Background: an optimization exercise with open tools, aiming at small area, a short achievable clock period and few clock cycles. Do not read the settings as production practice.
RTL that was checked went through simulation tests only; none was proved equivalent to the original.
Some runs may be left out. An edit can pass the tests and still lose a function that they never use.
Function not checked in runs 4 to 12, 14 and 15: the RTL went through the layout flow alone.
Power figures rest on the tool's default switching activity, not on a simulated workload.

### flow/design.v
module L1_cache
(
	input clk,
	input rst,
	input [31:0] mem_address, mem_wdata,
	input logic mem_read, mem_write,
	input [3:0] mem_byte_enable,
	output [31:0] mem_rdata,
	output logic mem_resp,
	input logic pmem_resp,
	input [255:0] pmem_rdata,
	output pmem_read, pmem_write,
	output logic [31:0] pmem_address,
	output [255:0] pmem_wdata
);
logic [255:0] line;
logic [26:0] tag;
logic valid, dirty;
logic rd_q, wr_q, resp_q;
logic [2:0] off;
logic [3:0] be;
logic st;
wire idle = ~(rd_q | wr_q | resp_q);
wire req  = mem_read | mem_write;
wire hit  = valid & (tag == mem_address[31:5]);
assign pmem_read    = rd_q;
assign pmem_write   = wr_q;
assign mem_resp     = resp_q;
assign pmem_address = {tag, 5'b0};
assign pmem_wdata   = line;
assign mem_rdata    = line[32*off +: 32];
always_ff @(posedge clk) begin
	if (rst) begin
		rd_q <= 1'b0;
		wr_q <= 1'b0;
		resp_q <= 1'b0;
		valid <= 1'b0;
		dirty <= 1'b0;
	end else begin
		if (idle & req) begin
			if (hit) resp_q <= 1'b1;
			else if (dirty) wr_q <= 1'b1;
			else rd_q <= 1'b1;
		end
		if (wr_q & pmem_resp) begin
			wr_q <= 1'b0;
			rd_q <= 1'b1;
			dirty <= 1'b0;
		end
		if (rd_q & pmem_resp) begin
			rd_q <= 1'b0;
			resp_q <= 1'b1;
			valid <= 1'b1;
		end
		if (resp_q) begin
			resp_q <= 1'b0;
			if (st) dirty <= 1'b1;
		end
	end
end
always_ff @(posedge clk) begin
	if (idle) begin
		off <= mem_address[4:2];
		be <= mem_byte_enable;
		st <= mem_write;
	end
	if ((idle & req & ~dirty) | (wr_q & pmem_resp))
		tag <= mem_address[31:5];
end
always_ff @(posedge clk) begin
	for (int k = 0; k < 32; k++) begin
		logic m;
		m = st & (off == 3'(k / 4)) & be[k % 4] & (rd_q | resp_q);
		if (rd_q | m)
			line[8*k +: 8] <= m ? mem_wdata[8*(k%4) +: 8] : pmem_rdata[8*k +: 8];
	end
end
endmodule
### flow/run.sh
#!/bin/bash
# synth_recipe.tcl (not shown) runs the flow's synth.tcl, then flattens the netlist and writes it again
# the make line also repeats each setting of config.mk as NAME=value (left out here)
make -C /OpenROAD-flow-scripts/flow DESIGN_CONFIG=/design/flow/config.mk WORK_HOME=/design/flow/orfs CLKGATE_MAP_FILE= SYNTH_SCRIPT=/design/flow/synth_recipe.tcl finish
### flow/config.mk
export PLATFORM = sky130hd
export DESIGN_NAME = L1_cache
export DESIGN_NICKNAME = L1_cache
export VERILOG_FILES = /design/flow/design.v
export SDC_FILE = /design/flow/constraint.sdc
export NUM_CORES = 4
export LEC_CHECK = 0
export CAP_MARGIN = 20
export CORE_MARGIN = 2
export CORE_UTILIZATION = 45
export PLACE_DENSITY = 0.6
export SETUP_SLACK_MARGIN = 0.2
export SLEW_MARGIN = 20
### flow/constraint.sdc
create_clock -name core_clock -period 10.0 [get_ports {clk}]
set_input_delay 2.0000 -clock core_clock [delete_from_list [all_inputs] [get_ports {clk}]]
set_output_delay 2.0000 -clock core_clock [all_outputs]
set_load 0.01 [all_outputs]
Figure 1. Power grid (run 1).
Scale bar: 50 um. Pins as bars on the die edge. Tap cells in grey.
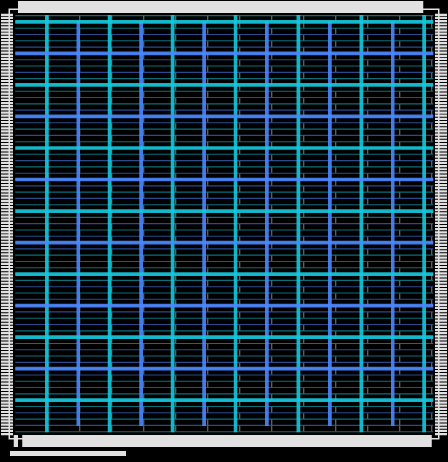
legend:
  VDD:
    colour: blue
  VSS:
    colour: cyan
tap cells: 442
met4 straps: 13

Figure 2. Cells coloured by class (run 1).
Scale bar: 50 um.
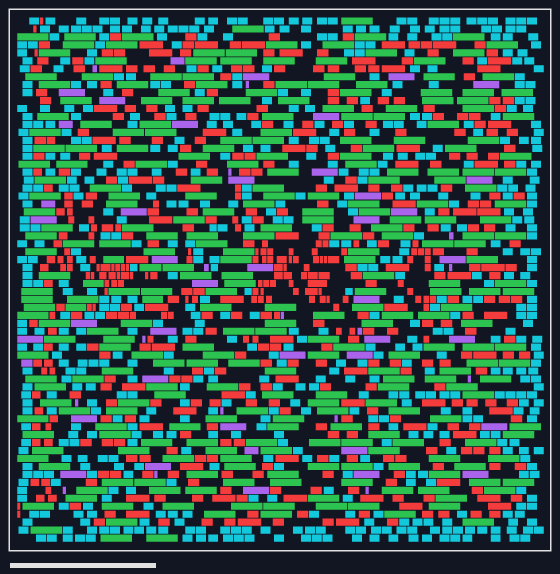
legend:
  clock drivers and dummy loads:
    colour: purple
    cells: 58
    share_of_their_area: 4.8%
  all other logic:
    colour: red
    cells: 503
    share_of_their_area: 26%
  other buffers and delay cells:
    colour: cyan
    cells: 649
    share_of_their_area: 29%
  flip-flops:
    colour: green
    cells: 296
    share_of_their_area: 40%

Figure 3. Clock network drawn from the DEF (run 1).
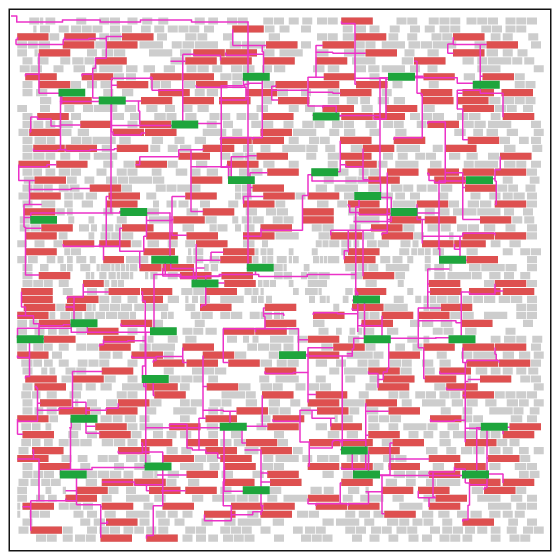
legend:
  flip-flops:
    colour: red
    count: 296
  clock wires:
    colour: magenta
    length: 4000 um
  cells driving clock nets:
    colour: green
    count: 35
flops lie: widely spread
routed clock nets: 36

==> impl_results.md, run 1 <==
* Vias in the first global route at 11400
* Vias per Instance at 5.62
* Core Region at 0.0324 sq mm
* Max Freq at 162 MHz
* WP depth at 5
* Row cnt at 66
* H-tree depth at 2
* Leak at 7.78 nW
* Number of library cell types mapped by synthesis at 37
* Skew-Pair Late Insertion Delay at 0.51 ns
* Crit path largest cell delay at 0.97 ns
* CTS tree: done
* Outcome: no timing/DRC/antenna violations
* Most frequent cells in the layout: 644 x clkdlybuf4s50_1, 291 x edfxtp_1, 271 x mux2_2, 64 x mux4_2, 37 x clkbuf_16
* Max Used Layer: met4
* Sequential-to-total area share from yosys stat at 0.602
* Final wirelength at 58.9 mm
* Worst setup EP type: primary output
* Top_reg_cell synth: edfxtp_1
* Fill cell count at 2322
* Post-Synthesis Cells at 829
* DR WL met2 at 30.0 mm
* PortBufs at 644
* Critical path class: register to primary output
* Metal3 WL at 5.76 mm
* CP top delay family: buffers and inverters
* Drt drc at 0
* Critical path's slowest cell: edfxtp_1
* Hold path startpoint: valid
* Max VDD drop at roughly 0.18 mV
* Routed length per placed instance at 30.0 um
* Crit-path cells: buf_4, buf_4, mux4_2, mux2_2, clkdlybuf4s50_1
* Critical R2R Launch: off[0]
* Iteration-0 DRC Markers at between 600 and 700
* Number of max-cap violations at 0
* CTS Hold Bufs at 0
* First-pass GRT wire length at 81.2 mm
Testbench counts for the RTL of run 1, summed over its fixed seeds: cycles 149,555.
run 1: worst min-delay path by stage:
stage                       end  depth (start not counted)
after floorplan           valid                          2
after global placement    valid                          2
after detailed placement  valid                          2
after CTS                 valid                          2
after global routing      valid                          2
final                     valid                          2
run 1: flip-flops by register name, summed over array words and instances (netlist names):
| signal | cells |
|---|---|
| valid | 1 |
| dirty | 1 |
| wr_q | 1 |
| be | 4 |
| resp_q | 1 |
| off | 3 |
| line | 256 |
| tag | 27 |
| st | 1 |
| rd_q | 1 |
run 1: cell type report:
type,count,area [sq um],share of cell area
Timing Repair Buffer,649,6480,0.286
Multi-Input combinational cell,502,5700,0.251
Inverter,1,3.75,0.000166
Sequential cell,296,8840,0.390
Clock buffer,49,1010,0.0446
Tap cell,442,553,0.0244
Clock inverter,9,46.3,0.00204
Antenna cell,12,30.0,0.00132
run 1: metrics by stage:
| stage | hold slack [ns] | instances | area (sq um) | utilization | setup WS (ns) |
|---|---|---|---|---|---|
| after floorplan | 0.436 | 833 | 14700 | - | 5.38 |
| after global placement | 0.475 | 1890 | 21600 | 0.667 | 4.22 |
| after detailed placement | 0.470 | 1890 | 21600 | 0.667 | 4.22 |
| after CTS | 0.495 | 1948 | 22600 | 0.699 | 3.68 |
| after global routing | 0.602 | 1956 | 22700 | 0.700 | 3.53 |
| final | 0.494 | 1960 | 22700 | 0.700 | 3.82 |
run 1: logic make-up (layout without fill, tap and decap cells):
group | count (synthesis) | count (layout) | synth area share
muxes | 352 | 352 | 0.319
DFF | 296 | 296 | 0.602
and+or+nand+nor | 106 | 106 | 0.0461
buffers and inverters | 35 | 708 | 0.0120
xor gates and xnor gates | 27 | 27 | 0.0161
AOI/OAI and AO/OA | 12 | 12 | 0.00477
other | 1 | 17 | 0.000255
run 1: worst register-to-register path, cell delays in order, from the launching register on:
cell,delay (ns)
edfxtp_1,0.97
buf_4,0.80
buf_4,0.53
nand4_1,0.41
nor2_2,0.63
or2_2,0.38
run 1: cell usage after synthesis (5+ instances only):
cell type | instances | area, sq um
clkbuf_1 | 12 | 45.0
nand2_1 | 10 | 37.5
nor2_2 | 16 | 100
nor2_1 | 8 | 30.0
mux4_2 | 64 | 1440
nand4_1 | 11 | 68.8
mux2_1 | 17 | 191
dfxtp_1 | 5 | 100
xnor2_1 | 27 | 236
buf_4 | 5 | 37.5
or2_2 | 16 | 100
edfxtp_1 | 291 | 8740
mux2_2 | 271 | 3050
nand2b_1 | 18 | 113
buf_2 | 15 | 75.1
run 1: routing by layer:
layer,vias to the layer above,global-route usage
met4,0,0.110
met2,589,0.587
met3,107,0.109
met5,-,0
met1,5647,0.393
li1,4664,-
run 1: report_power, final:
group          leakage [nW]  switching [mW]  internal [mW]
Clock                 0.522           0.501          0.702
Combinational          4.47           0.560          0.685
Sequential             2.79           0.123           1.60
Total                  7.78            1.18           2.99
Figure 4. Final layout (run 1).
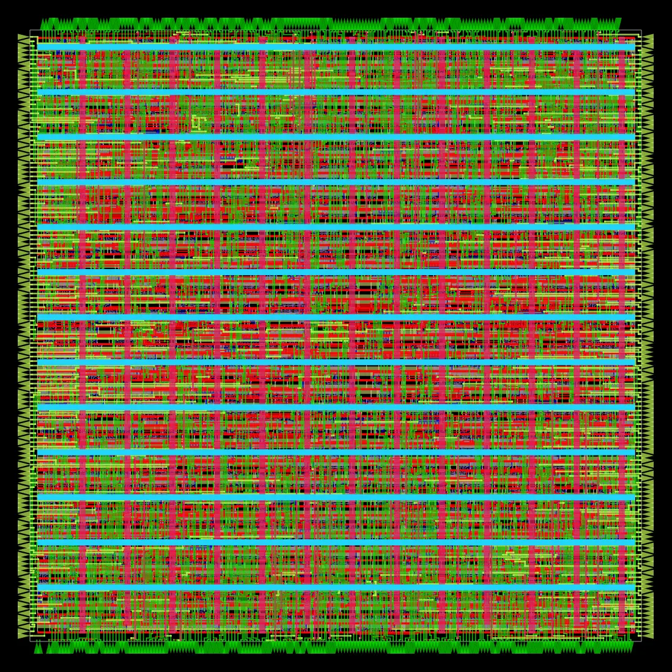

==> inputs of run 2 (changes only) <==
--- a/flow/config.mk
+++ b/flow/config.mk
@@ -9,5 +9,5 @@
 export CORE_MARGIN = 2
 export CORE_UTILIZATION = 45
 export PLACE_DENSITY = 0.6
-export SETUP_SLACK_MARGIN = 0.2
+export SETUP_SLACK_MARGIN = 5
 export SLEW_MARGIN = 20
Figure 5. Final layout (run 2).
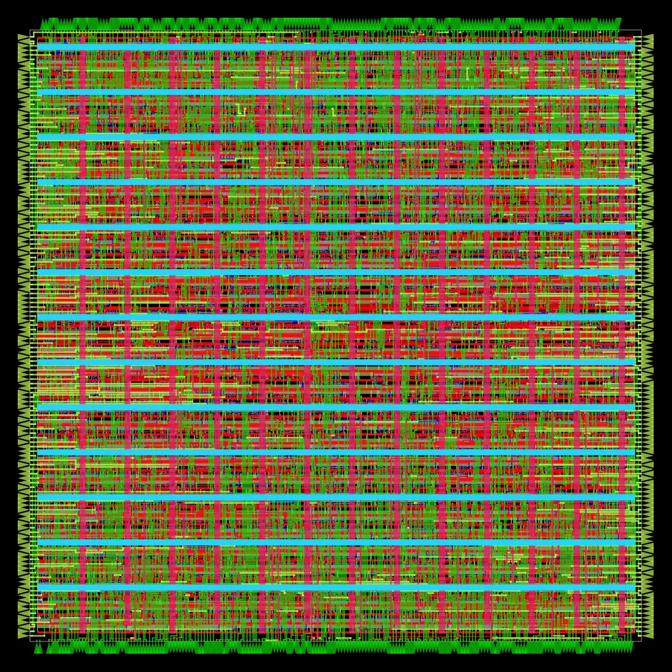
final wirelength: 59.2 mm
Die ar.: 0.0341 sq mm
Die Y: 185 um
row cnt: 66
Finished Layout Cells: 1965

Figure 6. Clock network drawn from the DEF (run 2).
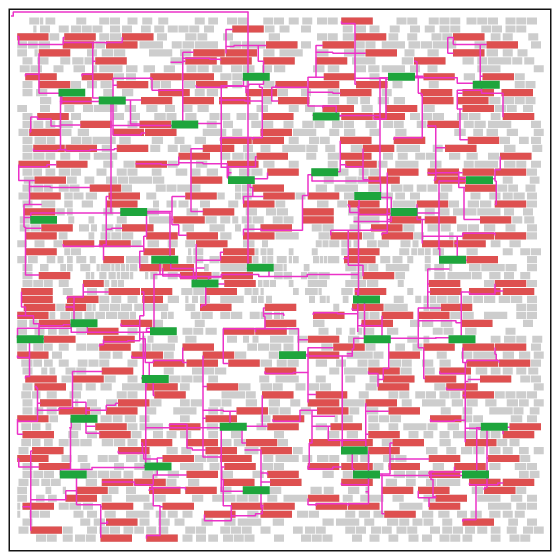
Skew-Pair Late Insertion Delay: 0.51 ns
clock share of power: 0.288

==> run 2 against run 1 <==
Against the previous run:
- still clean on timing, DRC and antenna
- clock power is essentially flat
- final cell count up 0.26%
- die area unchanged
- sequential power hardly changed
- critical path type unchanged
- largest cell class unchanged
==> impl_results.md, run 2 <==
* First-pass GRT wire length at 81.3 mm (+0.10%)
* H-tree depth at 2 (unchanged)
* Max Freq at 206 MHz (+27%)
* Largest Register: line
* Number of library cell types mapped by synthesis at 37 (unchanged)
* Count leader, synth: edfxtp_1
* Outcome: no timing/DRC/antenna violations
* Core Region at 0.0324 sq mm (unchanged)
* Critical path class: register to primary output
* Worst setup EP type: primary output
* Max reg flops at 256 (unchanged)
* Combinational Power Share at 0.303 (+0.004)
* Crit-path cells: clkbuf_16, buf_12, mux4_2, mux2_2, clkdlybuf4s50_1
* Most frequent cells in the layout: 644 x clkdlybuf4s50_1, 291 x edfxtp_1, 271 x mux2_2, 64 x mux4_2, 38 x clkbuf_16
* Final worst slack at 5.14 ns (+1.31 ns)
* Drt drc at 0 (unchanged)
* Sw Share at 0.285 (+0.000758)
* Synth area leaders: edfxtp_1 59%, mux2_2 21%, mux4_2 9.8%, xnor2_1 1.6%, mux2_1 1.3%
* Largest area contributor in the netlist: edfxtp_1
* Crit path largest cell delay at 0.54 ns (-0.43 ns)
* Number of max-cap violations at 0 (unchanged)
* Total CTS buffers at 35
* Post-synthesis mux area share at 0.319 (unchanged)
* Pint at 2.99 mW (+0.26%)
* CTS tree: done
* Max VDD drop at 0.177 mV (+0.34%)
* Post-Synthesis Cells at 829 (unchanged)
* Flop pwr share at 0.409 (-0.004)
* Routed length per placed instance at 30.1 um (+0.22%)
* Largest family of logic cells by synthesized area: multiplexers
* P_sw at 1.19 mW (+0.63%)
* Vias in the first global route at 11400 (-0.044%)
* Leak at 7.81 nW (+0.47%)
* Dpl ws at 4.22 ns (unchanged)
* Iteration-0 DRC Markers at 731 (+17%)
* Sequential-to-total area share from yosys stat at 0.602 (unchanged)
Figure 7. Metal layers overlaid (run 2).
Only two layers are drawn.
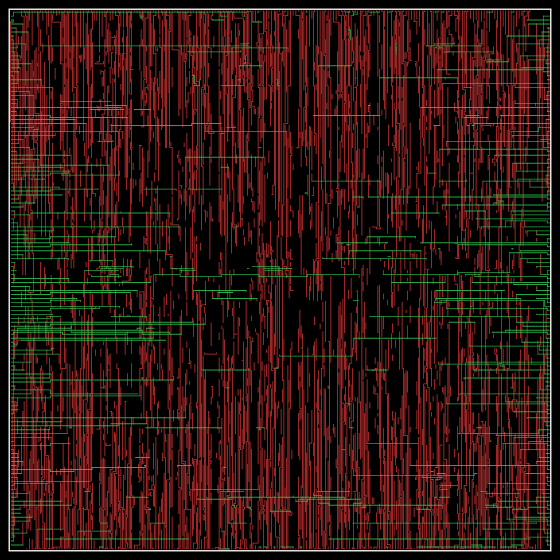
legend:
  met2:
    colour: red
    wire_length: 30.0 mm
  met3:
    colour: green
    wire_length: 5570 um

run 2: cell counts after synthesis:
Identical to the previous run, type by type.
run 2: cell families after synthesis:
family / Yosys count
muxes: 352
DFF: 296
and+or+nand+nor: 106
buffers and inverters: 35
xor gates and xnor gates: 27
AOI/OAI and AO/OA: 12
other: 1
run 2: power by group through the flow:
stage          clock (mW)  combinational [mW]  sequential (mW)
2_1_floorplan           0               0.465             1.77
3_3_place_gp            0                1.24             1.74
3_5_place_dp            0                1.24             1.74
4_1_cts              1.21                1.27             1.71
5_1_grt              1.26                1.32             1.73
6_report             1.21                1.27             1.71
run 2: worst reg2reg max path, stage by stage (launching register included):
cell      delay, ns
edfxtp_1       0.76
buf_4          0.54
nand4b_1       0.46
nor2_2         0.62
or2_2          0.40
run 2: worst paths after layout:
check	slack, ns	start	cells after the start	endpoint
worst max-delay path	5.14	off[0]	5	mem_rdata[10]
worst min-delay path	0.50	valid	2	valid
worst max register to register	6.90	off[2]	4	line[165]
worst min register to register	0.50	valid	2	valid
run 2: what timing repair did:
item                                    4_1_cts  5_1_grt
hold buffers                                  0        0
gates cloned                                  0        1
gates resized for setup                       6        3
buffers inserted                              3        0
endpoints found under the setup margin       31       11
run 2: layout make-up:
cell class | count | area, sq um
Antenna cell | 13 | 32.5
Clock buffer | 49 | 1010
Clock inverter | 9 | 46.3
Fill cell | 2313 | 9630
Inverter | 1 | 3.75
Multi-Input combinational cell | 502 | 5700
Sequential cell | 296 | 8840
Tap cell | 442 | 553
Timing Repair Buffer | 653 | 6560
run 2: through the flow:
step	cells	hold WS [ns]	utilization	area [sq um]	power, mW
CTS	1951	0.495	0.701	22700	4.19
global placement	1890	0.475	0.667	21600	2.97
detailed placement	1890	0.470	0.667	21600	2.99
global route	1959	0.602	0.702	22700	4.31
floorplan	833	0.436	-	14700	2.24
finish	1965	0.495	0.703	22700	4.19
run 2: routing by layer:
metal	track usage	share of wire
met1	0.396	0.36
met2	0.587	0.51
met3	0.105	0.094
met4	0.113	0.036
met5	0	0
==> inputs of run 3 (changes only) <==
--- a/flow/config.mk
+++ b/flow/config.mk
@@ -5,9 +5,10 @@
 export SDC_FILE = /design/flow/constraint.sdc
 export NUM_CORES = 4
 export LEC_CHECK = 0
+export ABC_CLOCK_PERIOD_IN_PS = 2500
 export CAP_MARGIN = 20
 export CORE_MARGIN = 2
-export CORE_UTILIZATION = 45
-export PLACE_DENSITY = 0.6
+export CORE_UTILIZATION = 60
+export PLACE_DENSITY = 0.7
 export SETUP_SLACK_MARGIN = 5
 export SLEW_MARGIN = 20
==> run 3 against run 2 <==
Against the previous run:
- the flow now stops in 3_2_place_iop
- synthesized cell count is the same
- synthesized area is the same
==> impl_results.md, run 3 <==
* Asr flop ratio synth at 0
* Number of library cell types mapped by synthesis at 37 (unchanged)
* Commonest cells post-synth: 291 x edfxtp_1, 271 x mux2_2, 64 x mux4_2
* Largest family of logic cells by synthesized area: multiplexers
* Post-synthesis mux area share at 0.319 (unchanged)
* Synth Area in Adders at 0
* Avg Cell Area, Syn at 17.7 sq um
* Sequential-to-total area share from yosys stat at 0.602 (unchanged)
* Err: [ERROR PPL-0024] Number of IO pins (652) exceeds maximum number of available positions (574). Increase the die perimeter from 641.82um to 886.72um.
* Die width at around 160 um
* Post-Synth Simple-Gate Area at 0.0461
* Synth area leaders: edfxtp_1 59%, mux2_2 21%, mux4_2 9.8%, xnor2_1 1.6%, mux2_1 1.3%
* Yosys top cell area share at 0.595
* XOR/XNOR share of the synthesized area at 0.0161
* Post-synth design cell area at 0.0147 sq mm
* Top_reg_cell synth: edfxtp_1
* Row cnt at 57 (-14%)
* Die Y at 160 um (-13%)
* Compound-Gate Fraction of Synth Area at 0.00477
* Initial Util at 0.607
* Count leader, synth: edfxtp_1
* Last stage: 3_2_place_iop
* Outcome: aborted with a tool error
* Post-Synthesis Cells at 829 (unchanged)
* Post-synth EDFFs at 291
* Largest area contributor in the netlist: edfxtp_1
* Yosys warns at 1
* Post-synthesis register bit count at 296
[run 3: cell counts after synthesis]
Identical to the previous run, type by type.
[run 3: logic make-up after synthesis]
group	count (synthesis)
compound gates	12
buf+inv	35
mux	352
simple gates	106
other cells	1
xor+xnor	27
flops	296
==> inputs of run 4 (changes only) <==
--- a/flow/design.v
+++ b/flow/design.v
@@ -17,9 +17,8 @@
 logic [26:0] tag;
 logic valid, dirty;
 logic rd_q, wr_q, resp_q;
-logic [2:0] off;
-logic [3:0] be;
-logic st;
+logic [7:0] wsel;      
+logic [3:0] wbe;       
 wire idle = ~(rd_q | wr_q | resp_q);
 wire req  = mem_read | mem_write;
 wire hit  = valid & (tag == mem_address[31:5]);
@@ -28,7 +27,11 @@
 assign mem_resp     = resp_q;
 assign pmem_address = {tag, 5'b0};
 assign pmem_wdata   = line;
-assign mem_rdata    = line[32*off +: 32];
+always_comb begin
+	mem_rdata = '0;
+	for (int w = 0; w < 8; w++)
+		mem_rdata = mem_rdata | ({32{wsel[w]}} & line[32*w +: 32]);
+end
 always_ff @(posedge clk) begin
 	if (rst) begin
 		rd_q <= 1'b0;
@@ -54,25 +57,31 @@
 		end
 		if (resp_q) begin
 			resp_q <= 1'b0;
-			if (st) dirty <= 1'b1;
+			if (|wbe) dirty <= 1'b1;
 		end
 	end
 end
 always_ff @(posedge clk) begin
 	if (idle) begin
-		off <= mem_address[4:2];
-		be <= mem_byte_enable;
-		st <= mem_write;
+		for (int w = 0; w < 8; w++)
+			wsel[w] <= (mem_address[4:2] == 3'(w));
+		wbe <= mem_write ? mem_byte_enable : 4'b0;
 	end
 	if ((idle & req & ~dirty) | (wr_q & pmem_resp))
 		tag <= mem_address[31:5];
 end
-always_ff @(posedge clk) begin
+logic [255:0] line_d;
+always_comb begin
 	for (int k = 0; k < 32; k++) begin
-		logic m;
-		m = st & (off == 3'(k / 4)) & be[k % 4] & (rd_q | resp_q);
-		if (rd_q | m)
-			line[8*k +: 8] <= m ? mem_wdata[8*(k%4) +: 8] : pmem_rdata[8*k +: 8];
+		logic m, f, h;
+		m = wsel[k / 4] & wbe[k % 4] & (rd_q | resp_q);
+		f = rd_q & ~m;
+		h = ~rd_q & ~m;
+		line_d[8*k +: 8] = ({8{m}} & mem_wdata[8*(k%4) +: 8])
+		                 | ({8{f}} & pmem_rdata[8*k +: 8])
+		                 | ({8{h}} & line[8*k +: 8]);
 	end
 end
+always_ff @(posedge clk)
+	line <= line_d;
 endmodule
==> flow/flow/run.sh (new file) <==
#!/bin/bash
# Standard layout, with plain buffers on the ports and timing repair aimed at
# a larger setup margin. The whole ORFS output goes to standard_flow.log.
set -euo pipefail
bash standard.sh "BUFFER_PORTS_ARGS=-buffer_cell sky130_fd_sc_hd__buf_2" SETUP_SLACK_MARGIN=7 finish > standard_flow.log 2>&1
==> flow/standard.sh (new file) <==
#!/bin/bash
# synth_recipe.tcl (not shown) runs the flow's synth.tcl, then flattens the netlist and writes it again
# the make line also repeats each setting of config.mk as NAME=value (left out here)
make -C /OpenROAD-flow-scripts/flow DESIGN_CONFIG=/design/flow/config.mk WORK_HOME=/design/flow/orfs CLKGATE_MAP_FILE= SYNTH_SCRIPT=/design/flow/synth_recipe.tcl "${@:-finish}"
==> flow/config.mk (replaced) <==
export PLATFORM = sky130hd
export DESIGN_NAME = L1_cache
export DESIGN_NICKNAME = L1_cache
export VERILOG_FILES = /design/flow/design.v
export SDC_FILE = /design/flow/constraint.sdc
export NUM_CORES = 4
export LEC_CHECK = 0
export ABC_AREA = 1
export CAP_MARGIN = 20
export CORE_MARGIN = 2
export CORE_UTILIZATION = 45
export PLACE_DENSITY = 0.6
export SLEW_MARGIN = 20
removed: flow/run.sh
==> run 4 against run 3 <==
Against the previous run:
- the flow again stops in 3_2_place_iop
- synthesized area decreased by 8.5%
- synthesized cell count increased by 110%
==> impl_results.md, run 4 <==
* Yosys top cell area share at 0.389 (-0.206)
* Avg Cell Area, Syn at 7.65 sq um (-57%)
* Yosys warns at 10 (+9)
* Commonest cells post-synth: 669 x nand2_1, 261 x dfxtp_1, 231 x o211ai_1
* Number of library cell types mapped by synthesis at 31 (-16%)
* Compound-Gate Fraction of Synth Area at 0.191 (+0.186)
* Die Y at 177 um (+10%)
* Post-synth EDFFs at 39 (-87%)
* Count leader, synth: nand2_1
* Post-synthesis register bit count at 300 (+1.4%)
* Top_reg_cell synth: dfxtp_1
* Post-Synthesis Cells at 1758 (+110%)
* Largest family of logic cells by synthesized area: simple AND/OR/NAND/NOR gates
* Post-synth design cell area at 0.0134 sq mm (-8.5%)
* XOR/XNOR share of the synthesized area at 0 (-0.0161)
* Outcome: aborted with a tool error
* Last stage: 3_2_place_iop
* Die width at 177 um (+10%)
* Post-synthesis mux area share at 0 (-0.319)
* Err: [ERROR PPL-0024] Number of IO pins (652) exceeds maximum number of available positions (632). Increase the die perimeter from 707.28um to 886.72um.
* Asr flop ratio synth at 0 (unchanged)
* Largest area contributor in the netlist: dfxtp_1
* Post-Synth Simple-Gate Area at 0.265 (+0.219)
* Row cnt at 63 (+11%)
* Synth area leaders: dfxtp_1 39%, nand2_1 19%, o211ai_1 13%, edfxtp_1 8.7%, inv_1 4.9%
* Initial Util at 0.455 (-0.153)
* Synth Area in Adders at 0 (unchanged)
* Sequential-to-total area share from yosys stat at 0.476 (-0.126)
## run 4: cells by family after synthesis
kind of cell	after synthesis
and+or+nand+nor	890
AOI/OAI and AO/OA	337
DFF	300
buffers and inverters	230
other	1
==> inputs of run 5 (changes only) <==
--- a/flow/config.mk
+++ b/flow/config.mk
@@ -7,7 +7,7 @@
 export LEC_CHECK = 0
 export ABC_AREA = 1
 export CAP_MARGIN = 20
-export CORE_MARGIN = 2
-export CORE_UTILIZATION = 45
+export CORE_AREA = 4 4 226 226
+export DIE_AREA = 0 0 230 230
 export PLACE_DENSITY = 0.6
 export SLEW_MARGIN = 20
Figure 8. Power grid (run 5).
Scale bar: 50 um. Pins as bars on the die edge. Tap cells in grey.
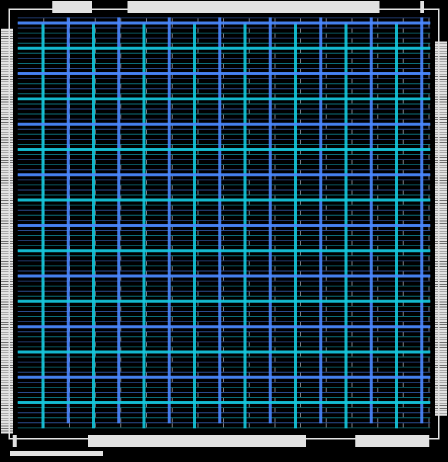
legend:
  VDD:
    colour: blue
  VSS:
    colour: cyan
met1 rails: 82
met5 straps: 16

Figure 9. Cells coloured by class (run 5).
Scale bar: 50 um.
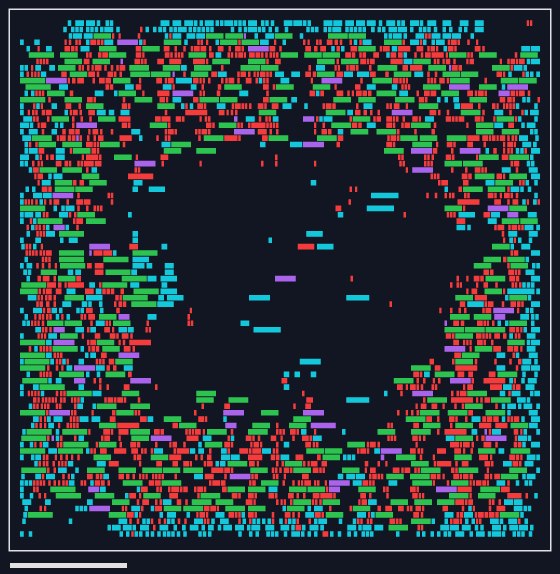
Core Region: 0.0488 sq mm
Seq/total area: 0.314

==> run 5 against run 4 <==
Against the previous run:
- now clean on timing, DRC and antenna
- synthesized cell count unchanged
- synthesized area unchanged
==> impl_results.md, run 5 <==
* Outcome: no timing/DRC/antenna violations
* Post-synth EDFFs at 39 (unchanged)
* WHS Endpoint: valid
* Initial Util at 0.275 (-0.180)
* Post-Synthesis Cells at 1758 (unchanged)
* Critical path class: register to primary output
* Multi-input gate area at 0.00669 sq mm
* CP top delay family: compound AO/OA/AOI/OAI gates
* Yosys top cell area share at 0.389 (unchanged)
* Hold Path Class: register to register
* CTS Buffer Depth at 3
* Row cnt at 81 (+29%)
* Post-synth design cell area at 0.0134 sq mm (unchanged)
* Commonest cells post-synth: 669 x nand2_1, 261 x dfxtp_1, 231 x o211ai_1
* Fin Setup TNS at 0 ns
* Worst-path clk slew at 0.06 ns
* CTS tree: done
* Synth area leaders: dfxtp_1 39%, nand2_1 19%, o211ai_1 13%, edfxtp_1 8.7%, inv_1 4.9%
* Number of library cell types mapped by synthesis at 31 (unchanged)
* Avg Cell Area, Syn at 7.65 sq um (unchanged)
* Count leader, synth: nand2_1
* Fin crit share at 0.418
* Sequential-to-total area share from yosys stat at 0.476 (unchanged)
* Crit path DAT at between 2 and 2.5 ns
* Top_reg_cell synth: dfxtp_1
* Die Y at 230 um (+30%)
* Critical path's slowest cell: edfxtp_1
* Clock share of power at 0.203
* Asr flop ratio synth at 0 (unchanged)
* Total GRT Usage at 0.268
* Fin crit period at 4.18 ns
* Largest area contributor in the netlist: dfxtp_1
* PortBufs at 644
* WHS at 0.467 ns
* Leak at 10.0 nW
* Post-synthesis register bit count at 300 (unchanged)
* Pint at 3.98 mW
* Io pins at 652
* Largest Register: line
* CTS Hold Bufs at 0
* Crit-path cells: buf_12, nand2_1, o211ai_1, a221oi_2, nand4_1, buf_2
* Synth-to-layout area growth at 64.4%
* Clock skew at between 0.02 and 0.025 ns
* Die width at 230 um (+30%)
* Yosys warns at 10 (unchanged)
* Fill cell count at 4769
Figure 10. Clock network drawn from the DEF (run 5).
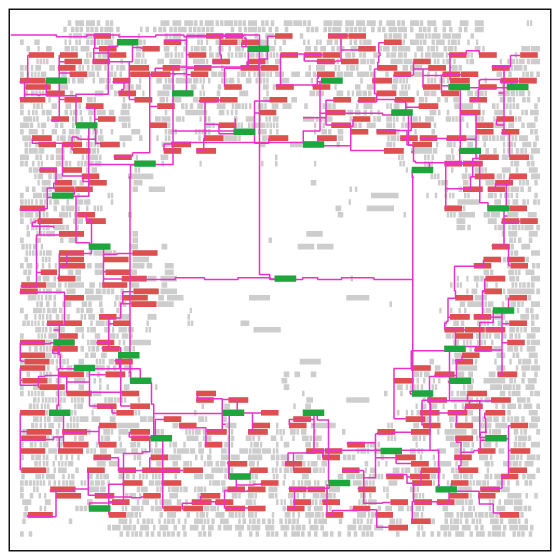
legend:
  flip-flops:
    colour: red
    count: 300
  clock wires:
    colour: magenta
    length: 4560 um
  cells driving clock nets:
    colour: green
    count: 36
flops lie: widely spread
routed clock nets: 37

==> run 5: cell counts after synthesis <==
No cell type changed its count.
==> run 5: area by class of cell <==
type	count	share of cell area
Multi-Input combinational cell	1232	0.303
Antenna cell	8	0.000906
Timing Repair inverter	2	0.00164
Clock inverter	4	0.00198
Inverter	177	0.0323
Clock buffer	56	0.0501
Tap cell	664	0.0376
Sequential cell	300	0.314
Timing Repair Buffer	734	0.259
==> run 5: how the worst max path moves through the flow <==
stage | slack (ns) | end | startpoint
after floorplan | 6.86 | mem_rdata[19] | wsel[0]
after detailed placement | 5.19 | mem_rdata[26] | wsel[1]
after global placement | 5.21 | mem_rdata[26] | wsel[1]
final | 5.82 | mem_rdata[26] | wsel[0]
after CTS | 5.80 | mem_rdata[8] | wsel[2]
after global routing | 5.72 | mem_rdata[26] | wsel[0]
==> run 5: per-stage QoR <==
step | instance area [sq um] | instances | worst slack [ns]
floorplan | 13700 | 1762 | 6.86
global placement | 17400 | 3025 | 5.21
detailed placement | 17400 | 3025 | 5.19
CTS | 21100 | 3141 | 5.80
global route | 22100 | 3172 | 5.72
finish | 22100 | 3177 | 5.82
==> run 5: worst register-to-register path: cells and delay by family (launching register included) <==
kind                   cells  cell delay, ns
flip-flops                 1            0.37
AO/OA/AOI/OAI              1            0.26
AND/OR/NAND/NOR            4            1.15
buffers and inverters      1            0.50
==> run 5: metal layers <==
metal | share of wire | track usage
met2 | 0.47 | 0.448
met3 | 0.10 | 0.0773
met5 | 0.00061 | 0
met1 | 0.40 | 0.336
met4 | 0.035 | 0.0837
==> run 5: power groups by stage <==
stage	clock network [mW]	logic [mW]	registers [mW]
2_1_floorplan	0	0.897	2.19
3_3_place_gp	0	2.04	2.11
3_5_place_dp	0	2.07	2.12
4_1_cts	1.33	2.62	2.26
5_1_grt	1.37	2.98	2.38
6_report	1.31	2.81	2.35
==> run 5: what timing repair did <==
item	4_1_cts	5_1_grt
buffers inserted	48	26
resized for setup	586	174
pin swaps	17	33
gates cloned	8	2
hold endpoints to repair	0	0
endpoints found under the setup margin	345	332
==> run 5: kinds of logic (layout without fill, tap and decap cells) <==
group	after synthesis	in the layout	share of synthesized area
simple gates	890	890	0.265
compound gates	337	337	0.191
flops	300	300	0.476
buf+inv	230	973	0.0681
other cells	1	13	0.000279
Figure 11. Metal layers overlaid (run 5).
Only two layers are drawn.
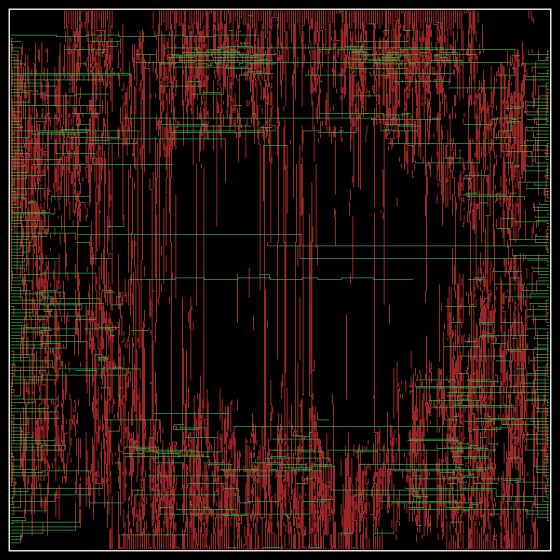

==> inputs of run 6 (changes only) <==
==> flow/flow/run.sh (replaced) <==
#!/bin/bash
# Standard layout, with plain buffers on the ports and timing repair aimed at
# a larger setup margin. The whole ORFS output goes to standard_flow.log.
set -euo pipefail
bash standard.sh "BUFFER_PORTS_ARGS=-buffer_cell sky130_fd_sc_hd__buf_2" SETUP_SLACK_MARGIN=5 finish > standard_flow.log 2>&1
Figure 12. Metal layers overlaid (run 6).
Only two layers are drawn.
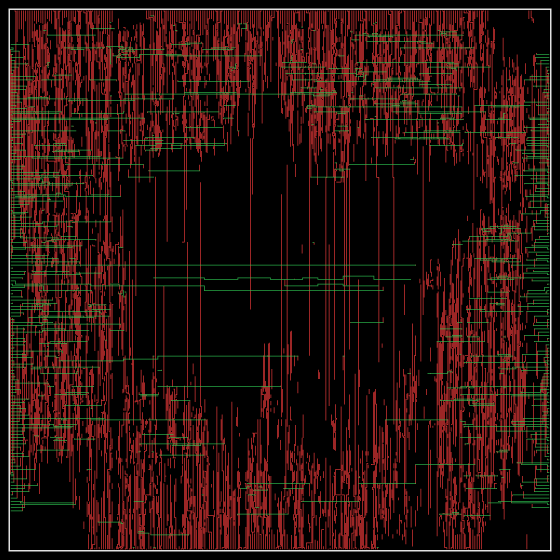
final wirelength: 71.4 mm
total number of vias: 16000
routed length per placed instance: 23.0 um
Total GRT Usage: 0.254

Figure 13. Cells coloured by class (run 6).
Scale bar: 50 um.
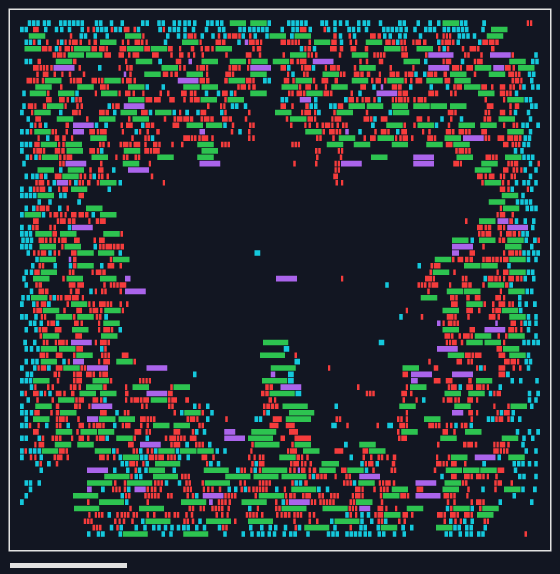
Seq/total area: 0.343
fin area: 0.0186 sq mm
fin util: 0.381

Figure 14. Final layout (run 6).
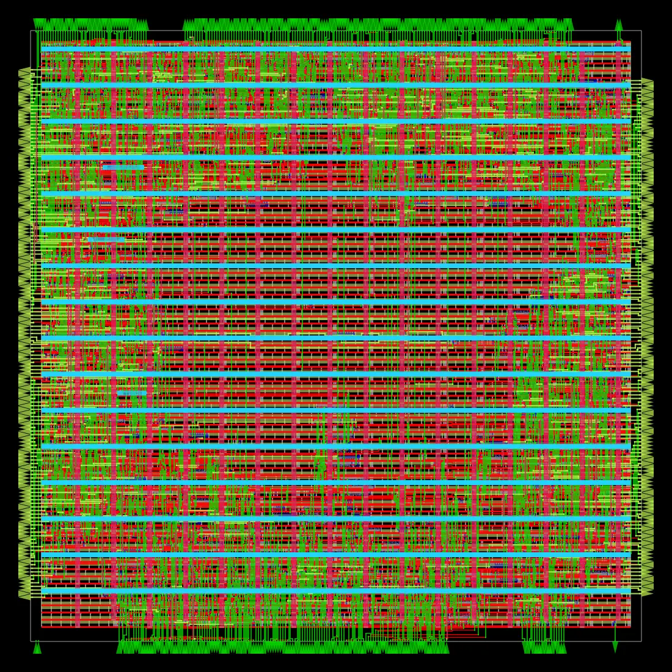
Finished Layout Cells: 3100
die width: 230 um
Die Y: 230 um
Die ar.: 0.0529 sq mm
row cnt: 81

==> run 6 against run 5 <==
Against the previous run:
- register-to-register slack lost 0.80 ns
- critical path depth did not move
- flip-flop and latch count is the same
- count of clock-buffer cells in the layout shrank 1
- die area unchanged
- still clean on timing, DRC and antenna
- worst hold slack lost 0.0035 ns
- critical path type unchanged
- via count decreased by 4.2%
- wire length is 7.1% lower
- critical endpoint is now mem_rdata[13]
- final area is 16% lower
- combinational power is 26% lower
- synthesized cell count unchanged
- global-route usage is 1.4 points lower
==> impl_results.md, run 6 <==
* Io pins at 652 (unchanged)
* Hold Path Class: register to register
* CP top delay family: buffers and inverters
* Initial Util at 0.275 (unchanged)
* Worst-path clk slew at 0.06 ns (about the same)
* Fin Setup TNS at 0 ns (unchanged)
* Skew-Pair Late Insertion Delay at about 0.54 ns
* Clock skew at 0.0236 ns (-0.00136 ns)
* Root Driver: clkbuf_16
* Critical path's slowest cell: inv_1
* Post-synthesis register bit count at 300 (unchanged)
* Final setup vio count at 0
* Clock share of power at 0.252 (+0.049)
* Largest area contributor in the netlist: dfxtp_1
* Post-DP HPWL at 54.7 mm
* Post-CTS Repair Setup Buffers at 0 (-100%)
* PortBufs at 644 (unchanged)
* Post-synth EDFFs at 39 (unchanged)
* Sequential-to-total area share from yosys stat at 0.476 (unchanged)
* Avg Cell Area, Syn at 7.65 sq um (unchanged)
* Synth-to-layout area growth at 38.6%
* Combinational Power Share at 0.372
* CTS Buffer Depth at 3 (unchanged)
* Global route overflow at 0
* Outcome: no timing/DRC/antenna violations
* Critical path class: register to primary output
* Total CTS buffers at 37
* Fin crit share at 0.482 (+0.0638)
* Asr flop ratio synth at 0 (unchanged)
* Leak at 8.80 nW (-12%)
* Pre-antenna DRT Iters at 5
* H-tree depth at 2
* CP Max Fanout at 26
* Core Region at 0.0488 sq mm (unchanged)
* Max VDD drop at 0.132 mV
* Synth area leaders: dfxtp_1 39%, nand2_1 19%, o211ai_1 13%, edfxtp_1 8.7%, inv_1 4.9%
* Count leader, synth: nand2_1
* Slew at the pin closest to its max-slew limit at 1.09 ns
* P_sw at 2.27 mW
* Post-cts sizing count at 0 (-100%)
* Worst setup SP type: register
* Crit-path cells: buf_4, inv_1, o22ai_1, a221oi_1, nand3_1, buf_2
* Max-slew headroom at 0.270
* Top_reg_cell synth: dfxtp_1
* Crit path DAT at 2.82 ns (+0.64 ns)
* Yosys top cell area share at 0.389 (unchanged)
* Largest Register: line
* Post-synth design cell area at 0.0134 sq mm (unchanged)
* Commonest cells post-synth: 669 x nand2_1, 261 x dfxtp_1, 231 x o211ai_1
* Fin crit period at 4.82 ns (+0.638 ns)
* Pint at 3.31 mW (-17%)
* CTS Hold Bufs at 0 (unchanged)
* Most common cell after layout, fill and taps aside: nand2_1
* Antenna violations before repair at 10
* Placed insts at 3026 (+0.033%)
* WP buf/inv at 3
* CTS tree: done
* Number of library cell types mapped by synthesis at 31 (unchanged)
* Yosys warns at 10 (unchanged)
* Post-Synthesis Cells at 1758 (unchanged)
run 6: layout make-up:
| type | count | area, sq um |
|---|---|---|
| Antenna cell | 6 | 15.0 |
| Clock buffer | 55 | 1150 |
| Clock inverter | 13 | 130 |
| Fill cell | 5176 | 30200 |
| Inverter | 177 | 672 |
| Multi-Input combinational cell | 1232 | 6150 |
| Sequential cell | 300 | 6400 |
| Tap cell | 664 | 831 |
| Timing Repair Buffer | 653 | 3290 |
run 6: routing by layer:
metal / up-vias / share of wire / GRT usage
li1: 7318 / - / -
met5: - / 0.00048 / 0
met2: 888 / 0.48 / 0.431
met4: 6 / 0.032 / 0.0856
met3: 153 / 0.089 / 0.0590
met1: 7622 / 0.40 / 0.319
run 6: path summary, 6_finish.rpt:
check / start / to / slack [ns] / cells past startpoint
worst max register to register: rd_q / tag[23] / 6.56 / 6
worst max-delay path: wsel[0] / mem_rdata[13] / 5.18 / 6
worst min register to register: valid / valid / 0.46 / 2
worst min-delay path: valid / valid / 0.46 / 2
run 6: power by group through the flow:
stage | Combinational, mW | Sequential (mW) | Clock (mW)
after global placement | 2.05 | 2.10 | 0
after CTS | 2.08 | 2.08 | 1.44
after global routing | 2.24 | 2.14 | 1.48
after floorplan | 0.862 | 2.18 | 0
final | 2.07 | 2.10 | 1.41
after detailed placement | 2.07 | 2.10 | 0
run 6: kinds of logic (layout without fill, tap and decap cells):
logic type	after synthesis	count (layout)	synth area share
flip-flops	300	300	0.476
AO/OA/AOI/OAI	337	337	0.191
buffers and inverters	230	898	0.0681
other	1	11	0.000279
AND/OR/NAND/NOR	890	890	0.265
run 6: worst reg2reg max path, cell delays in order, from the launching register on:
cell and delay [ns]:
dfxtp_2 0.58, inv_8 0.59, nand2_8 0.16, nor2_1 0.82, o21a_1 0.28, nand2_1 0.10, nand2_2 0.53
run 6: per-stage QoR:
| step | hold WS, ns | power, mW | cell area (sq um) | setup WS (ns) |
|---|---|---|---|---|
| 3_3_place_gp | 0.454 | 4.14 | 17300 | 5.76 |
| 6_report | 0.464 | 5.58 | 18600 | 5.18 |
| 2_1_floorplan | 0.430 | 3.04 | 13500 | 6.79 |
| 3_5_place_dp | 0.457 | 4.17 | 17300 | 5.73 |
| 5_1_grt | 0.487 | 5.87 | 18600 | 5.00 |
| 4_1_cts | 0.465 | 5.60 | 18600 | 5.13 |
==> inputs of run 7 (changes only) <==
--- a/flow/config.mk
+++ b/flow/config.mk
@@ -7,7 +7,7 @@
 export LEC_CHECK = 0
 export ABC_AREA = 1
 export CAP_MARGIN = 20
-export CORE_AREA = 4 4 226 226
-export DIE_AREA = 0 0 230 230
+export CORE_MARGIN = 2
+export CORE_UTILIZATION = 45
 export PLACE_DENSITY = 0.6
 export SLEW_MARGIN = 20
==> run 7 against run 6 <==
Against the previous run:
- the flow now stops in 3_2_place_iop
- synthesized cell count did not move
- synthesized area did not move
==> impl_results.md, run 7 <==
* Outcome: aborted with a tool error
* Die width at 177 um (-23%)
* Number of library cell types mapped by synthesis at 31 (unchanged)
* Count leader, synth: nand2_1
* Post-synth design cell area at 0.0134 sq mm (unchanged)
* Asr flop ratio synth at 0 (unchanged)
* Commonest cells post-synth: 669 x nand2_1, 261 x dfxtp_1, 231 x o211ai_1
* Initial Util at 0.455 (+0.180)
* Post-synthesis register bit count at 300 (unchanged)
* Die Y at 177 um (-23%)
* Avg Cell Area, Syn at 7.65 sq um (unchanged)
* Largest area contributor in the netlist: dfxtp_1
* Post-Synthesis Cells at 1758 (unchanged)
* Top_reg_cell synth: dfxtp_1
* Post-synth EDFFs at 39 (unchanged)
* Row cnt at 63 (-22%)
* Err: [ERROR PPL-0024] Number of IO pins (652) exceeds maximum number of available positions (632). Increase the die perimeter from 707.28um to 886.72um.
* Synth area leaders: dfxtp_1 39%, nand2_1 19%, o211ai_1 13%, edfxtp_1 8.7%, inv_1 4.9%
* Yosys top cell area share at 0.389 (unchanged)
* Yosys warns at 10 (unchanged)
* Last stage: 3_2_place_iop
* Sequential-to-total area share from yosys stat at 0.476 (unchanged)
## run 7: kinds of logic after synthesis
logic type / count (synthesis) / synth area share
AND/OR/NAND/NOR: 890 / 0.265
AO/OA/AOI/OAI: 337 / 0.191
flip-flops: 300 / 0.476
buffers and inverters: 230 / 0.0681
other: 1 / 0.000279
==> inputs of run 8 (changes only) <==
--- a/flow/design.v
+++ b/flow/design.v
@@ -19,6 +19,7 @@
 logic rd_q, wr_q, resp_q;
 logic [7:0] wsel;      
 logic [3:0] wbe;       
+logic [31:0] rdata_q;  
 wire idle = ~(rd_q | wr_q | resp_q);
 wire req  = mem_read | mem_write;
 wire hit  = valid & (tag == mem_address[31:5]);
@@ -27,11 +28,7 @@
 assign mem_resp     = resp_q;
 assign pmem_address = {tag, 5'b0};
 assign pmem_wdata   = line;
-always_comb begin
-	mem_rdata = '0;
-	for (int w = 0; w < 8; w++)
-		mem_rdata = mem_rdata | ({32{wsel[w]}} & line[32*w +: 32]);
-end
+assign mem_rdata    = rdata_q;
 always_ff @(posedge clk) begin
 	if (rst) begin
 		rd_q <= 1'b0;
@@ -84,4 +81,15 @@
 end
 always_ff @(posedge clk)
 	line <= line_d;
+logic [7:0] rsel;
+logic [31:0] rdata_d;
+always_comb begin
+	for (int w = 0; w < 8; w++)
+		rsel[w] = idle ? (mem_address[4:2] == 3'(w)) : wsel[w];
+	rdata_d = '0;
+	for (int w = 0; w < 8; w++)
+		rdata_d = rdata_d | ({32{rsel[w]}} & line_d[32*w +: 32]);
+end
+always_ff @(posedge clk)
+	rdata_q <= rdata_d;
 endmodule
==> flow/flow/run.sh (replaced) <==
#!/bin/bash
# Standard layout, with plain buffers on the ports and timing repair aimed at
# a larger setup margin. The whole ORFS output goes to standard_flow.log.
set -euo pipefail
bash standard.sh "BUFFER_PORTS_ARGS=-buffer_cell sky130_fd_sc_hd__buf_2" SETUP_SLACK_MARGIN=7 finish > standard_flow.log 2>&1
--- a/flow/config.mk
+++ b/flow/config.mk
@@ -7,7 +7,7 @@
 export LEC_CHECK = 0
 export ABC_AREA = 1
 export CAP_MARGIN = 20
-export CORE_MARGIN = 2
-export CORE_UTILIZATION = 45
+export CORE_AREA = 4 4 226 226
+export DIE_AREA = 0 0 230 230
 export PLACE_DENSITY = 0.6
 export SLEW_MARGIN = 20
Figure 15. Power grid (run 8).
Scale bar: 50 um. Pins as bars on the die edge. Tap cells in grey.
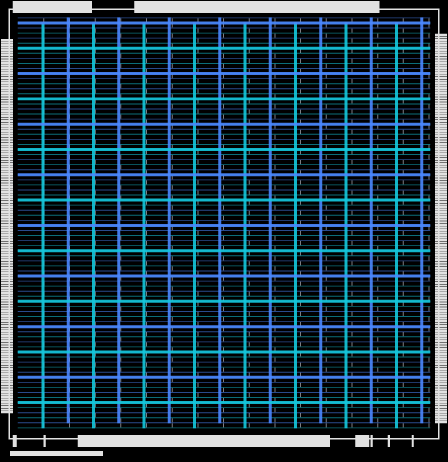
legend:
  VSS:
    colour: cyan
  VDD:
    colour: blue
met4 straps: 16
tap cells: 664
signal pins: 652

Figure 16. Metal layers overlaid (run 8).
Only two layers are drawn.
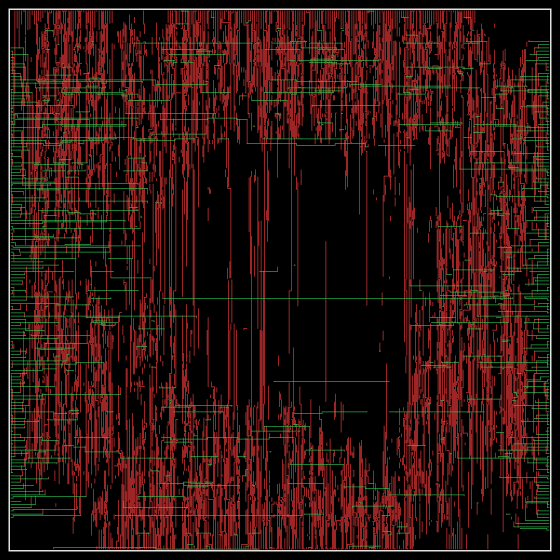
Total GRT Usage: 0.274
routed length per placed instance: 21.3 um
total number of vias: 18100
final wirelength: 77.3 mm

==> run 8 against run 7 <==
Against the previous run:
- now clean on timing, DRC and antenna
- synthesized area is 13% higher
- synthesized cell count is 28% higher
==> impl_results.md, run 8 <==
* Most common cell after layout, fill and taps aside: nand2_1
* Synth-to-layout area growth at 53.0%
* Top flop regs: line (256), rdata_q (32), tag (27)
* Sequential-to-total area share from yosys stat at 0.458 (-0.0181)
* Io pins at 652
* CTS tree: done
* CP Max Fanout at 2
* Skew-Pair Late Insertion Delay at about 0.55 ns
* Post-synthesis register bit count at 332 (+11%)
* Commonest cells post-synth: 1082 x nand2_1, 453 x nand3_1, 301 x dfxtp_1
* Final number of hold-violating endpoints at 0
* Post-synth EDFFs at 31 (-21%)
* Pint at 4.03 mW
* WHS at 0.483 ns
* Clock share of power at 0.232
* PD cells at 270 mW/mm^2
* Initial Util at 0.311 (-0.144)
* Critical path's slowest cell: dfxtp_4
* Dpl ws at between 6 and 7 ns
* Die width at 230 um (+30%)
* Critical path required time at 8.00 ns
* Synth area leaders: dfxtp_1 40%, nand2_1 27%, nand3_1 15%, edfxtp_1 6.1%, nor2_1 3.1%
* Fin crit share at 0.315
* Avg Cell Area, Syn at 6.74 sq um (-12%)
* Number of library cell types mapped by synthesis at 30 (-3.2%)
* Total CTS buffers at 40
* Count leader, synth: nand2_1
* Die Y at 230 um (+30%)
* RSZ-0062 raised after global routing: yes
* Pin count of the biggest net entering global routing at 64
* Post-Synthesis Cells at 2256 (+28%)
* Post-synth design cell area at 0.0152 sq mm (+13%)
* Outcome: no timing/DRC/antenna violations
* Antenna violations before repair at 14
* Yosys top cell area share at 0.397 (+0.00775)
* Yosys warns at 1 (-9)
* Core Region at 0.0488 sq mm
* Pre-antenna DRT Iters at 5
* Sw Share at 0.358
* Largest area contributor in the netlist: dfxtp_1
* Top_reg_cell synth: dfxtp_1
* CTS Hold Bufs at 0
* Crit-path cells: buf_16, buf_6
* H-tree depth at 2
* P_sw at 2.24 mW
* Row cnt at 81 (+29%)
* Asr flop ratio synth at 0 (unchanged)
Figure 17. Cells coloured by class (run 8).
Scale bar: 50 um.
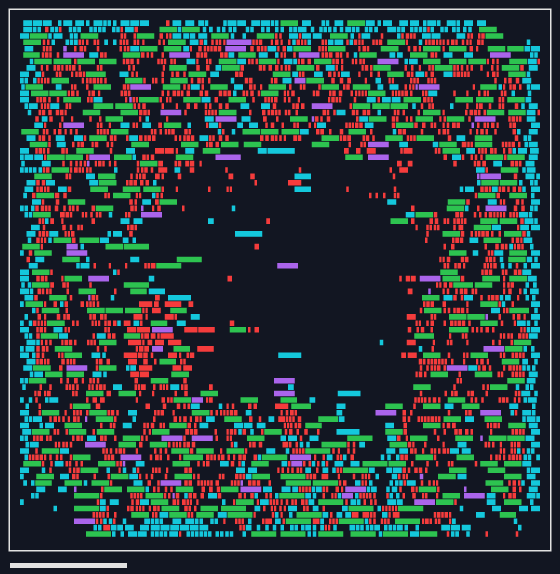
legend:
  clock drivers and dummy loads:
    colour: purple
    cells: 69
    share_of_their_area: 5.7%
  flip-flops:
    colour: green
    cells: 332
    share_of_their_area: 33%
  all other logic:
    colour: red
    cells: 1834
    share_of_their_area: 35%
  other buffers and delay cells:
    colour: cyan
    cells: 731
    share_of_their_area: 26%

## run 8: cell types whose count changed after synthesis, moves of 14 or more
cell	delta
nand2_1	+413
nand3_1	+374
o211ai_1	-231
inv_1	-101
dfxtp_1	+40
o221ai_1	-35
clkbuf_1	+29
a221oi_1	-26
nor2_1	+23
nor2_2	+18
nor2_4	+16
a21oi_1	-14
nand4_1	-14
## run 8: repair_timing
item / CTS / global route
resized for setup: 634 / 21
buffers inserted: 50 / 26
setup endpoints to repair: 468 / 333
pin swaps: 1 / 0
gates cloned: 4 / 1
## run 8: per-stage QoR
step	total power, mW	std cells	area [sq um]	utilization
floorplan	3.04	2260	15200	-
global placement	3.97	3478	19000	0.388
detailed placement	3.99	3479	19000	0.389
CTS	6.21	3602	22900	0.469
global route	6.56	3633	23200	0.476
finish	6.27	3639	23300	0.476
## run 8: final timing paths
check | slack [ns] | cells past startpoint | startpoint | endpoint
worst min-delay path | 0.48 | 2 | valid | valid
worst min register to register | 0.48 | 2 | valid | valid
worst max register to register | 7.08 | 11 | rd_q | rdata_q[19]
worst max-delay path | 6.85 | 2 | rd_q | pmem_read
## run 8: cell type report
class	count	area, sq um
clock buffer	65	1200
clock inverter	4	70.1
fill	4922	25600
inverter	79	299
tap	664	831
sequential	332	7340
multi-input combinational	1755	7640
antenna	9	22.5
timing repair buffer	731	5860
## run 8: critical path, delay by kind of cell, from the launching register on
kind / cells / cell delay (ns)
buffers and inverters: 2 / 0.24
DFF: 1 / 0.36
## run 8: power groups by stage
stage / Combinational [mW] / Sequential (mW) / Clock, mW
2_1_floorplan: 0.762 / 2.28 / 0
3_3_place_gp: 1.85 / 2.12 / 0
3_5_place_dp: 1.86 / 2.12 / 0
4_1_cts: 2.45 / 2.28 / 1.48
5_1_grt: 2.69 / 2.34 / 1.53
6_report: 2.51 / 2.30 / 1.46
## run 8: logic make-up after synthesis
| family | share of synthesized area |
|---|---|
| buf+inv | 0.0484 |
| compound gates | 0.00823 |
| flops | 0.458 |
| xor+xnor | 0.00346 |
| other cells | 0.000247 |
| simple gates | 0.482 |
## run 8: per-layer routing
| layer | vias up | global-route usage | share of wire |
|---|---|---|---|
| li1 | 8593 | - | - |
| met1 | 8413 | 0.329 | 0.39 |
| met2 | 888 | 0.469 | 0.48 |
| met3 | 178 | 0.0684 | 0.083 |
| met4 | 10 | 0.110 | 0.042 |
| met5 | - | 0 | 0.00065 |
Figure 18. Clock network drawn from the DEF (run 8).
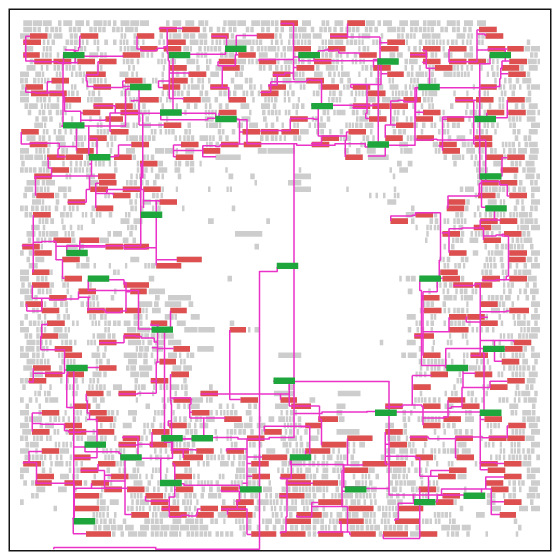

==> inputs of run 9 (changes only) <==
==> flow/flow/run.sh (replaced) <==
#!/bin/bash
# Standard layout, with plain buffers on the ports and timing repair aimed at
# a larger setup margin. The whole ORFS output goes to standard_flow.log.
set -euo pipefail
bash standard.sh "BUFFER_PORTS_ARGS=-buffer_cell sky130_fd_sc_hd__buf_2" SETUP_SLACK_MARGIN=6 finish > standard_flow.log 2>&1
Figure 19. Clock network drawn from the DEF (run 9).
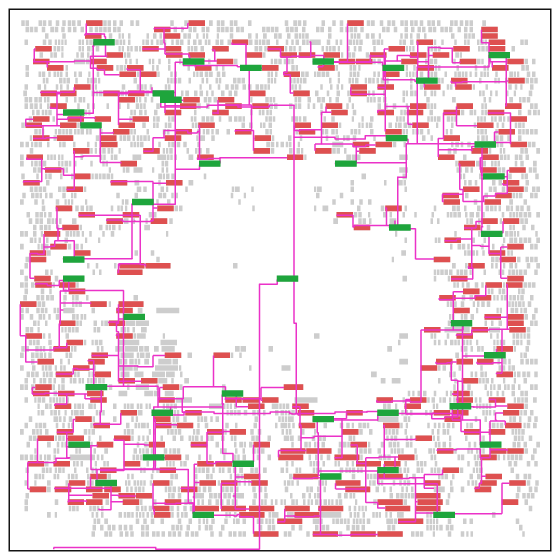
clock skew: 0.0123 ns
Skew-Pair Late Insertion Delay: 0.55 ns
clock share of power: 0.272
clk pwr: 1.49 mW

Figure 20. Cells coloured by class (run 9).
Scale bar: 50 um.
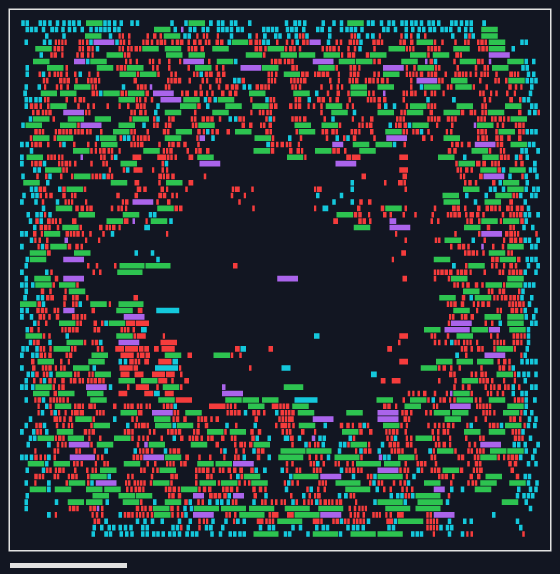
legend:
  all other logic:
    colour: red
    cells: 1831
    share_of_their_area: 40%
  other buffers and delay cells:
    colour: cyan
    cells: 657
    share_of_their_area: 17%
  flip-flops:
    colour: green
    cells: 332
    share_of_their_area: 36%
  clock drivers and dummy loads:
    colour: purple
    cells: 71
    share_of_their_area: 6.8%

==> run 9 against run 8 <==
Against the previous run:
- still clean on timing, DRC and antenna
- first-iteration DRC count rose by 16%
- clock power is essentially flat
- sequential share of layout area is 2.6 points higher
- critical path depth stayed put
- combinational power is 25% lower
- synthesized area unchanged
- wire length shrank 3.8%
- sequential power fell by 8%
- via count down 1.7%
- critical path type unchanged
- largest cell class unchanged
- highest routed layer unchanged
==> impl_results.md, run 9 <==
* Pre-antenna DRT Iters at 7 (+2)
* Total number of vias at 17800 (-1.7%)
* Die Y at 230 um (unchanged)
* Post-CTS Repair Setup Buffers at 0 (-100%)
* Top flop regs: line (256), rdata_q (32), tag (27)
* Yosys top cell area share at 0.397 (unchanged)
* Post-synthesis register bit count at 332 (unchanged)
* Total GRT Usage at 0.266 (-0.00759)
* PD cells at 269 mW/mm^2 (-0.23%)
* CTS tree: done
* Outcome: no timing/DRC/antenna violations
* Leak at 10.5 nW
* Number of library cell types mapped by synthesis at 30 (unchanged)
* WHS at 0.481 ns (-0.00160 ns)
* Most common cell after layout, fill and taps aside: nand2_1
* Fin. max-slew vios at 0
* Commonest cells post-synth: 1082 x nand2_1, 453 x nand3_1, 301 x dfxtp_1
* Post-synthesis mux area share at 0 (unchanged)
* CP Max Fanout at 59 (+57)
* Top_reg_cell synth: dfxtp_1
* XOR/XNOR share of the synthesized area at 0.00346 (unchanged)
* CP top delay family: buffers and inverters
* Routed length per placed instance at 20.9 um (-1.6%)
* Post-synth EDFFs at 31 (unchanged)
* Fill cell count at 5236 (+6.4%)
* Row cnt at 81 (unchanged)
* Compound-Gate Fraction of Synth Area at 0.00823 (unchanged)
* Pin count of the biggest net entering global routing at 69 (+7.8%)
* Critical path's slowest cell: dfxtp_4
* Critical path required time at 8.00 ns (about the same)
* Register area at 0.00696 sq mm (-5.2%)
* Post-cts sizing count at 1 (-99.8%)
* Avg Cell Area, Syn at 6.74 sq um (unchanged)
* Die width at 230 um (unchanged)
* Antenna violations before repair at 10 (-4)
* Synth area leaders: dfxtp_1 40%, nand2_1 27%, nand3_1 15%, edfxtp_1 6.1%, nor2_1 3.1%
* Sequential-to-total area share from yosys stat at 0.458 (unchanged)
* Total CTS buffers at 40 (unchanged)
* Asr flop ratio synth at 0 (unchanged)
* Routability cong. at 0.959
* WP buf/inv at 2 (unchanged)
* Initial Util at 0.311 (unchanged)
* Synth-to-layout area growth at 34.2%
* Fin crit share at 0.382 (+0.0672)
* Count leader, synth: nand2_1
* PortBufs at 644
* Final wirelength at 74.4 mm (-3.8%)
* Core Region at 0.0488 sq mm (unchanged)
* Yosys warns at 1 (unchanged)
* Post-synth design cell area at 0.0152 sq mm (unchanged)
* Final number of hold-violating endpoints at 0 (unchanged)
* CTS Hold Bufs at 0 (unchanged)
* Largest family of logic cells by synthesized area: simple AND/OR/NAND/NOR gates
* Synth Area in Adders at 0 (unchanged)
* Crit-path cells: buf_6, buf_2
* RSZ-0062 raised after global routing: no
* Multi-input gate area at 0.00759 sq mm (-0.66%)
Figure 21. Final layout (run 9).
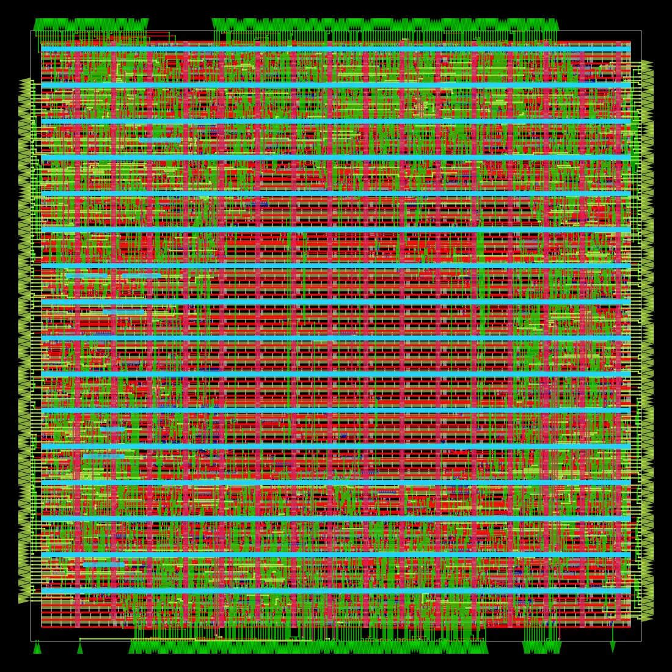
io pins: 652
fin area: 0.0204 sq mm

[run 9: changes by cell type in the layout (fill, tap and decap cells not counted), sizes merged]
cell	delta
diode	-6
clkinv	+3
clkinvlp	+1
nor2	-1
clkbuf	-3
inv	+1
o21ai	-2
buf	-72
bufbuf	-2
[run 9: final cells by class]
class / count / share of cell area
Timing Repair Buffer: 657 / 0.166
Tap cell: 664 / 0.0407
Clock inverter: 9 / 0.00497
Sequential cell: 332 / 0.341
Inverter: 79 / 0.0147
Antenna cell: 3 / 0.000368
Clock buffer: 62 / 0.0602
Multi-Input combinational cell: 1752 / 0.372
[run 9: worst register-to-register path: stages, from the launching register on]
cell	delay (ns)
dfxtp_4	0.44
inv_4	0.65
nand2_8	0.28
nor2_8	0.47
nand4_1	0.25
o21ai_4	0.33
buf_4	0.43
nand2_1	0.12
nand2_1	0.15
nor2_1	0.09
nand2_1	0.08
[run 9: cell families after synthesis]
kind of cell / after synthesis
AOI/OAI and AO/OA: 19
xor gates and xnor gates: 6
buffers and inverters: 176
DFF: 332
other: 1
and+or+nand+nor: 1722
[run 9: layer usage]
metal,GRT usage,part of all wire
met1,0.338,0.41
met2,0.439,0.46
met3,0.0649,0.088
met4,0.100,0.040
met5,0,0.0012
[run 9: worst paths after layout]
check	endpoint	cells past startpoint	startpoint	slack [ns]
worst min-delay path	line[223]	2	line[223]	0.48
worst min register to register	line[223]	2	line[223]	0.48
worst max register to register	rdata_q[7]	10	rd_q	6.66
worst max-delay path	pmem_read	2	rd_q	6.18
[run 9: per-stage QoR]
stage | cells | utilization | power [mW] | setup WS, ns | cell area (sq um)
global route | 3556 | 0.417 | 5.78 | 6.07 | 20400
finish | 3558 | 0.418 | 5.49 | 6.18 | 20400
CTS | 3553 | 0.416 | 5.50 | 6.12 | 20300
floorplan | 2260 | - | 3.04 | 6.18 | 15200
detailed placement | 3482 | 0.389 | 3.99 | 6.35 | 19000
global placement | 3481 | 0.388 | 3.97 | 6.39 | 19000
[run 9: where the power goes]
group | total [mW] | internal [mW] | switching [mW]
Combinational | 1.88 | 0.663 | 1.22
Sequential | 2.12 | 1.82 | 0.294
Clock | 1.49 | 0.896 | 0.595
Figure 22. Metal layers overlaid (run 9).
Only two layers are drawn.
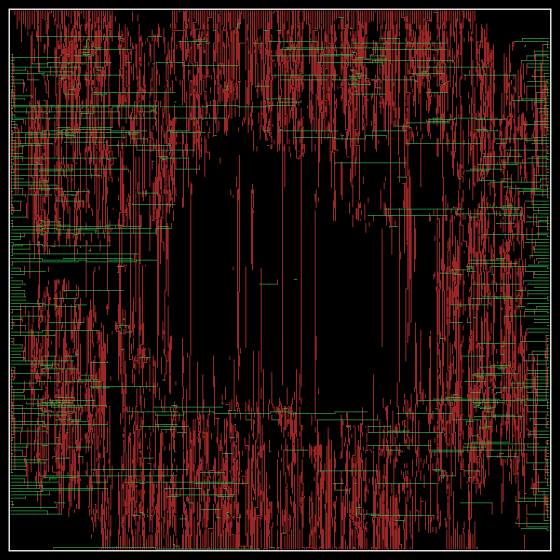

==> inputs of run 10 (changes only) <==
--- a/flow/design.v
+++ b/flow/design.v
@@ -23,9 +23,10 @@
 wire idle = ~(rd_q | wr_q | resp_q);
 wire req  = mem_read | mem_write;
 wire hit  = valid & (tag == mem_address[31:5]);
-assign pmem_read    = rd_q;
-assign pmem_write   = wr_q;
-assign mem_resp     = resp_q;
+logic rd_o, wr_o, resp_o;
+assign pmem_read    = rd_o;
+assign pmem_write   = wr_o;
+assign mem_resp     = resp_o;
 assign pmem_address = {tag, 5'b0};
 assign pmem_wdata   = line;
 assign mem_rdata    = rdata_q;
@@ -56,6 +57,30 @@
 			resp_q <= 1'b0;
 			if (|wbe) dirty <= 1'b1;
 		end
+	end
+end
+wire idle_o = ~(rd_o | wr_o | resp_o);
+always_ff @(posedge clk) begin
+	if (rst) begin
+		rd_o <= 1'b0;
+		wr_o <= 1'b0;
+		resp_o <= 1'b0;
+	end else begin
+		if (idle_o & req) begin
+			if (hit) resp_o <= 1'b1;
+			else if (dirty) wr_o <= 1'b1;
+			else rd_o <= 1'b1;
+		end
+		if (wr_o & pmem_resp) begin
+			wr_o <= 1'b0;
+			rd_o <= 1'b1;
+		end
+		if (rd_o & pmem_resp) begin
+			rd_o <= 1'b0;
+			resp_o <= 1'b1;
+		end
+		if (resp_o)
+			resp_o <= 1'b0;
 	end
 end
 always_ff @(posedge clk) begin
==> flow/flow/run.sh (replaced) <==
#!/bin/bash
# Standard layout, with plain buffers on the ports and timing repair aimed at
# a larger setup margin. The whole ORFS output goes to standard_flow.log.
set -euo pipefail
bash standard.sh "BUFFER_PORTS_ARGS=-buffer_cell sky130_fd_sc_hd__buf_1" SETUP_SLACK_MARGIN=6.9 finish > standard_flow.log 2>&1
Figure 23. Metal layers overlaid (run 10).
Only two layers are drawn.
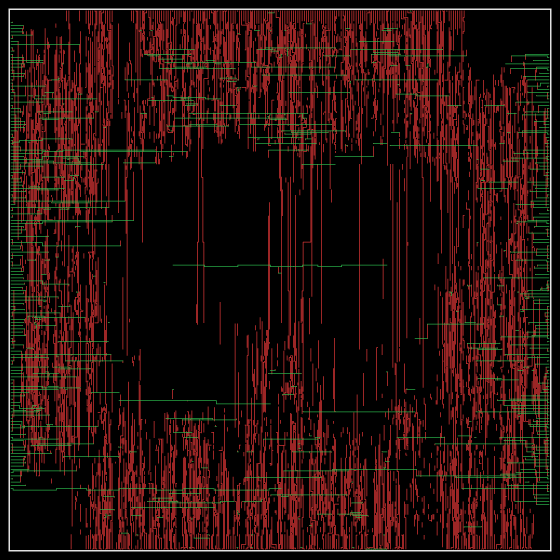
legend:
  met2:
    colour: red
    wire_length: 32.8 mm
  met3:
    colour: green
    wire_length: 5040 um

Figure 24. Clock network drawn from the DEF (run 10).
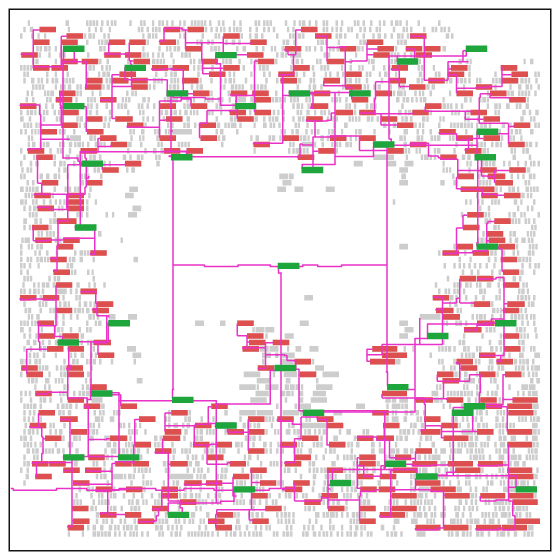
legend:
  cells driving clock nets:
    colour: green
    count: 39
  clock wires:
    colour: magenta
    length: 4930 um
  flip-flops:
    colour: red
    count: 335
flops lie: widely spread
routed clock nets: 40

Figure 25. Final layout (run 10).
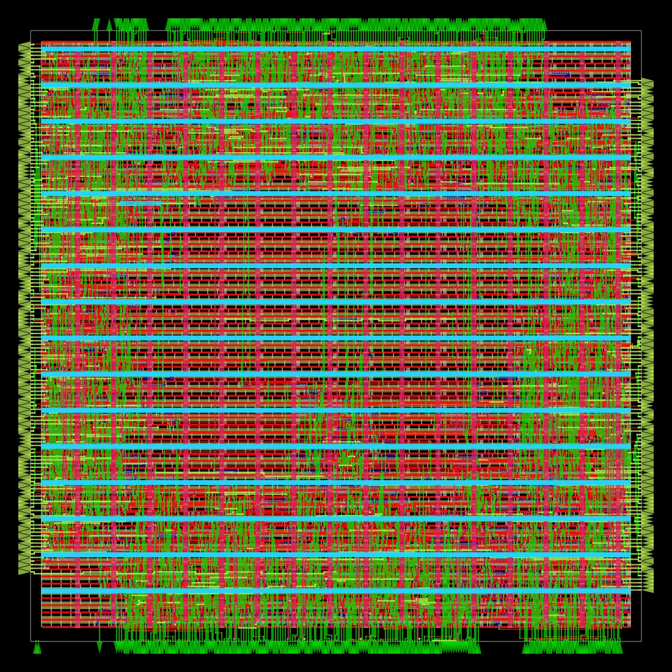
final wirelength: 69.1 mm
Finished Layout Cells: 3586
fin util: 0.411
fin area: 0.0201 sq mm

==> run 10 against run 9 <==
Against the previous run:
- global-route usage down 1.9 points
- critical path type unchanged
- first-iteration DRC count down 18%
- register-to-register slack better by 0.48 ns
- fmax up 22%
==> impl_results.md, run 10 <==
* Outcome: no timing/DRC/antenna violations
* Asr flop ratio synth at 0 (unchanged)
* Pin count of the biggest net entering global routing at 35 (-49%)
* Avg Cell Area, Syn at 6.74 sq um (about the same)
* PortBufs at 644 (unchanged)
* Synth-to-layout area growth at 33.2%
* Flop pwr share at 0.389 (+0.003)
* Synth area leaders: dfxtp_1 40%, nand2_1 32%, nand3_1 8.7%, edfxtp_1 6.2%, nor2_1 2.9%
* Hold path startpoint: valid
* Post-synth design cell area at 0.0151 sq mm (-0.78%)
* CP Launch Point: tag[1]
* Compound-Gate Fraction of Synth Area at 0.00714 (-0.00110)
* Io pins at 652 (unchanged)
* Total GRT Usage at 0.247 (-0.0189)
* Metal3 WL at 5.04 mm (-23%)
* WP depth at 1 (-1)
* Crit-path cells: buf_2
* Skew-Pair Late Insertion Delay at 0.54 ns (about the same)
* Initial Util at 0.309 (-0.00243)
* Sequential-to-total area share from yosys stat at 0.465 (+0.00759)
* Total chip power at 5.44 mW (-0.90%)
* Critical R2R Launch: rd_q
* Post-synthesis register bit count at 335 (+0.90%)
* Top flop regs: line (256), rdata_q (32), tag (27)
* Post-synth EDFFs at 31 (unchanged)
* PD cells at 271 mW/mm^2 (+0.64%)
* Largest family of logic cells by synthesized area: simple AND/OR/NAND/NOR gates
* Dpl ws at 6.28 ns (-0.0657 ns)
* Combinational Power Share at 0.337 (-0.005)
* WHS Path Cells at 2 (unchanged)
* Reg2Reg Depth at 11 (+1)
* Critical path required time at 8.00 ns (about the same)
* CTS tree: done
* Top_reg_cell synth: dfxtp_1
* Row cnt at 81 (unchanged)
* WHS at 0.455 ns (-0.0263 ns)
* Core Region at 0.0488 sq mm (unchanged)
* Placed cell area at 0.0182 sq mm (-4.3%)
* DR WL met2 at 32.8 mm (-5.2%)
* Antenna violations before repair at 2 (-8)
* Final worst slack at 6.88 ns (+0.693 ns)
* Leak at 9.65 nW (-8.4%)
* WP buf/inv at 1 (-1)
* Placed insts at 3489 (+0.20%)
* P_sw at 2.09 mW (-0.55%)
* Fill cell count at 5376 (+2.7%)
run 10: kinds of logic after synthesis:
family                 count (synthesis)
AO/OA/AOI/OAI                         20
XOR/XNOR                               6
AND/OR/NAND/NOR                     1730
buffers and inverters                145
other                                  1
flip-flops                           335
run 10: cell type report:
type,count,area (sq um),area share
multi-input combinational,1761,7580,0.377
sequential,335,7050,0.351
timing repair buffer,685,3020,0.150
clock buffer,60,1240,0.0617
tap,664,831,0.0414
inverter,75,287,0.0143
clock inverter,6,82.6,0.00411
run 10: layer usage:
layer | track usage | up-vias
met1 | 0.303 | 7816
met3 | 0.0518 | 162
met4 | 0.106 | 2
met5 | 0 | -
li1 | - | 8313
met2 | 0.421 | 730
run 10: path summary, 6_finish.rpt:
path / slack, ns / to
max: 6.88 / pmem_address[6]
min: 0.45 / valid
max reg2reg: 7.14 / rdata_q[0]
min reg2reg: 0.45 / valid
run 10: what timing repair did:
| item | CTS | global route |
|---|---|---|
| gates resized for setup | 133 | 105 |
| endpoints found under the hold margin | 0 | 0 |
| hold buffers | 0 | 0 |
| setup buffers | 22 | 9 |
| setup endpoints to repair | 160 | 136 |
run 10: worst min-delay path, cell delays in order, from the launching register on:
cell	delay [ns]
dfxtp_1	0.30
inv_1	0.06
a21oi_1	0.06
run 10: power by group through the flow:
stage / registers [mW] / clock network (mW) / logic (mW)
6_report: 2.12 / 1.49 / 1.83
5_1_grt: 2.16 / 1.57 / 2.01
4_1_cts: 2.11 / 1.51 / 1.80
3_5_place_dp: 2.13 / 0 / 1.73
3_3_place_gp: 2.13 / 0 / 1.72
2_1_floorplan: 2.30 / 0 / 0.743
Figure 26. Cells coloured by class (run 10).
Scale bar: 50 um.
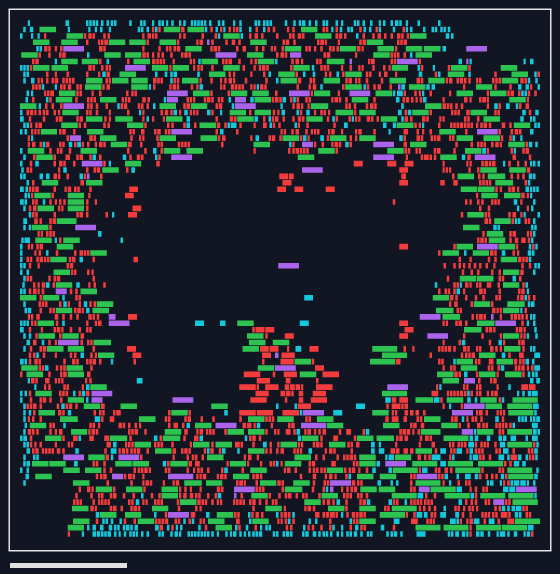

==> inputs of run 11 (changes only) <==
==> flow/flow/run.sh (replaced) <==
#!/bin/bash
# Standard layout, with plain buffers on the ports and timing repair aimed at
# a larger setup margin. The whole ORFS output goes to standard_flow.log.
set -euo pipefail
bash standard.sh "BUFFER_PORTS_ARGS=-buffer_cell sky130_fd_sc_hd__buf_2" SETUP_SLACK_MARGIN=6.9 finish > standard_flow.log 2>&1
Figure 27. Cells coloured by class (run 11).
Scale bar: 50 um.
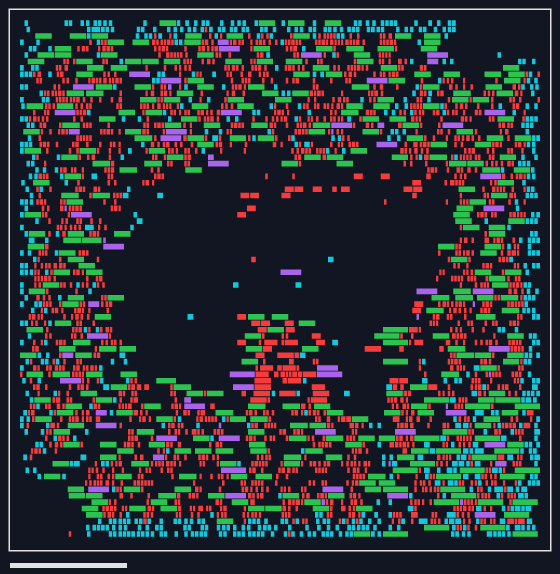
fin area: 0.0208 sq mm
fin util: 0.425

Figure 28. Power grid (run 11).
Scale bar: 50 um. Pins as bars on the die edge. Tap cells in grey.
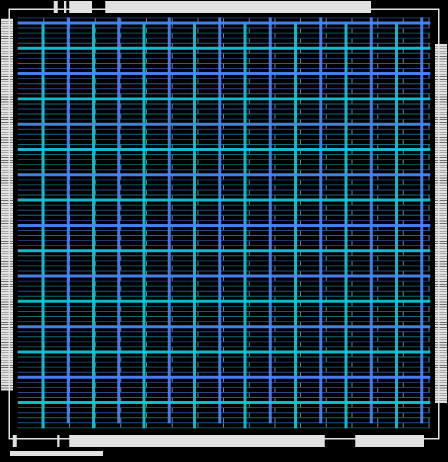
legend:
  VDD:
    colour: blue
  VSS:
    colour: cyan
met5 straps: 16
signal pins: 652
tap cells: 664
met4 straps: 16
rows: 81

Figure 29. Metal layers overlaid (run 11).
Only two layers are drawn.
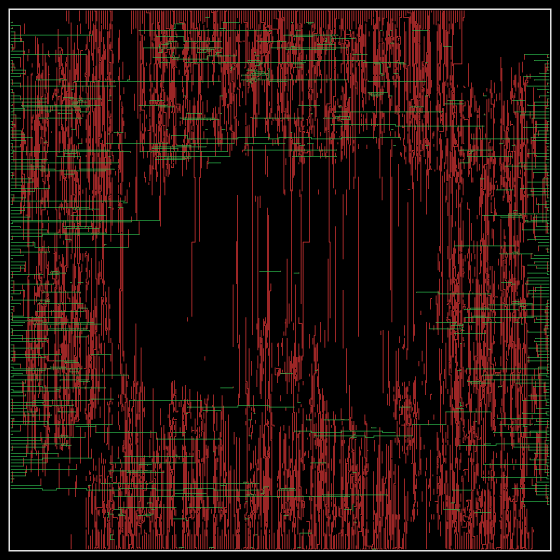
legend:
  met3:
    colour: green
    wire_length: 5840 um
  met2:
    colour: red
    wire_length: 35.0 mm

==> run 11 against run 10 <==
Against the previous run:
- final area grew 3.4%
- first-iteration DRC count rose by 10%
- die area unchanged
- worst hold slack improved by 0.0025 ns
- combinational power increased by 5%
- clock skew grew 0.014 ns
- final cell count grew 0.50%
- wire length is 3.7% higher
- non-clock buffer count increased by 6
- clock power hardly changed
- sequential power about the same
- sequential share of layout area is 0.96 points lower
- largest cell class unchanged
- largest power group unchanged
==> impl_results.md, run 11 <==
* Compound-Gate Fraction of Synth Area at 0.00714 (unchanged)
* Post-synth EDFFs at 31 (unchanged)
* WHS at 0.457 ns (+0.00247 ns)
* Top_reg_cell synth: dfxtp_1
* Fill cell count at 5127 (-4.6%)
* Initial Util at 0.309 (unchanged)
* Routed length per placed instance at 19.9 um
* Count leader, synth: nand2_1
* Skew-Pair Late Insertion Delay at 0.57 ns (+0.03 ns)
* Synth-to-layout area growth at 37.7%
* CTS Hold Bufs at 0 (unchanged)
* Top flop regs: line (256), rdata_q (32), tag (27)
* Asr flop ratio synth at 0 (unchanged)
* Largest family of logic cells by synthesized area: simple AND/OR/NAND/NOR gates
* Outcome: no timing/DRC/antenna violations
* Io pins at 652 (unchanged)
* Fin crit period at 3.14 ns
* Final wirelength at 71.6 mm (+3.7%)
* Crit-path cells: buf_2
* Die width at between 200 and 250 um
* Avg Cell Area, Syn at 6.74 sq um (unchanged)
* Sequential-to-total area share from yosys stat at 0.465 (unchanged)
* Core Region at 0.0488 sq mm (unchanged)
* PD cells at 267 mW/mm^2 (-1.4%)
* PortBufs at 644 (unchanged)
* Number of library cell types mapped by synthesis at 31
* CP top delay family: flip-flops
* Post-synthesis register bit count at 335 (unchanged)
* Clock skew at between 0.02 and 0.025 ns
* Post-synth design cell area at 0.0151 sq mm (unchanged)
* CTS tree: done
* Critical path required time at 8.00 ns (about the same)
* Pre-antenna DRT Iters at 5
* WP buf/inv at 1 (unchanged)
* Pin count of the biggest net entering global routing at 35 (unchanged)
* Total GRT Usage at 0.257 (+0.00985)
* Crit path largest cell delay at 0.41 ns
* Synth area leaders: dfxtp_1 40%, nand2_1 32%, nand3_1 8.7%, edfxtp_1 6.2%, nor2_1 2.9%
* Critical path's slowest cell: edfxtp_1
* Antenna violations before repair at 14 (+12)
* Reg2reg setup slack at 7.18 ns (+0.04 ns)
run 11: path summary, 6_finish.rpt:
| kind | depth (start not counted) | start | to |
|---|---|---|---|
| setup / recovery | 1 | tag[12] | pmem_address[17] |
| hold / removal | 2 | valid | valid |
| setup reg to reg | 11 | rd_q | rdata_q[0] |
| hold reg to reg | 2 | valid | valid |
run 11: power by group:
part | switching, mW | internal (mW)
Sequential | 0.288 | 1.86
Combinational | 1.24 | 0.684
Clock | 0.596 | 0.886
run 11: per-layer routing:
layer | share of wire | vias to the layer above | global-route usage
met1 | 0.39 | 8101 | 0.307
met5 | 0.00081 | - | 0
met3 | 0.082 | 155 | 0.0595
li1 | - | 8356 | -
met2 | 0.49 | 856 | 0.451
met4 | 0.037 | 8 | 0.0945
run 11: area by class of cell:
type	instances	area [sq um]	area share
clock inverter	9	130	0.00627
tap	664	831	0.0400
multi-input combinational	1761	7570	0.365
inverter	75	289	0.0139
sequential	335	7090	0.341
antenna	11	27.5	0.00133
clock buffer	58	1170	0.0563
timing repair buffer	691	3660	0.176
run 11: logic make-up after synthesis:
logic type,after synthesis
xor gates and xnor gates,6
other,1
buffers and inverters,145
AOI/OAI and AO/OA,20
and+or+nand+nor,1730
DFF,335
run 11: repair_timing:
action,4_1_cts,5_1_grt
resized for setup,49,35
setup endpoints to repair,90,60
gates cloned,0,0
setup buffers,21,16
run 11: stage by stage:
stage | setup slack [ns] | total power [mW] | util | area [sq um] | cells
after global routing | 6.82 | 5.84 | 0.425 | 20800 | 3601
final | 6.86 | 5.55 | 0.425 | 20800 | 3604
after CTS | 6.83 | 5.53 | 0.421 | 20600 | 3577
after floorplan | 6.94 | 3.04 | - | 15100 | 2241
after detailed placement | 6.38 | 4.00 | 0.389 | 19000 | 3489
after global placement | 6.39 | 3.99 | 0.389 | 19000 | 3489
Figure 30. Clock network drawn from the DEF (run 11).
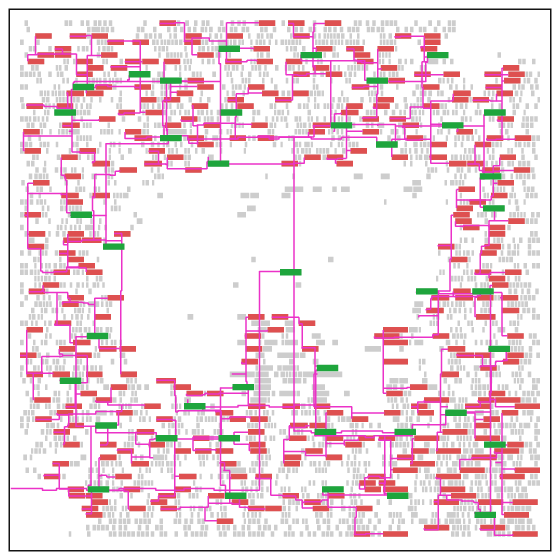

==> inputs of run 12 (changes only) <==
==> flow/design.v (replaced) <==
module L1_cache
(
	input clk,
	input rst,
	input [31:0] mem_address, mem_wdata,
	input logic mem_read, mem_write,
	input [3:0] mem_byte_enable,
	output [31:0] mem_rdata,
	output logic mem_resp,
	input logic pmem_resp,
	input [255:0] pmem_rdata,
	output pmem_read, pmem_write,
	output logic [31:0] pmem_address,
	output [255:0] pmem_wdata
);
logic [255:0] line;
logic [26:0] tag;
logic valid, dirty;
logic [7:0] wsel;      
logic [3:0] wbe;       
logic [31:0] rdata_q;  
logic [3:0] s, o;
wire req     = mem_read | mem_write;
wire cidle   = ~(s[3] | s[1] | s[0]);
wire hit     = valid & (tag == mem_address[31:5]);
wire st_done = s[1] & (|wbe);       
function automatic logic [3:0] next(input logic [3:0] q, input logic rq,
	input logic ht, input logic dn, input logic pr);
	logic rd, wr, rs, pd, cidle, miss, rd_start;
	{rd, wr, rs, pd} = q;
	cidle = ~(rd | rs | pd);
	miss = cidle & rq & ~ht;
	rd_start = (miss & ~dn) | (pd & wr & pr);
	next[3] = rd ? ~pr : rd_start;
	next[2] = wr ? ~pr : (~rd & dn);
	next[1] = (cidle & rq & ht) | (rd & pr);
	next[0] = pd ? ~(wr & pr) : (miss & dn);
endfunction
wire dirty_n = st_done | (dirty & ~(s[2] & pmem_resp));
always_ff @(posedge clk) begin
	if (rst) begin
		s <= 4'b0;
		o <= 4'b0;
		valid <= 1'b0;
		dirty <= 1'b0;
	end else begin
		s <= next(s, req, hit, dirty_n, pmem_resp);
		o <= next(o, req, hit, dirty_n, pmem_resp);
		dirty <= dirty_n;
		if (s[3] & pmem_resp) valid <= 1'b1;
		else if (cidle & ~req & ~dirty_n) valid <= 1'b0;
	end
end
assign pmem_read    = o[3];
assign pmem_write   = o[2];
assign mem_resp     = o[1];
assign pmem_address = {tag, 5'b0};
assign pmem_wdata   = line;
assign mem_rdata    = rdata_q;
always_ff @(posedge clk) begin
	if (cidle) begin
		for (int w = 0; w < 8; w++)
			wsel[w] <= (mem_address[4:2] == 3'(w));
		wbe <= mem_write ? mem_byte_enable : 4'b0;
	end
	if ((cidle & ~dirty_n) | (s[0] & s[2] & pmem_resp))
		tag <= mem_address[31:5];
end
logic [255:0] line_d;
always_comb begin
	for (int k = 0; k < 32; k++) begin
		logic m, f, h;
		m = wsel[k / 4] & wbe[k % 4] & (s[3] | s[1]);
		f = s[3] & ~m;
		h = ~s[3] & ~m;
		line_d[8*k +: 8] = ({8{m}} & mem_wdata[8*(k%4) +: 8])
		                 | ({8{f}} & pmem_rdata[8*k +: 8])
		                 | ({8{h}} & line[8*k +: 8]);
	end
end
always_ff @(posedge clk)
	line <= line_d;
logic [7:0] rsel;
logic [31:0] rdata_d;
always_comb begin
	for (int w = 0; w < 8; w++)
		rsel[w] = cidle ? (mem_address[4:2] == 3'(w)) : wsel[w];
	rdata_d = '0;
	for (int w = 0; w < 8; w++)
		rdata_d = rdata_d | ({32{rsel[w]}} & line_d[32*w +: 32]);
end
always_ff @(posedge clk)
	rdata_q <= rdata_d;
endmodule
==> flow/flow/run.sh (replaced) <==
#!/bin/bash
# Standard layout, with plain buffers on the ports and timing repair aimed at
# a larger setup margin. The whole ORFS output goes to standard_flow.log.
set -euo pipefail
bash standard.sh "BUFFER_PORTS_ARGS=-buffer_cell sky130_fd_sc_hd__buf_1" SETUP_SLACK_MARGIN=6.9 finish > standard_flow.log 2>&1
Figure 31. Clock network drawn from the DEF (run 12).
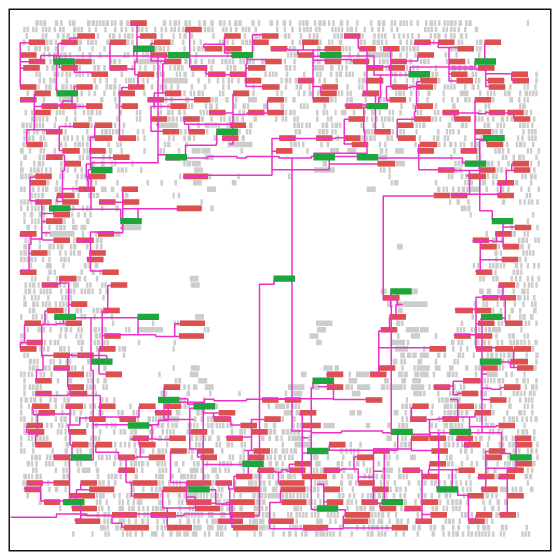
legend:
  cells driving clock nets:
    colour: green
    count: 41
  clock wires:
    colour: magenta
    length: 5020 um
  flip-flops:
    colour: red
    count: 337
flops lie: widely spread

Figure 32. Power grid (run 12).
Scale bar: 50 um. Pins as bars on the die edge. Tap cells in grey.
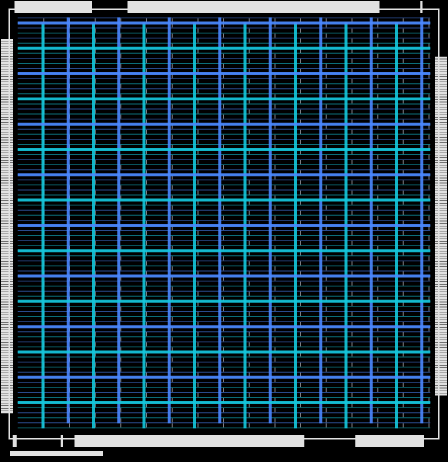
legend:
  VSS:
    colour: cyan
  VDD:
    colour: blue
tap cells: 664
rows: 81
met5 straps: 16

Figure 33. Final layout (run 12).
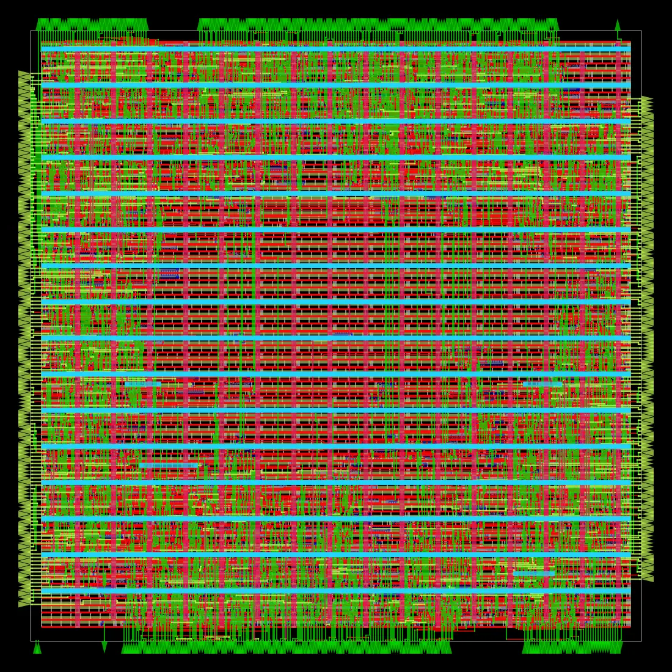
fin area: 0.0204 sq mm
final wirelength: 71.1 mm

==> run 12 against run 11 <==
Against the previous run:
- first-iteration DRC count down 8.3%
- worst hold slack better by 0.021 ns
- core utilization down 0.72 points
- still clean
- sequential share of layout area up 0.65 points
- final cell count about the same
- clock power up 13%
- flip-flop and latch count up 2
- via count down 1.3%
- fmax up 0.53%
- critical path depth unchanged
- count of clock-buffer cells in the layout down 1
==> impl_results.md, run 12 <==
* Metal3 WL at 5.77 mm (-1.2%)
* Share of layout cells above drive strength 1 at 0.156
* Routed length per placed instance at 19.7 um (-0.86%)
* Fin crit period at 3.12 ns (-0.0166 ns)
* CP top delay family: flip-flops
* Critical R2R Launch: s[3]
* Placed cell area at 0.0181 sq mm (-4.6%)
* PD cells at 305 mW/mm^2 (+14%)
* Outcome: no timing/DRC/antenna violations
* WHS Endpoint: line[93]
* Critical path required time at 8.00 ns (about the same)
* Fill cell count at 5361 (+4.6%)
* Antenna violations before repair at 5 (-9)
* Hold path startpoint: line[93]
* Largest family of logic cells by synthesized area: simple AND/OR/NAND/NOR gates
* Post-synthesis mux area share at 0
* Post-synth design cell area at 0.0150 sq mm (-0.49%)
* Reg2Reg Depth at 12 (+1)
* CP Launch Point: tag[5]
* Top flop regs: line (256), rdata_q (32), tag (27)
* Clock skew at 0.0240 ns (-0.000365 ns)
* Total chip power at 6.22 mW (+12%)
* Vias per Instance at roughly 4.8
* WP buf/inv at 1 (unchanged)
* RSZ-0062 raised after global routing: yes
* Count leader, synth: nand2_1
* WHS at 0.478 ns (+0.0210 ns)
* Placed insts at 3493 (+0.11%)
* Max Used Layer: met5
* CTS Hold Bufs at 0 (unchanged)
* Core Region at 0.0488 sq mm (unchanged)
* Number of library cell types mapped by synthesis at 29 (-6.5%)
* Reg2reg setup slack at 7.00 ns (-0.18 ns)
* Post-synthesis register bit count at 337 (+0.60%)
* Synth-to-layout area growth at 36.1%
* CTS tree: done
* Pre-antenna DRT Iters at 5 (unchanged)
* WHS Path Cells at 2 (unchanged)
* Die width at 230 um (unchanged)
* R2R Path End: rdata_q[1]
* Io pins at 652 (unchanged)
* Initial Util at 0.307 (-0.00151)
* Post-synth EDFFs at 31 (unchanged)
* Final worst slack at 6.88 ns (+0.0166 ns)
* Finished Layout Cells at 3607 (+0.083%)
* Crit-path cells: clkbuf_2
* Total GRT Usage at 0.255 (-0.00227)
* Pin count of the biggest net entering global routing at 36 (+2.9%)
* PortBufs at 644 (unchanged)
* Compound-Gate Fraction of Synth Area at 0.00942 (+0.00229)
run 12: changes by cell type in the layout (fill, tap and decap cells not counted), sizes merged, moves of 2 or more:
cell | previous run | this run
nand2 | 1280 | 1278
nand3 | 263 | 266
o21ai | 10 | 12
dfxtp | 304 | 306
diode | 11 | 2
buf | 691 | 610
clkinv | 3 | 8
bufinv | 3 | 7
clkbuf | 58 | 136
run 12: report_power, final:
group / switching (mW) / internal, mW / total, mW
clock network: 0.615 / 1.05 / 1.67
logic: 1.49 / 0.777 / 2.27
registers: 0.322 / 1.96 / 2.28
run 12: worst max-delay path by stage:
stage | to | slack, ns | cells after the start
2_1_floorplan | tag[0] | 6.70 | 4
3_3_place_gp | tag[2] | 6.09 | 5
3_5_place_dp | tag[10] | 6.13 | 5
4_1_cts | pmem_address[10] | 6.84 | 1
5_1_grt | pmem_address[10] | 6.82 | 1
6_report | pmem_address[10] | 6.88 | 1
run 12: what timing repair did:
action                                  in CTS  in global routing
pin swaps                                    2                  1
gates resized for setup                    184                117
gates cloned                                 2                  0
setup buffers                               24                 12
endpoints found under the setup margin     257                146
run 12: cell type report:
cell class,count,area (sq um),area share
multi-input cells,1766,7510,0.368
flip-flops and latches,337,7100,0.348
repair buffers,689,3160,0.155
clock buffers,57,1250,0.0613
well taps,664,831,0.0407
inverters,75,289,0.0142
clock inverters,17,267,0.0131
diodes,2,5.00,0.000245
run 12: metal layers:
metal  GRT usage  vias to the layer above
met2       0.428                      736
li1            -                     8362
met1       0.330                     8019
met5           0                        -
met4      0.0709                        8
met3      0.0575                      118
run 12: logic make-up after synthesis:
| family | Yosys count |
|---|---|
| and+or+nand+nor | 1730 |
| DFF | 337 |
| buffers and inverters | 145 |
| AOI/OAI and AO/OA | 22 |
| xor gates and xnor gates | 7 |
| other | 1 |
Figure 34. Metal layers overlaid (run 12).
Only two layers are drawn.
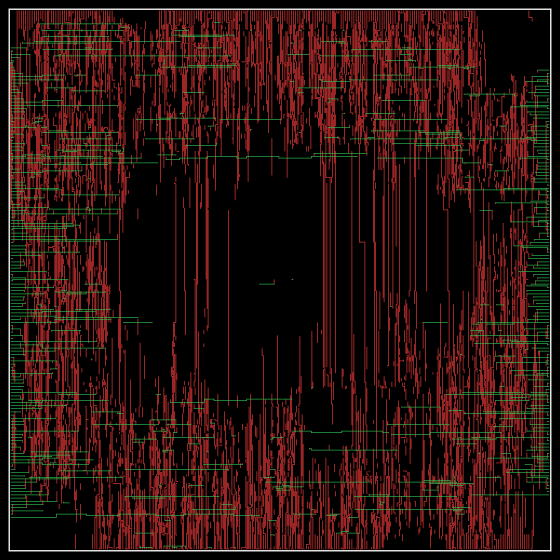

==> inputs of run 13 (changes only) <==
--- a/flow/design.v
+++ b/flow/design.v
@@ -21,7 +21,6 @@
 logic [31:0] rdata_q;  
 logic [3:0] s, o;
 wire req     = mem_read | mem_write;
-wire cidle   = ~(s[3] | s[1] | s[0]);
 wire hit     = valid & (tag == mem_address[31:5]);
 wire st_done = s[1] & (|wbe);       
 function automatic logic [3:0] next(input logic [3:0] q, input logic rq,
@@ -48,7 +47,6 @@
 		o <= next(o, req, hit, dirty_n, pmem_resp);
 		dirty <= dirty_n;
 		if (s[3] & pmem_resp) valid <= 1'b1;
-		else if (cidle & ~req & ~dirty_n) valid <= 1'b0;
 	end
 end
 assign pmem_read    = o[3];
@@ -57,13 +55,14 @@
 assign pmem_address = {tag, 5'b0};
 assign pmem_wdata   = line;
 assign mem_rdata    = rdata_q;
+wire cidle = ~(s[3] | s[1] | s[0]);
 always_ff @(posedge clk) begin
 	if (cidle) begin
 		for (int w = 0; w < 8; w++)
 			wsel[w] <= (mem_address[4:2] == 3'(w));
 		wbe <= mem_write ? mem_byte_enable : 4'b0;
 	end
-	if ((cidle & ~dirty_n) | (s[0] & s[2] & pmem_resp))
+	if ((cidle & req & ~dirty_n) | (s[0] & s[2] & pmem_resp))
 		tag <= mem_address[31:5];
 end
 logic [255:0] line_d;
Figure 35. Metal layers overlaid (run 13).
Only two layers are drawn.
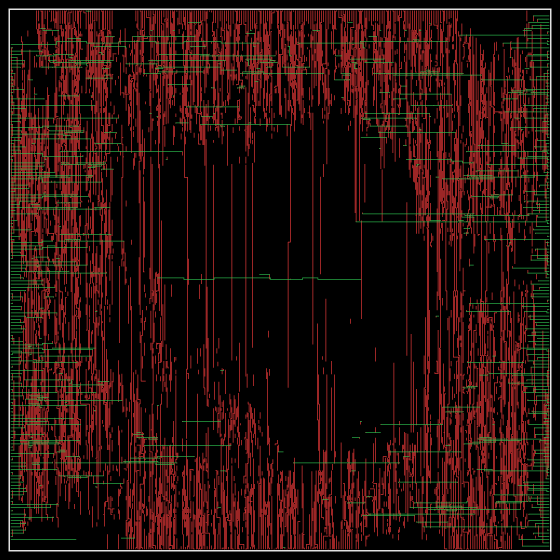
routed length per placed instance: 19.7 um
final wirelength: 71.0 mm

Figure 36. Final layout (run 13).
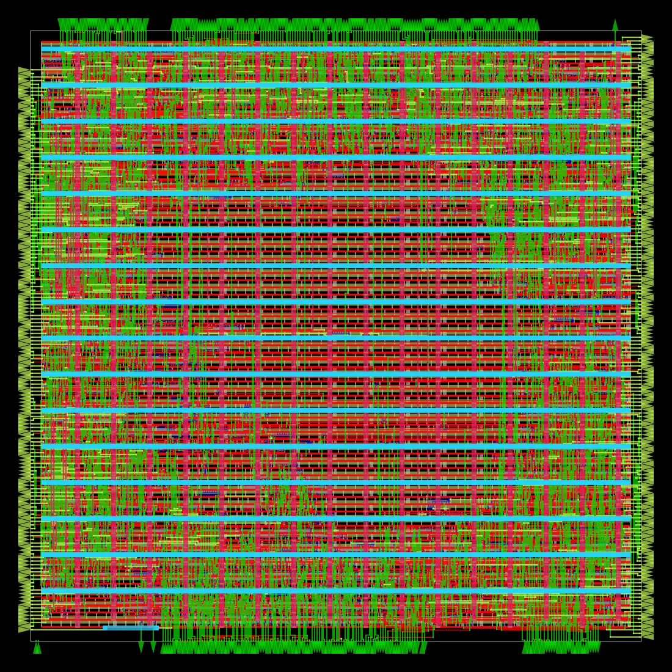
fin util: 0.416
fin area: 0.0203 sq mm

==> run 13 against run 12 <==
Against the previous run:
- still clean
- global-route usage fell by 0.099 points
- clock skew down 0.0059 ns
- first-iteration DRC count is 5.9% higher
- largest power group unchanged
==> impl_results.md, run 13 <==
* Crit-path cells: clkbuf_2
* Core Region at 0.0488 sq mm (unchanged)
* Outcome: no timing/DRC/antenna violations
* CTS Hold Bufs at 0 (unchanged)
* Pre-antenna DRT Iters at 5 (unchanged)
* WHS at 0.465 ns (-0.0136 ns)
* First-pass GRT wire length at between 100 and 150 mm
* Compound-Gate Fraction of Synth Area at 0.00761 (-0.00181)
* CP top delay family: flip-flops
* CP Max Fanout at 3
* Fin crit share at 0.311
* Slew at the pin closest to its max-slew limit at 0.898 ns
* RSZ-0062 raised after global routing: yes
* Clock skew at 0.0181 ns (-0.00589 ns)
* Die width at 230 um (unchanged)
* PD cells at 290 mW/mm^2 (-4.7%)
* Post-synthesis mux area share at 0 (unchanged)
* Share of layout cells above drive strength 1 at 0.159 (+0.00288)
* Vias per Instance at 4.75 (-0.70%)
* Post-synth design cell area at 0.0153 sq mm (+1.9%)
* Initial Util at 0.313 (+0.00574)
* Largest family of logic cells by synthesized area: simple AND/OR/NAND/NOR gates
* Number of library cell types mapped by synthesis at 30 (+3.4%)
* CTS tree: done
* Io pins at 652 (unchanged)
* Total GRT Usage at 0.254 (-0.000987)
* WP buf/inv at 1 (unchanged)
* Count leader, synth: nand2_1
* Critical path required time at 8.00 ns (about the same)
* H-tree depth at 2
* Post-synthesis register bit count at 337 (unchanged)
* Top flop regs: line (256), rdata_q (32), tag (27)
* Pin count of the biggest net entering global routing at 26 (-28%)
* Max Freq at 322 MHz
* PortBufs at 644 (unchanged)
* Antenna violations before repair at 2 (-3)
* Total number of vias at 17100
* Fin crit period at 3.11 ns (-0.0159 ns)
* Synth-to-layout area growth at 32.9%
Testbench counts for the RTL of run 13, summed over its fixed seeds: cycles 139,757.
Figure 37. Power grid (run 13).
Scale bar: 50 um. Pins as bars on the die edge. Tap cells in grey.
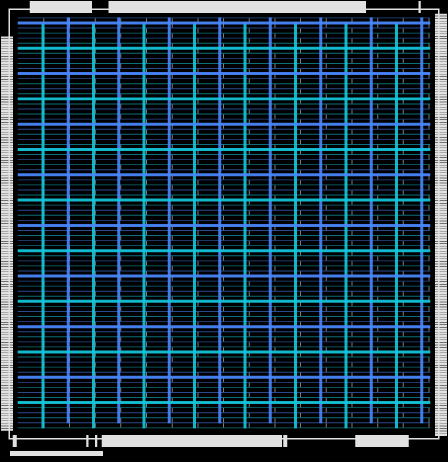
legend:
  VDD:
    colour: blue
  VSS:
    colour: cyan
signal pins: 652
met5 straps: 16
tap cells: 664
rows: 81
met4 straps: 16

[run 13: cell count changes in the layout (fill, tap and decap cells not counted), moves of 7 or more]
cell and change:
nor2_4 +10, nor2_8 +8, buf_1 +23, bufinv_16 -7, clkbuf_2 +13, nor2_2 +23
dfxtp_2 -8, nor2_1 -41, buf_2 -27
[run 13: cells by family (layout without fill, tap and decap cells)]
| logic type | Yosys count | after routing |
|---|---|---|
| buf+inv | 145 | 838 |
| flops | 337 | 337 |
| xor+xnor | 7 | 7 |
| simple gates | 1728 | 1728 |
| other cells | 1 | 6 |
| compound gates | 22 | 23 |
[run 13: routing by layer]
metal	GRT usage	routed length [um]	up-vias
met2	0.436	34100	798
met5	0	19	-
li1	-	-	8355
met1	0.317	29100	7834
met3	0.0509	5460	114
met4	0.0898	2320	2
[run 13: final timing paths]
kind | from | endpoint | slack [ns] | cells past startpoint
hold / removal | valid | valid | 0.46 | 2
setup reg to reg | s[3] | rdata_q[3] | 7.16 | 11
setup / recovery | tag[22] | pmem_address[27] | 6.89 | 1
hold reg to reg | valid | valid | 0.46 | 2
[run 13: final cells by class]
cell class	instances	area (sq um)
repair buffers	696	3170
flip-flops and latches	337	7100
clock inverters	14	77.6
fillers	5299	28500
well taps	664	831
multi-input cells	1763	7760
clock buffers	54	1090
inverters	74	283
diodes	1	2.50
[run 13: power by group]
group / leakage, nW / total, mW / switching, mW / internal (mW)
sequential: 2.88 / 2.28 / 0.332 / 1.95
clock: 0.581 / 1.35 / 0.586 / 0.763
combinational: 6.23 / 2.26 / 1.50 / 0.764
total: 9.69 / 5.89 / 2.42 / 3.48
[run 13: timing repair]
| item | in CTS | in global routing |
|---|---|---|
| pin swaps | 6 | 0 |
| resized for setup | 138 | 117 |
| buffers inserted | 31 | 11 |
| endpoints found under the setup margin | 209 | 120 |
| cloned | 1 | 0 |
[run 13: stage by stage]
| stage | std cells | setup slack (ns) | utilization | total power, mW | cell area (sq um) |
|---|---|---|---|---|---|
| 6_report | 3603 | 6.89 | 0.416 | 5.89 | 20300 |
| 5_1_grt | 3603 | 6.85 | 0.416 | 6.23 | 20300 |
| 4_1_cts | 3591 | 6.86 | 0.411 | 5.84 | 20100 |
| 3_5_place_dp | 3491 | 5.90 | 0.377 | 4.37 | 18400 |
| 3_3_place_gp | 3491 | 5.88 | 0.377 | 4.38 | 18400 |
| 2_1_floorplan | 2244 | 6.73 | - | 3.40 | 15300 |
Figure 38. Cells coloured by class (run 13).
Scale bar: 50 um.
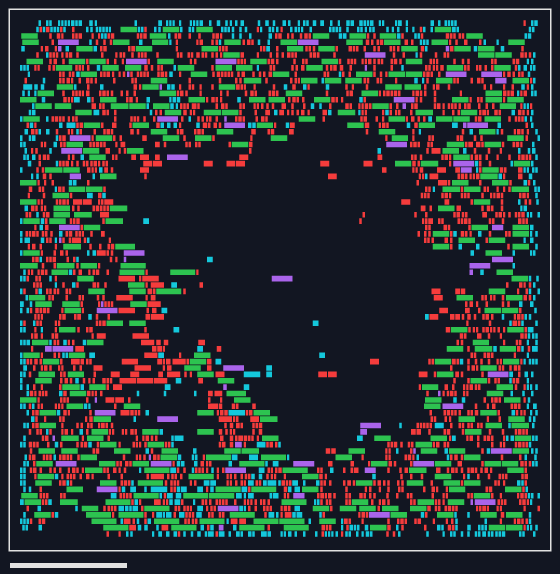

==> inputs of run 14 (changes only) <==
--- a/flow/design.v
+++ b/flow/design.v
@@ -21,6 +21,7 @@
 logic [31:0] rdata_q;  
 logic [3:0] s, o;
 wire req     = mem_read | mem_write;
+wire cidle   = ~(s[3] | s[1] | s[0]);
 wire hit     = valid & (tag == mem_address[31:5]);
 wire st_done = s[1] & (|wbe);       
 function automatic logic [3:0] next(input logic [3:0] q, input logic rq,
@@ -47,6 +48,7 @@
 		o <= next(o, req, hit, dirty_n, pmem_resp);
 		dirty <= dirty_n;
 		if (s[3] & pmem_resp) valid <= 1'b1;
+		else if (cidle & ~req & ~dirty_n) valid <= 1'b0;
 	end
 end
 assign pmem_read    = o[3];
@@ -55,14 +57,13 @@
 assign pmem_address = {tag, 5'b0};
 assign pmem_wdata   = line;
 assign mem_rdata    = rdata_q;
-wire cidle = ~(s[3] | s[1] | s[0]);
 always_ff @(posedge clk) begin
 	if (cidle) begin
 		for (int w = 0; w < 8; w++)
 			wsel[w] <= (mem_address[4:2] == 3'(w));
 		wbe <= mem_write ? mem_byte_enable : 4'b0;
 	end
-	if ((cidle & req & ~dirty_n) | (s[0] & s[2] & pmem_resp))
+	if ((cidle & ~dirty_n) | (s[0] & s[2] & pmem_resp))
 		tag <= mem_address[31:5];
 end
 logic [255:0] line_d;
==> flow/flow/run.sh (replaced) <==
#!/bin/bash
# Standard layout, with plain buffers on the ports, a clock tree without
# dummy loads and timing repair aimed at a larger setup margin. The whole
# ORFS output goes to standard_flow.log.
set -euo pipefail
bash standard.sh "BUFFER_PORTS_ARGS=-buffer_cell sky130_fd_sc_hd__buf_1" \
  "CTS_ARGS=-sink_clustering_enable -repair_clock_nets -dont_use_dummy_load -buf_list sky130_fd_sc_hd__clkbuf_8 -root_buf sky130_fd_sc_hd__clkbuf_16" \
  SETUP_SLACK_MARGIN=6.9 finish > standard_flow.log 2>&1
Figure 39. Cells coloured by class (run 14).
Scale bar: 50 um.
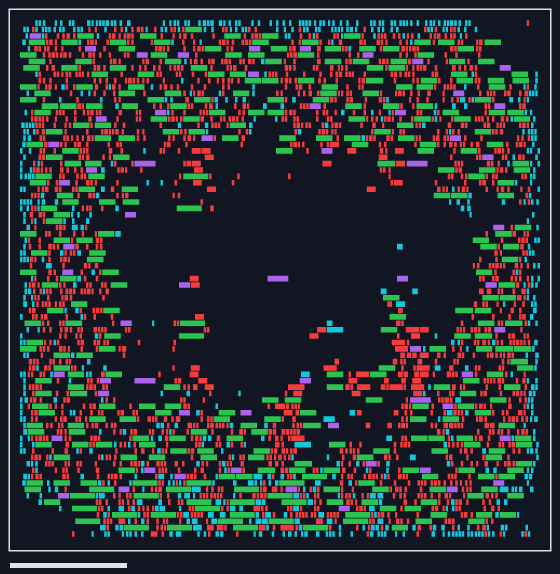
fin util: 0.402
Seq/total area: 0.360
fin area: 0.0196 sq mm

Figure 40. Metal layers overlaid (run 14).
Only two layers are drawn.
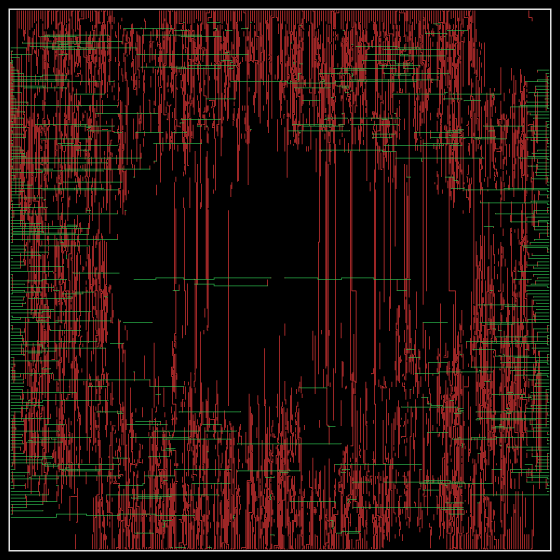
legend:
  met3:
    colour: green
    wire_length: 5920 um
  met2:
    colour: red
    wire_length: 33.6 mm

==> run 14 against run 13 <==
Against the previous run:
- combinational power decreased by 2%
- clock power fell by 17%
- critical path depth did not move
- register-to-register slack got worse by 0.13 ns
- critical path type unchanged
- critical endpoint is now pmem_address[18]
- largest cell class unchanged
==> impl_results.md, run 14 <==
* Slew at the pin closest to its max-slew limit at 0.787 ns (-0.111 ns)
* Initial Util at 0.307 (-0.00574)
* H-tree depth at 2 (unchanged)
* WP depth at 1 (unchanged)
* Fin crit period at 3.11 ns (+0.00489 ns)
* WHS Path Cells at 2 (unchanged)
* Antenna violations before repair at 6 (+4)
* CP top delay family: flip-flops
* RSZ-0062 raised after global routing: yes
* Core Region at 0.0488 sq mm (unchanged)
* Post-synthesis register bit count at 337 (unchanged)
* Number of library cell types mapped by synthesis at 29 (-3.3%)
* Critical path required time at 8.00 ns (about the same)
* Fin crit share at 0.311 (+0.000489)
* Die width at 230 um (unchanged)
* Vias per Instance at 4.81 (+1.2%)
* CTS Buffer Depth at 3
* Final number of hold-violating endpoints at 0
* Routed length per placed instance at 19.8 um (+0.29%)
* Reg2Reg Depth at 12 (+1)
* WP buf/inv at 1 (unchanged)
* PD cells at 286 mW/mm^2 (-1.6%)
* Hold path startpoint: line[93]
* Count leader, synth: nand2_1
* Clock skew at 0.0348 ns (+0.0167 ns)
* Root Driver: clkbuf_16
* CP Launch Point: tag[13]
* CP Max Fanout at 3 (unchanged)
* Top flop regs: line (256), rdata_q (32), tag (27)
* Io pins at 652 (unchanged)
* Max Freq at 322 MHz (-0.16%)
* Pre-antenna DRT Iters at 6 (+1)
* Post-synth design cell area at 0.0150 sq mm (-1.8%)
* First-pass GRT wire length at 104 mm (+1.3%)
* Placed cell area at 0.0181 sq mm (-1.6%)
* Outcome: no timing/DRC/antenna violations
* Critical R2R Launch: s[3]
* CTS tree: done
Figure 41. Clock network drawn from the DEF (run 14).
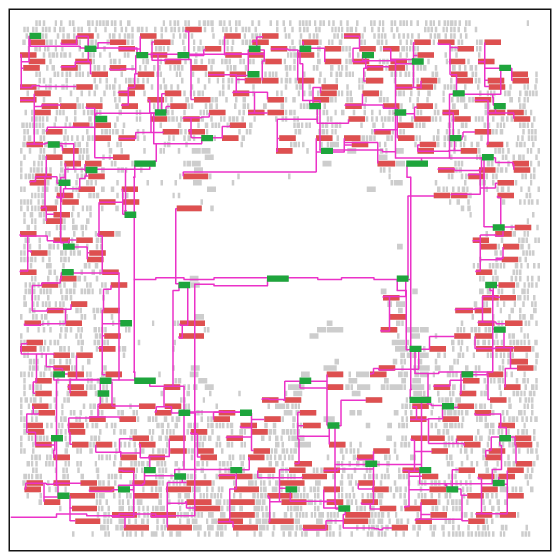
legend:
  cells driving clock nets:
    colour: green
    count: 60
  flip-flops:
    colour: red
    count: 337
  clock wires:
    colour: magenta
    length: 5190 um
flops lie: widely spread

-- run 14: cell count changes in the layout (fill, tap and decap cells not counted), sizes merged, moves of 3 or more --
| cell | change |
|---|---|
| clkinv | -12 |
| clkbuf | -33 |
| buf | +30 |
| nand2 | +3 |
-- run 14: logic make-up after synthesis --
logic type	share of synthesized area
AOI/OAI and AO/OA	0.00942
other	0.000250
and+or+nand+nor	0.477
xor gates and xnor gates	0.00409
buffers and inverters	0.0390
DFF	0.470
-- run 14: final timing paths --
kind | end | slack [ns]
worst max register to register | rdata_q[1] | 7.03
worst min register to register | line[93] | 0.48
worst min-delay path | line[93] | 0.48
worst max-delay path | pmem_address[18] | 6.89
-- run 14: power breakdown --
group / internal, mW / switching [mW] / total (mW)
Combinational: 0.729 / 1.49 / 2.22
Sequential: 1.95 / 0.319 / 2.27
Clock: 0.573 / 0.546 / 1.12
-- run 14: timing repair --
item | in CTS | in global routing
buffers inserted | 21 | 13
gates resized for setup | 138 | 67
pin swaps | 3 | 2
hold endpoints to repair | 0 | 0
gates cloned | 2 | 0
endpoints found under the setup margin | 219 | 107
-- run 14: through the flow --
| step | setup WS [ns] | hold WS, ns | util | total power [mW] | std cells |
|---|---|---|---|---|---|
| 2_1_floorplan | 6.70 | 0.440 | - | 3.38 | 2246 |
| 4_1_cts | 6.84 | 0.478 | 0.397 | 5.58 | 3576 |
| 3_5_place_dp | 6.13 | 0.466 | 0.371 | 4.35 | 3493 |
| 5_1_grt | 6.83 | 0.500 | 0.402 | 5.95 | 3589 |
| 3_3_place_gp | 6.09 | 0.466 | 0.371 | 4.35 | 3493 |
| 6_report | 6.89 | 0.477 | 0.402 | 5.61 | 3591 |
-- run 14: cell type report --
cell class / instances / area, sq um
Antenna cell: 2 / 5.00
Clock buffer: 60 / 882
Tap cell: 664 / 831
Inverter: 75 / 294
Timing Repair Buffer: 687 / 3030
Sequential cell: 337 / 7070
Multi-Input combinational cell: 1766 / 7520
Fill cell: 5466 / 29200
-- run 14: metal layers --
metal | wire (um) | track usage
met5 | 71 | 0
met4 | 2080 | 0.0790
met3 | 5920 | 0.0560
met2 | 33600 | 0.429
met1 | 29300 | 0.328
Figure 42. Final layout (run 14).
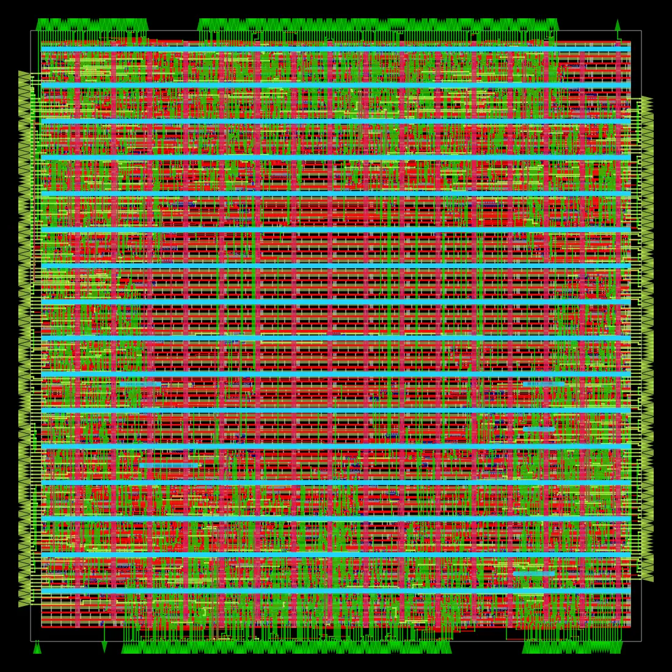

==> inputs of run 15 (changes only) <==
--- a/flow/config.mk
+++ b/flow/config.mk
@@ -9,5 +9,5 @@
 export CAP_MARGIN = 20
 export CORE_AREA = 4 4 226 226
 export DIE_AREA = 0 0 230 230
-export PLACE_DENSITY = 0.6
+export PLACE_DENSITY = 0.45
 export SLEW_MARGIN = 20
Figure 43. Final layout (run 15).
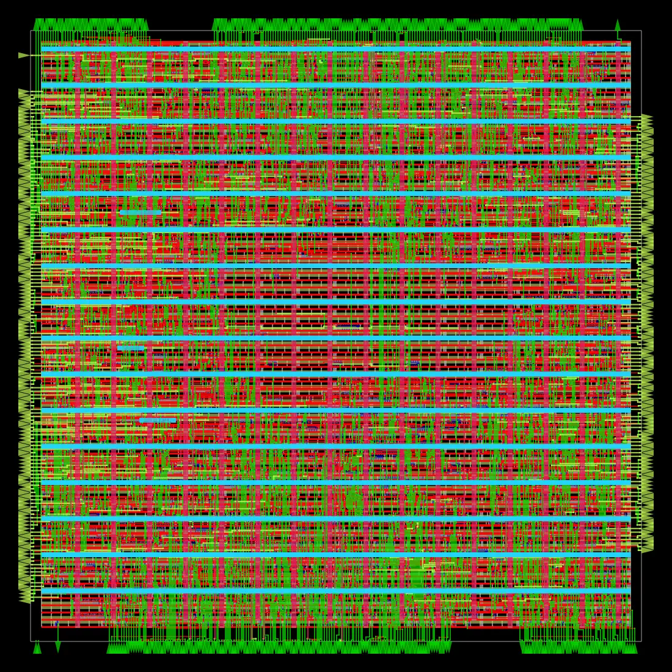
Finished Layout Cells: 3595
fin area: 0.0198 sq mm
fin util: 0.405
final wirelength: 73.4 mm

Figure 44. Clock network drawn from the DEF (run 15).
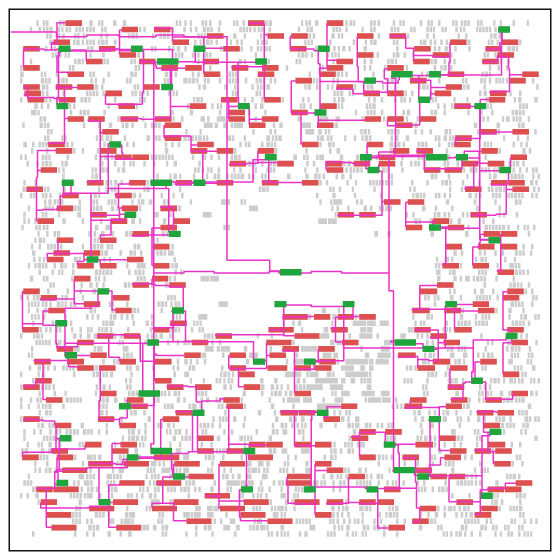
legend:
  flip-flops:
    colour: red
    count: 337
  cells driving clock nets:
    colour: green
    count: 66
  clock wires:
    colour: magenta
    length: 5390 um
routed clock nets: 67

==> run 15 against run 14 <==
Against the previous run:
- synthesized cell count is the same
- total power grew 2.3%
- final cell count grew 0.11%
- critical endpoint is now pmem_address[14]
- fmax grew 0.12%
- sequential share of layout area shrank 0.28 points
- largest power group unchanged
- combinational power is essentially flat
==> impl_results.md, run 15 <==
* Top flop regs: line (256), rdata_q (32), tag (27)
* H-tree depth at 3 (+1)
* WP buf/inv at 1 (unchanged)
* Global route overflow at 0
* Initial Util at 0.307 (unchanged)
* Root Driver: clkbuf_16
* Worst setup SP type: register
* Hold Path Class: register to register
* Number of library cell types mapped by synthesis at 29 (unchanged)
* CP top delay family: flip-flops
* Die width at 230 um (unchanged)
* RSZ-0062 raised after global routing: yes
* Multi-input gate area at 0.00750 sq mm (-0.23%)
* Critical path required time at 8.00 ns (about the same)
* Vias in the first global route at 16600
* Post-synthesis register bit count at 337 (unchanged)
* Routed length per placed instance at 20.4 um (+3.2%)
* Total number of vias at between 15000 and 20000
* Count leader, synth: nand2_1
* First-pass GRT wire length at 106 mm (+2.2%)
* Fin crit period at 3.11 ns (-0.00375 ns)
* Synth area leaders: dfxtp_1 41%, nand2_1 32%, nand3_1 8.9%, edfxtp_1 6.2%, nor2_1 3.1%
* Max reg flops at 256
* Post-synth design cell area at 0.0150 sq mm (unchanged)
* Post-DP HPWL at 57.4 mm
* Die ar. at about 0.053 sq mm
* Fin Setup TNS at 0 ns
* PD cells at 290 mW/mm^2 (+1.4%)
* Post-Synthesis Cells at 2242
* Critical path class: register to primary output
* Asr flop ratio synth at 0
* Fill cell count at 5448 (-0.33%)
* Commonest cells post-synth: 1269 x nand2_1, 306 x dfxtp_1, 266 x nand3_1
* Clock skew at 0.0244 ns (-0.0104 ns)
* Vias per Instance at 4.78 (-0.55%)
* Reg2reg setup slack at 7.22 ns (+0.19 ns)
* Die Y at 230 um
* CTS tree: done
* Clock Sinks at 337
* Core Region at 0.0488 sq mm (unchanged)
* Io pins at 652 (unchanged)
* CP Max Fanout at 3 (unchanged)
* Outcome: no timing/DRC/antenna violations
* Synth-to-layout area growth at 31.9%
* CTS Buffer Depth at 3 (unchanged)
* Final number of hold-violating endpoints at 0 (unchanged)
* Pre-antenna DRT Iters at 5 (-1)
* Largest area contributor in the netlist: dfxtp_1
* PortBufs at approximately 640
* Avg Cell Area, Syn at 6.69 sq um
* Largest Register: line
* Antenna violations before repair at 7 (+1)
* CTS Hold Bufs at 0
* Fin crit share at 0.311 (-0.000375)
* Max Freq at 322 MHz (+0.12%)
* Total CTS buffers at 66
* Register area at 0.00708 sq mm (about the same)
* Slew at the pin closest to its max-slew limit at 0.774 ns (-0.0129 ns)
Figure 45. Metal layers overlaid (run 15).
Only two layers are drawn.
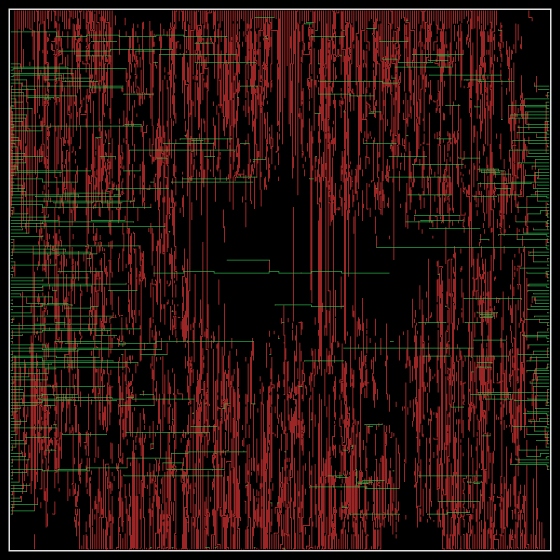
legend:
  met3:
    colour: green
    wire_length: 5330 um
  met2:
    colour: red
    wire_length: 35.2 mm

-- run 15: cell counts after synthesis --
No cell type changed its count.
-- run 15: metal layers --
metal  vias up  global-route usage  routed length [um]
li1       8371                   -                   -
met1      8068               0.331               30800
met2       617               0.445               35200
met3       122              0.0649                5330
met4         6              0.0871                2000
met5         -                   0                  34
-- run 15: worst min-delay path, delay by kind of cell, from the launching register on --
| kind | cells | cell delay, ns |
|---|---|---|
| flip-flops | 1 | 0.32 |
| AND/OR/NAND/NOR | 2 | 0.12 |
-- run 15: final cells by class --
class | count | share of cell area
diodes | 4 | 0.000506
repair buffers | 683 | 0.156
multi-input cells | 1766 | 0.379
flip-flops and latches | 337 | 0.358
clock buffers | 66 | 0.0510
inverters | 75 | 0.0145
well taps | 664 | 0.0420
-- run 15: what timing repair did --
action                     in CTS  in global routing
gates resized for setup       152                 56
pin swaps                       2                  1
cloned                          2                  0
setup endpoints to repair     271                 85
setup buffers                  19                 12
-- run 15: cell families (layout without fill, tap and decap cells) --
logic type / Yosys count / in the layout / synth area share
xor+xnor: 7 / 7 / 0.00409
other cells: 1 / 9 / 0.000250
simple gates: 1730 / 1731 / 0.477
buf+inv: 145 / 824 / 0.0390
compound gates: 22 / 23 / 0.00942
flops: 337 / 337 / 0.470
-- run 15: power by group --
group	switching [mW]	internal [mW]	total, mW	leakage, nW
clock network	0.562	0.662	1.22	0.521
registers	0.326	1.95	2.28	2.88
logic	1.49	0.739	2.23	5.89
-- run 15: metrics by stage --
stage	hold WS [ns]	total power [mW]	instance area [sq um]	worst slack, ns	std cells
after global placement	0.465	4.36	18100	6.06	3488
after global routing	0.513	6.10	19800	6.83	3595
after detailed placement	0.467	4.38	18200	6.04	3492
after CTS	0.478	5.75	19600	6.84	3579
after floorplan	0.440	3.38	15000	6.70	2246
final	0.480	5.73	19800	6.89	3595
-- run 15: final timing paths --
kind | startpoint | endpoint | depth (start not counted)
min reg2reg | line[181] | line[181] | 2
max reg2reg | s[3] | rdata_q[16] | 11
min | line[181] | line[181] | 2
max | tag[9] | pmem_address[14] | 1

-- re-timing with driven ports --
How much do the figures lean on ideal ports? The routed layouts below were timed once more, with nothing changed but the port constraints.
Step 1 (the two cells are an assumption about what drives the block):
set clk [get_ports {clk}]
set_driving_cell -lib_cell sky130_fd_sc_hd__clkbuf_16 $clk
set_driving_cell -lib_cell sky130_fd_sc_hd__buf_2 [delete_from_list [all_inputs] $clk]
Step 2 moves the port delays by t, midway between the first and last clock arrival at a register: inputs arrive t later, outputs are due t later. That takes back most of the time a late clock gives input paths.
Slacks: no drivers / after step 1 / after step 2; pairs: no drivers / after step 1.
run	t, ns	setup WS [ns]	worst setup path at the end	slew at the worst register clock pin (ns)	worst slew at a driven data input, ns
run 1	0.553	3.825 / 3.771 / 4.324	register to output	0.06 / 0.06	0.14
run 2	0.553	5.137 / 5.085 / 5.638	register to output	0.06 / 0.06	0.14
run 5	0.589	5.816 / 5.757 / 6.346	register to output	0.06 / 0.06	0.11
run 6	0.580	5.178 / 5.128 / 5.708	register to output	0.06 / 0.06	0.14
run 8	0.603	6.855 / 6.799 / 6.426	input to register	0.06 / 0.06	0.10
run 9	0.601	6.182 / 6.128 / 6.267	input to register	0.06 / 0.06	0.10
run 10	0.593	6.876 / 6.817 / 6.380	input to register	0.07 / 0.07	0.08
run 11	0.611	6.862 / 6.804 / 6.401	input to register	0.07 / 0.07	0.08
run 12	0.601	6.879 / 6.821 / 6.301	input to register	0.06 / 0.06	0.11
run 13	0.596	6.895 / 6.837 / 6.360	input to register	0.06 / 0.06	0.10
run 14	0.582	6.890 / 6.832 / 6.313	input to register	0.07 / 0.07	0.11
run 15	0.587	6.893 / 6.833 / 6.361	input to register	0.06 / 0.06	0.11
After both steps every run listed still meets setup and hold. The setup slack of run 12, which loses most, moves by -0.058 ns with the drivers and by -0.578 ns with both steps.
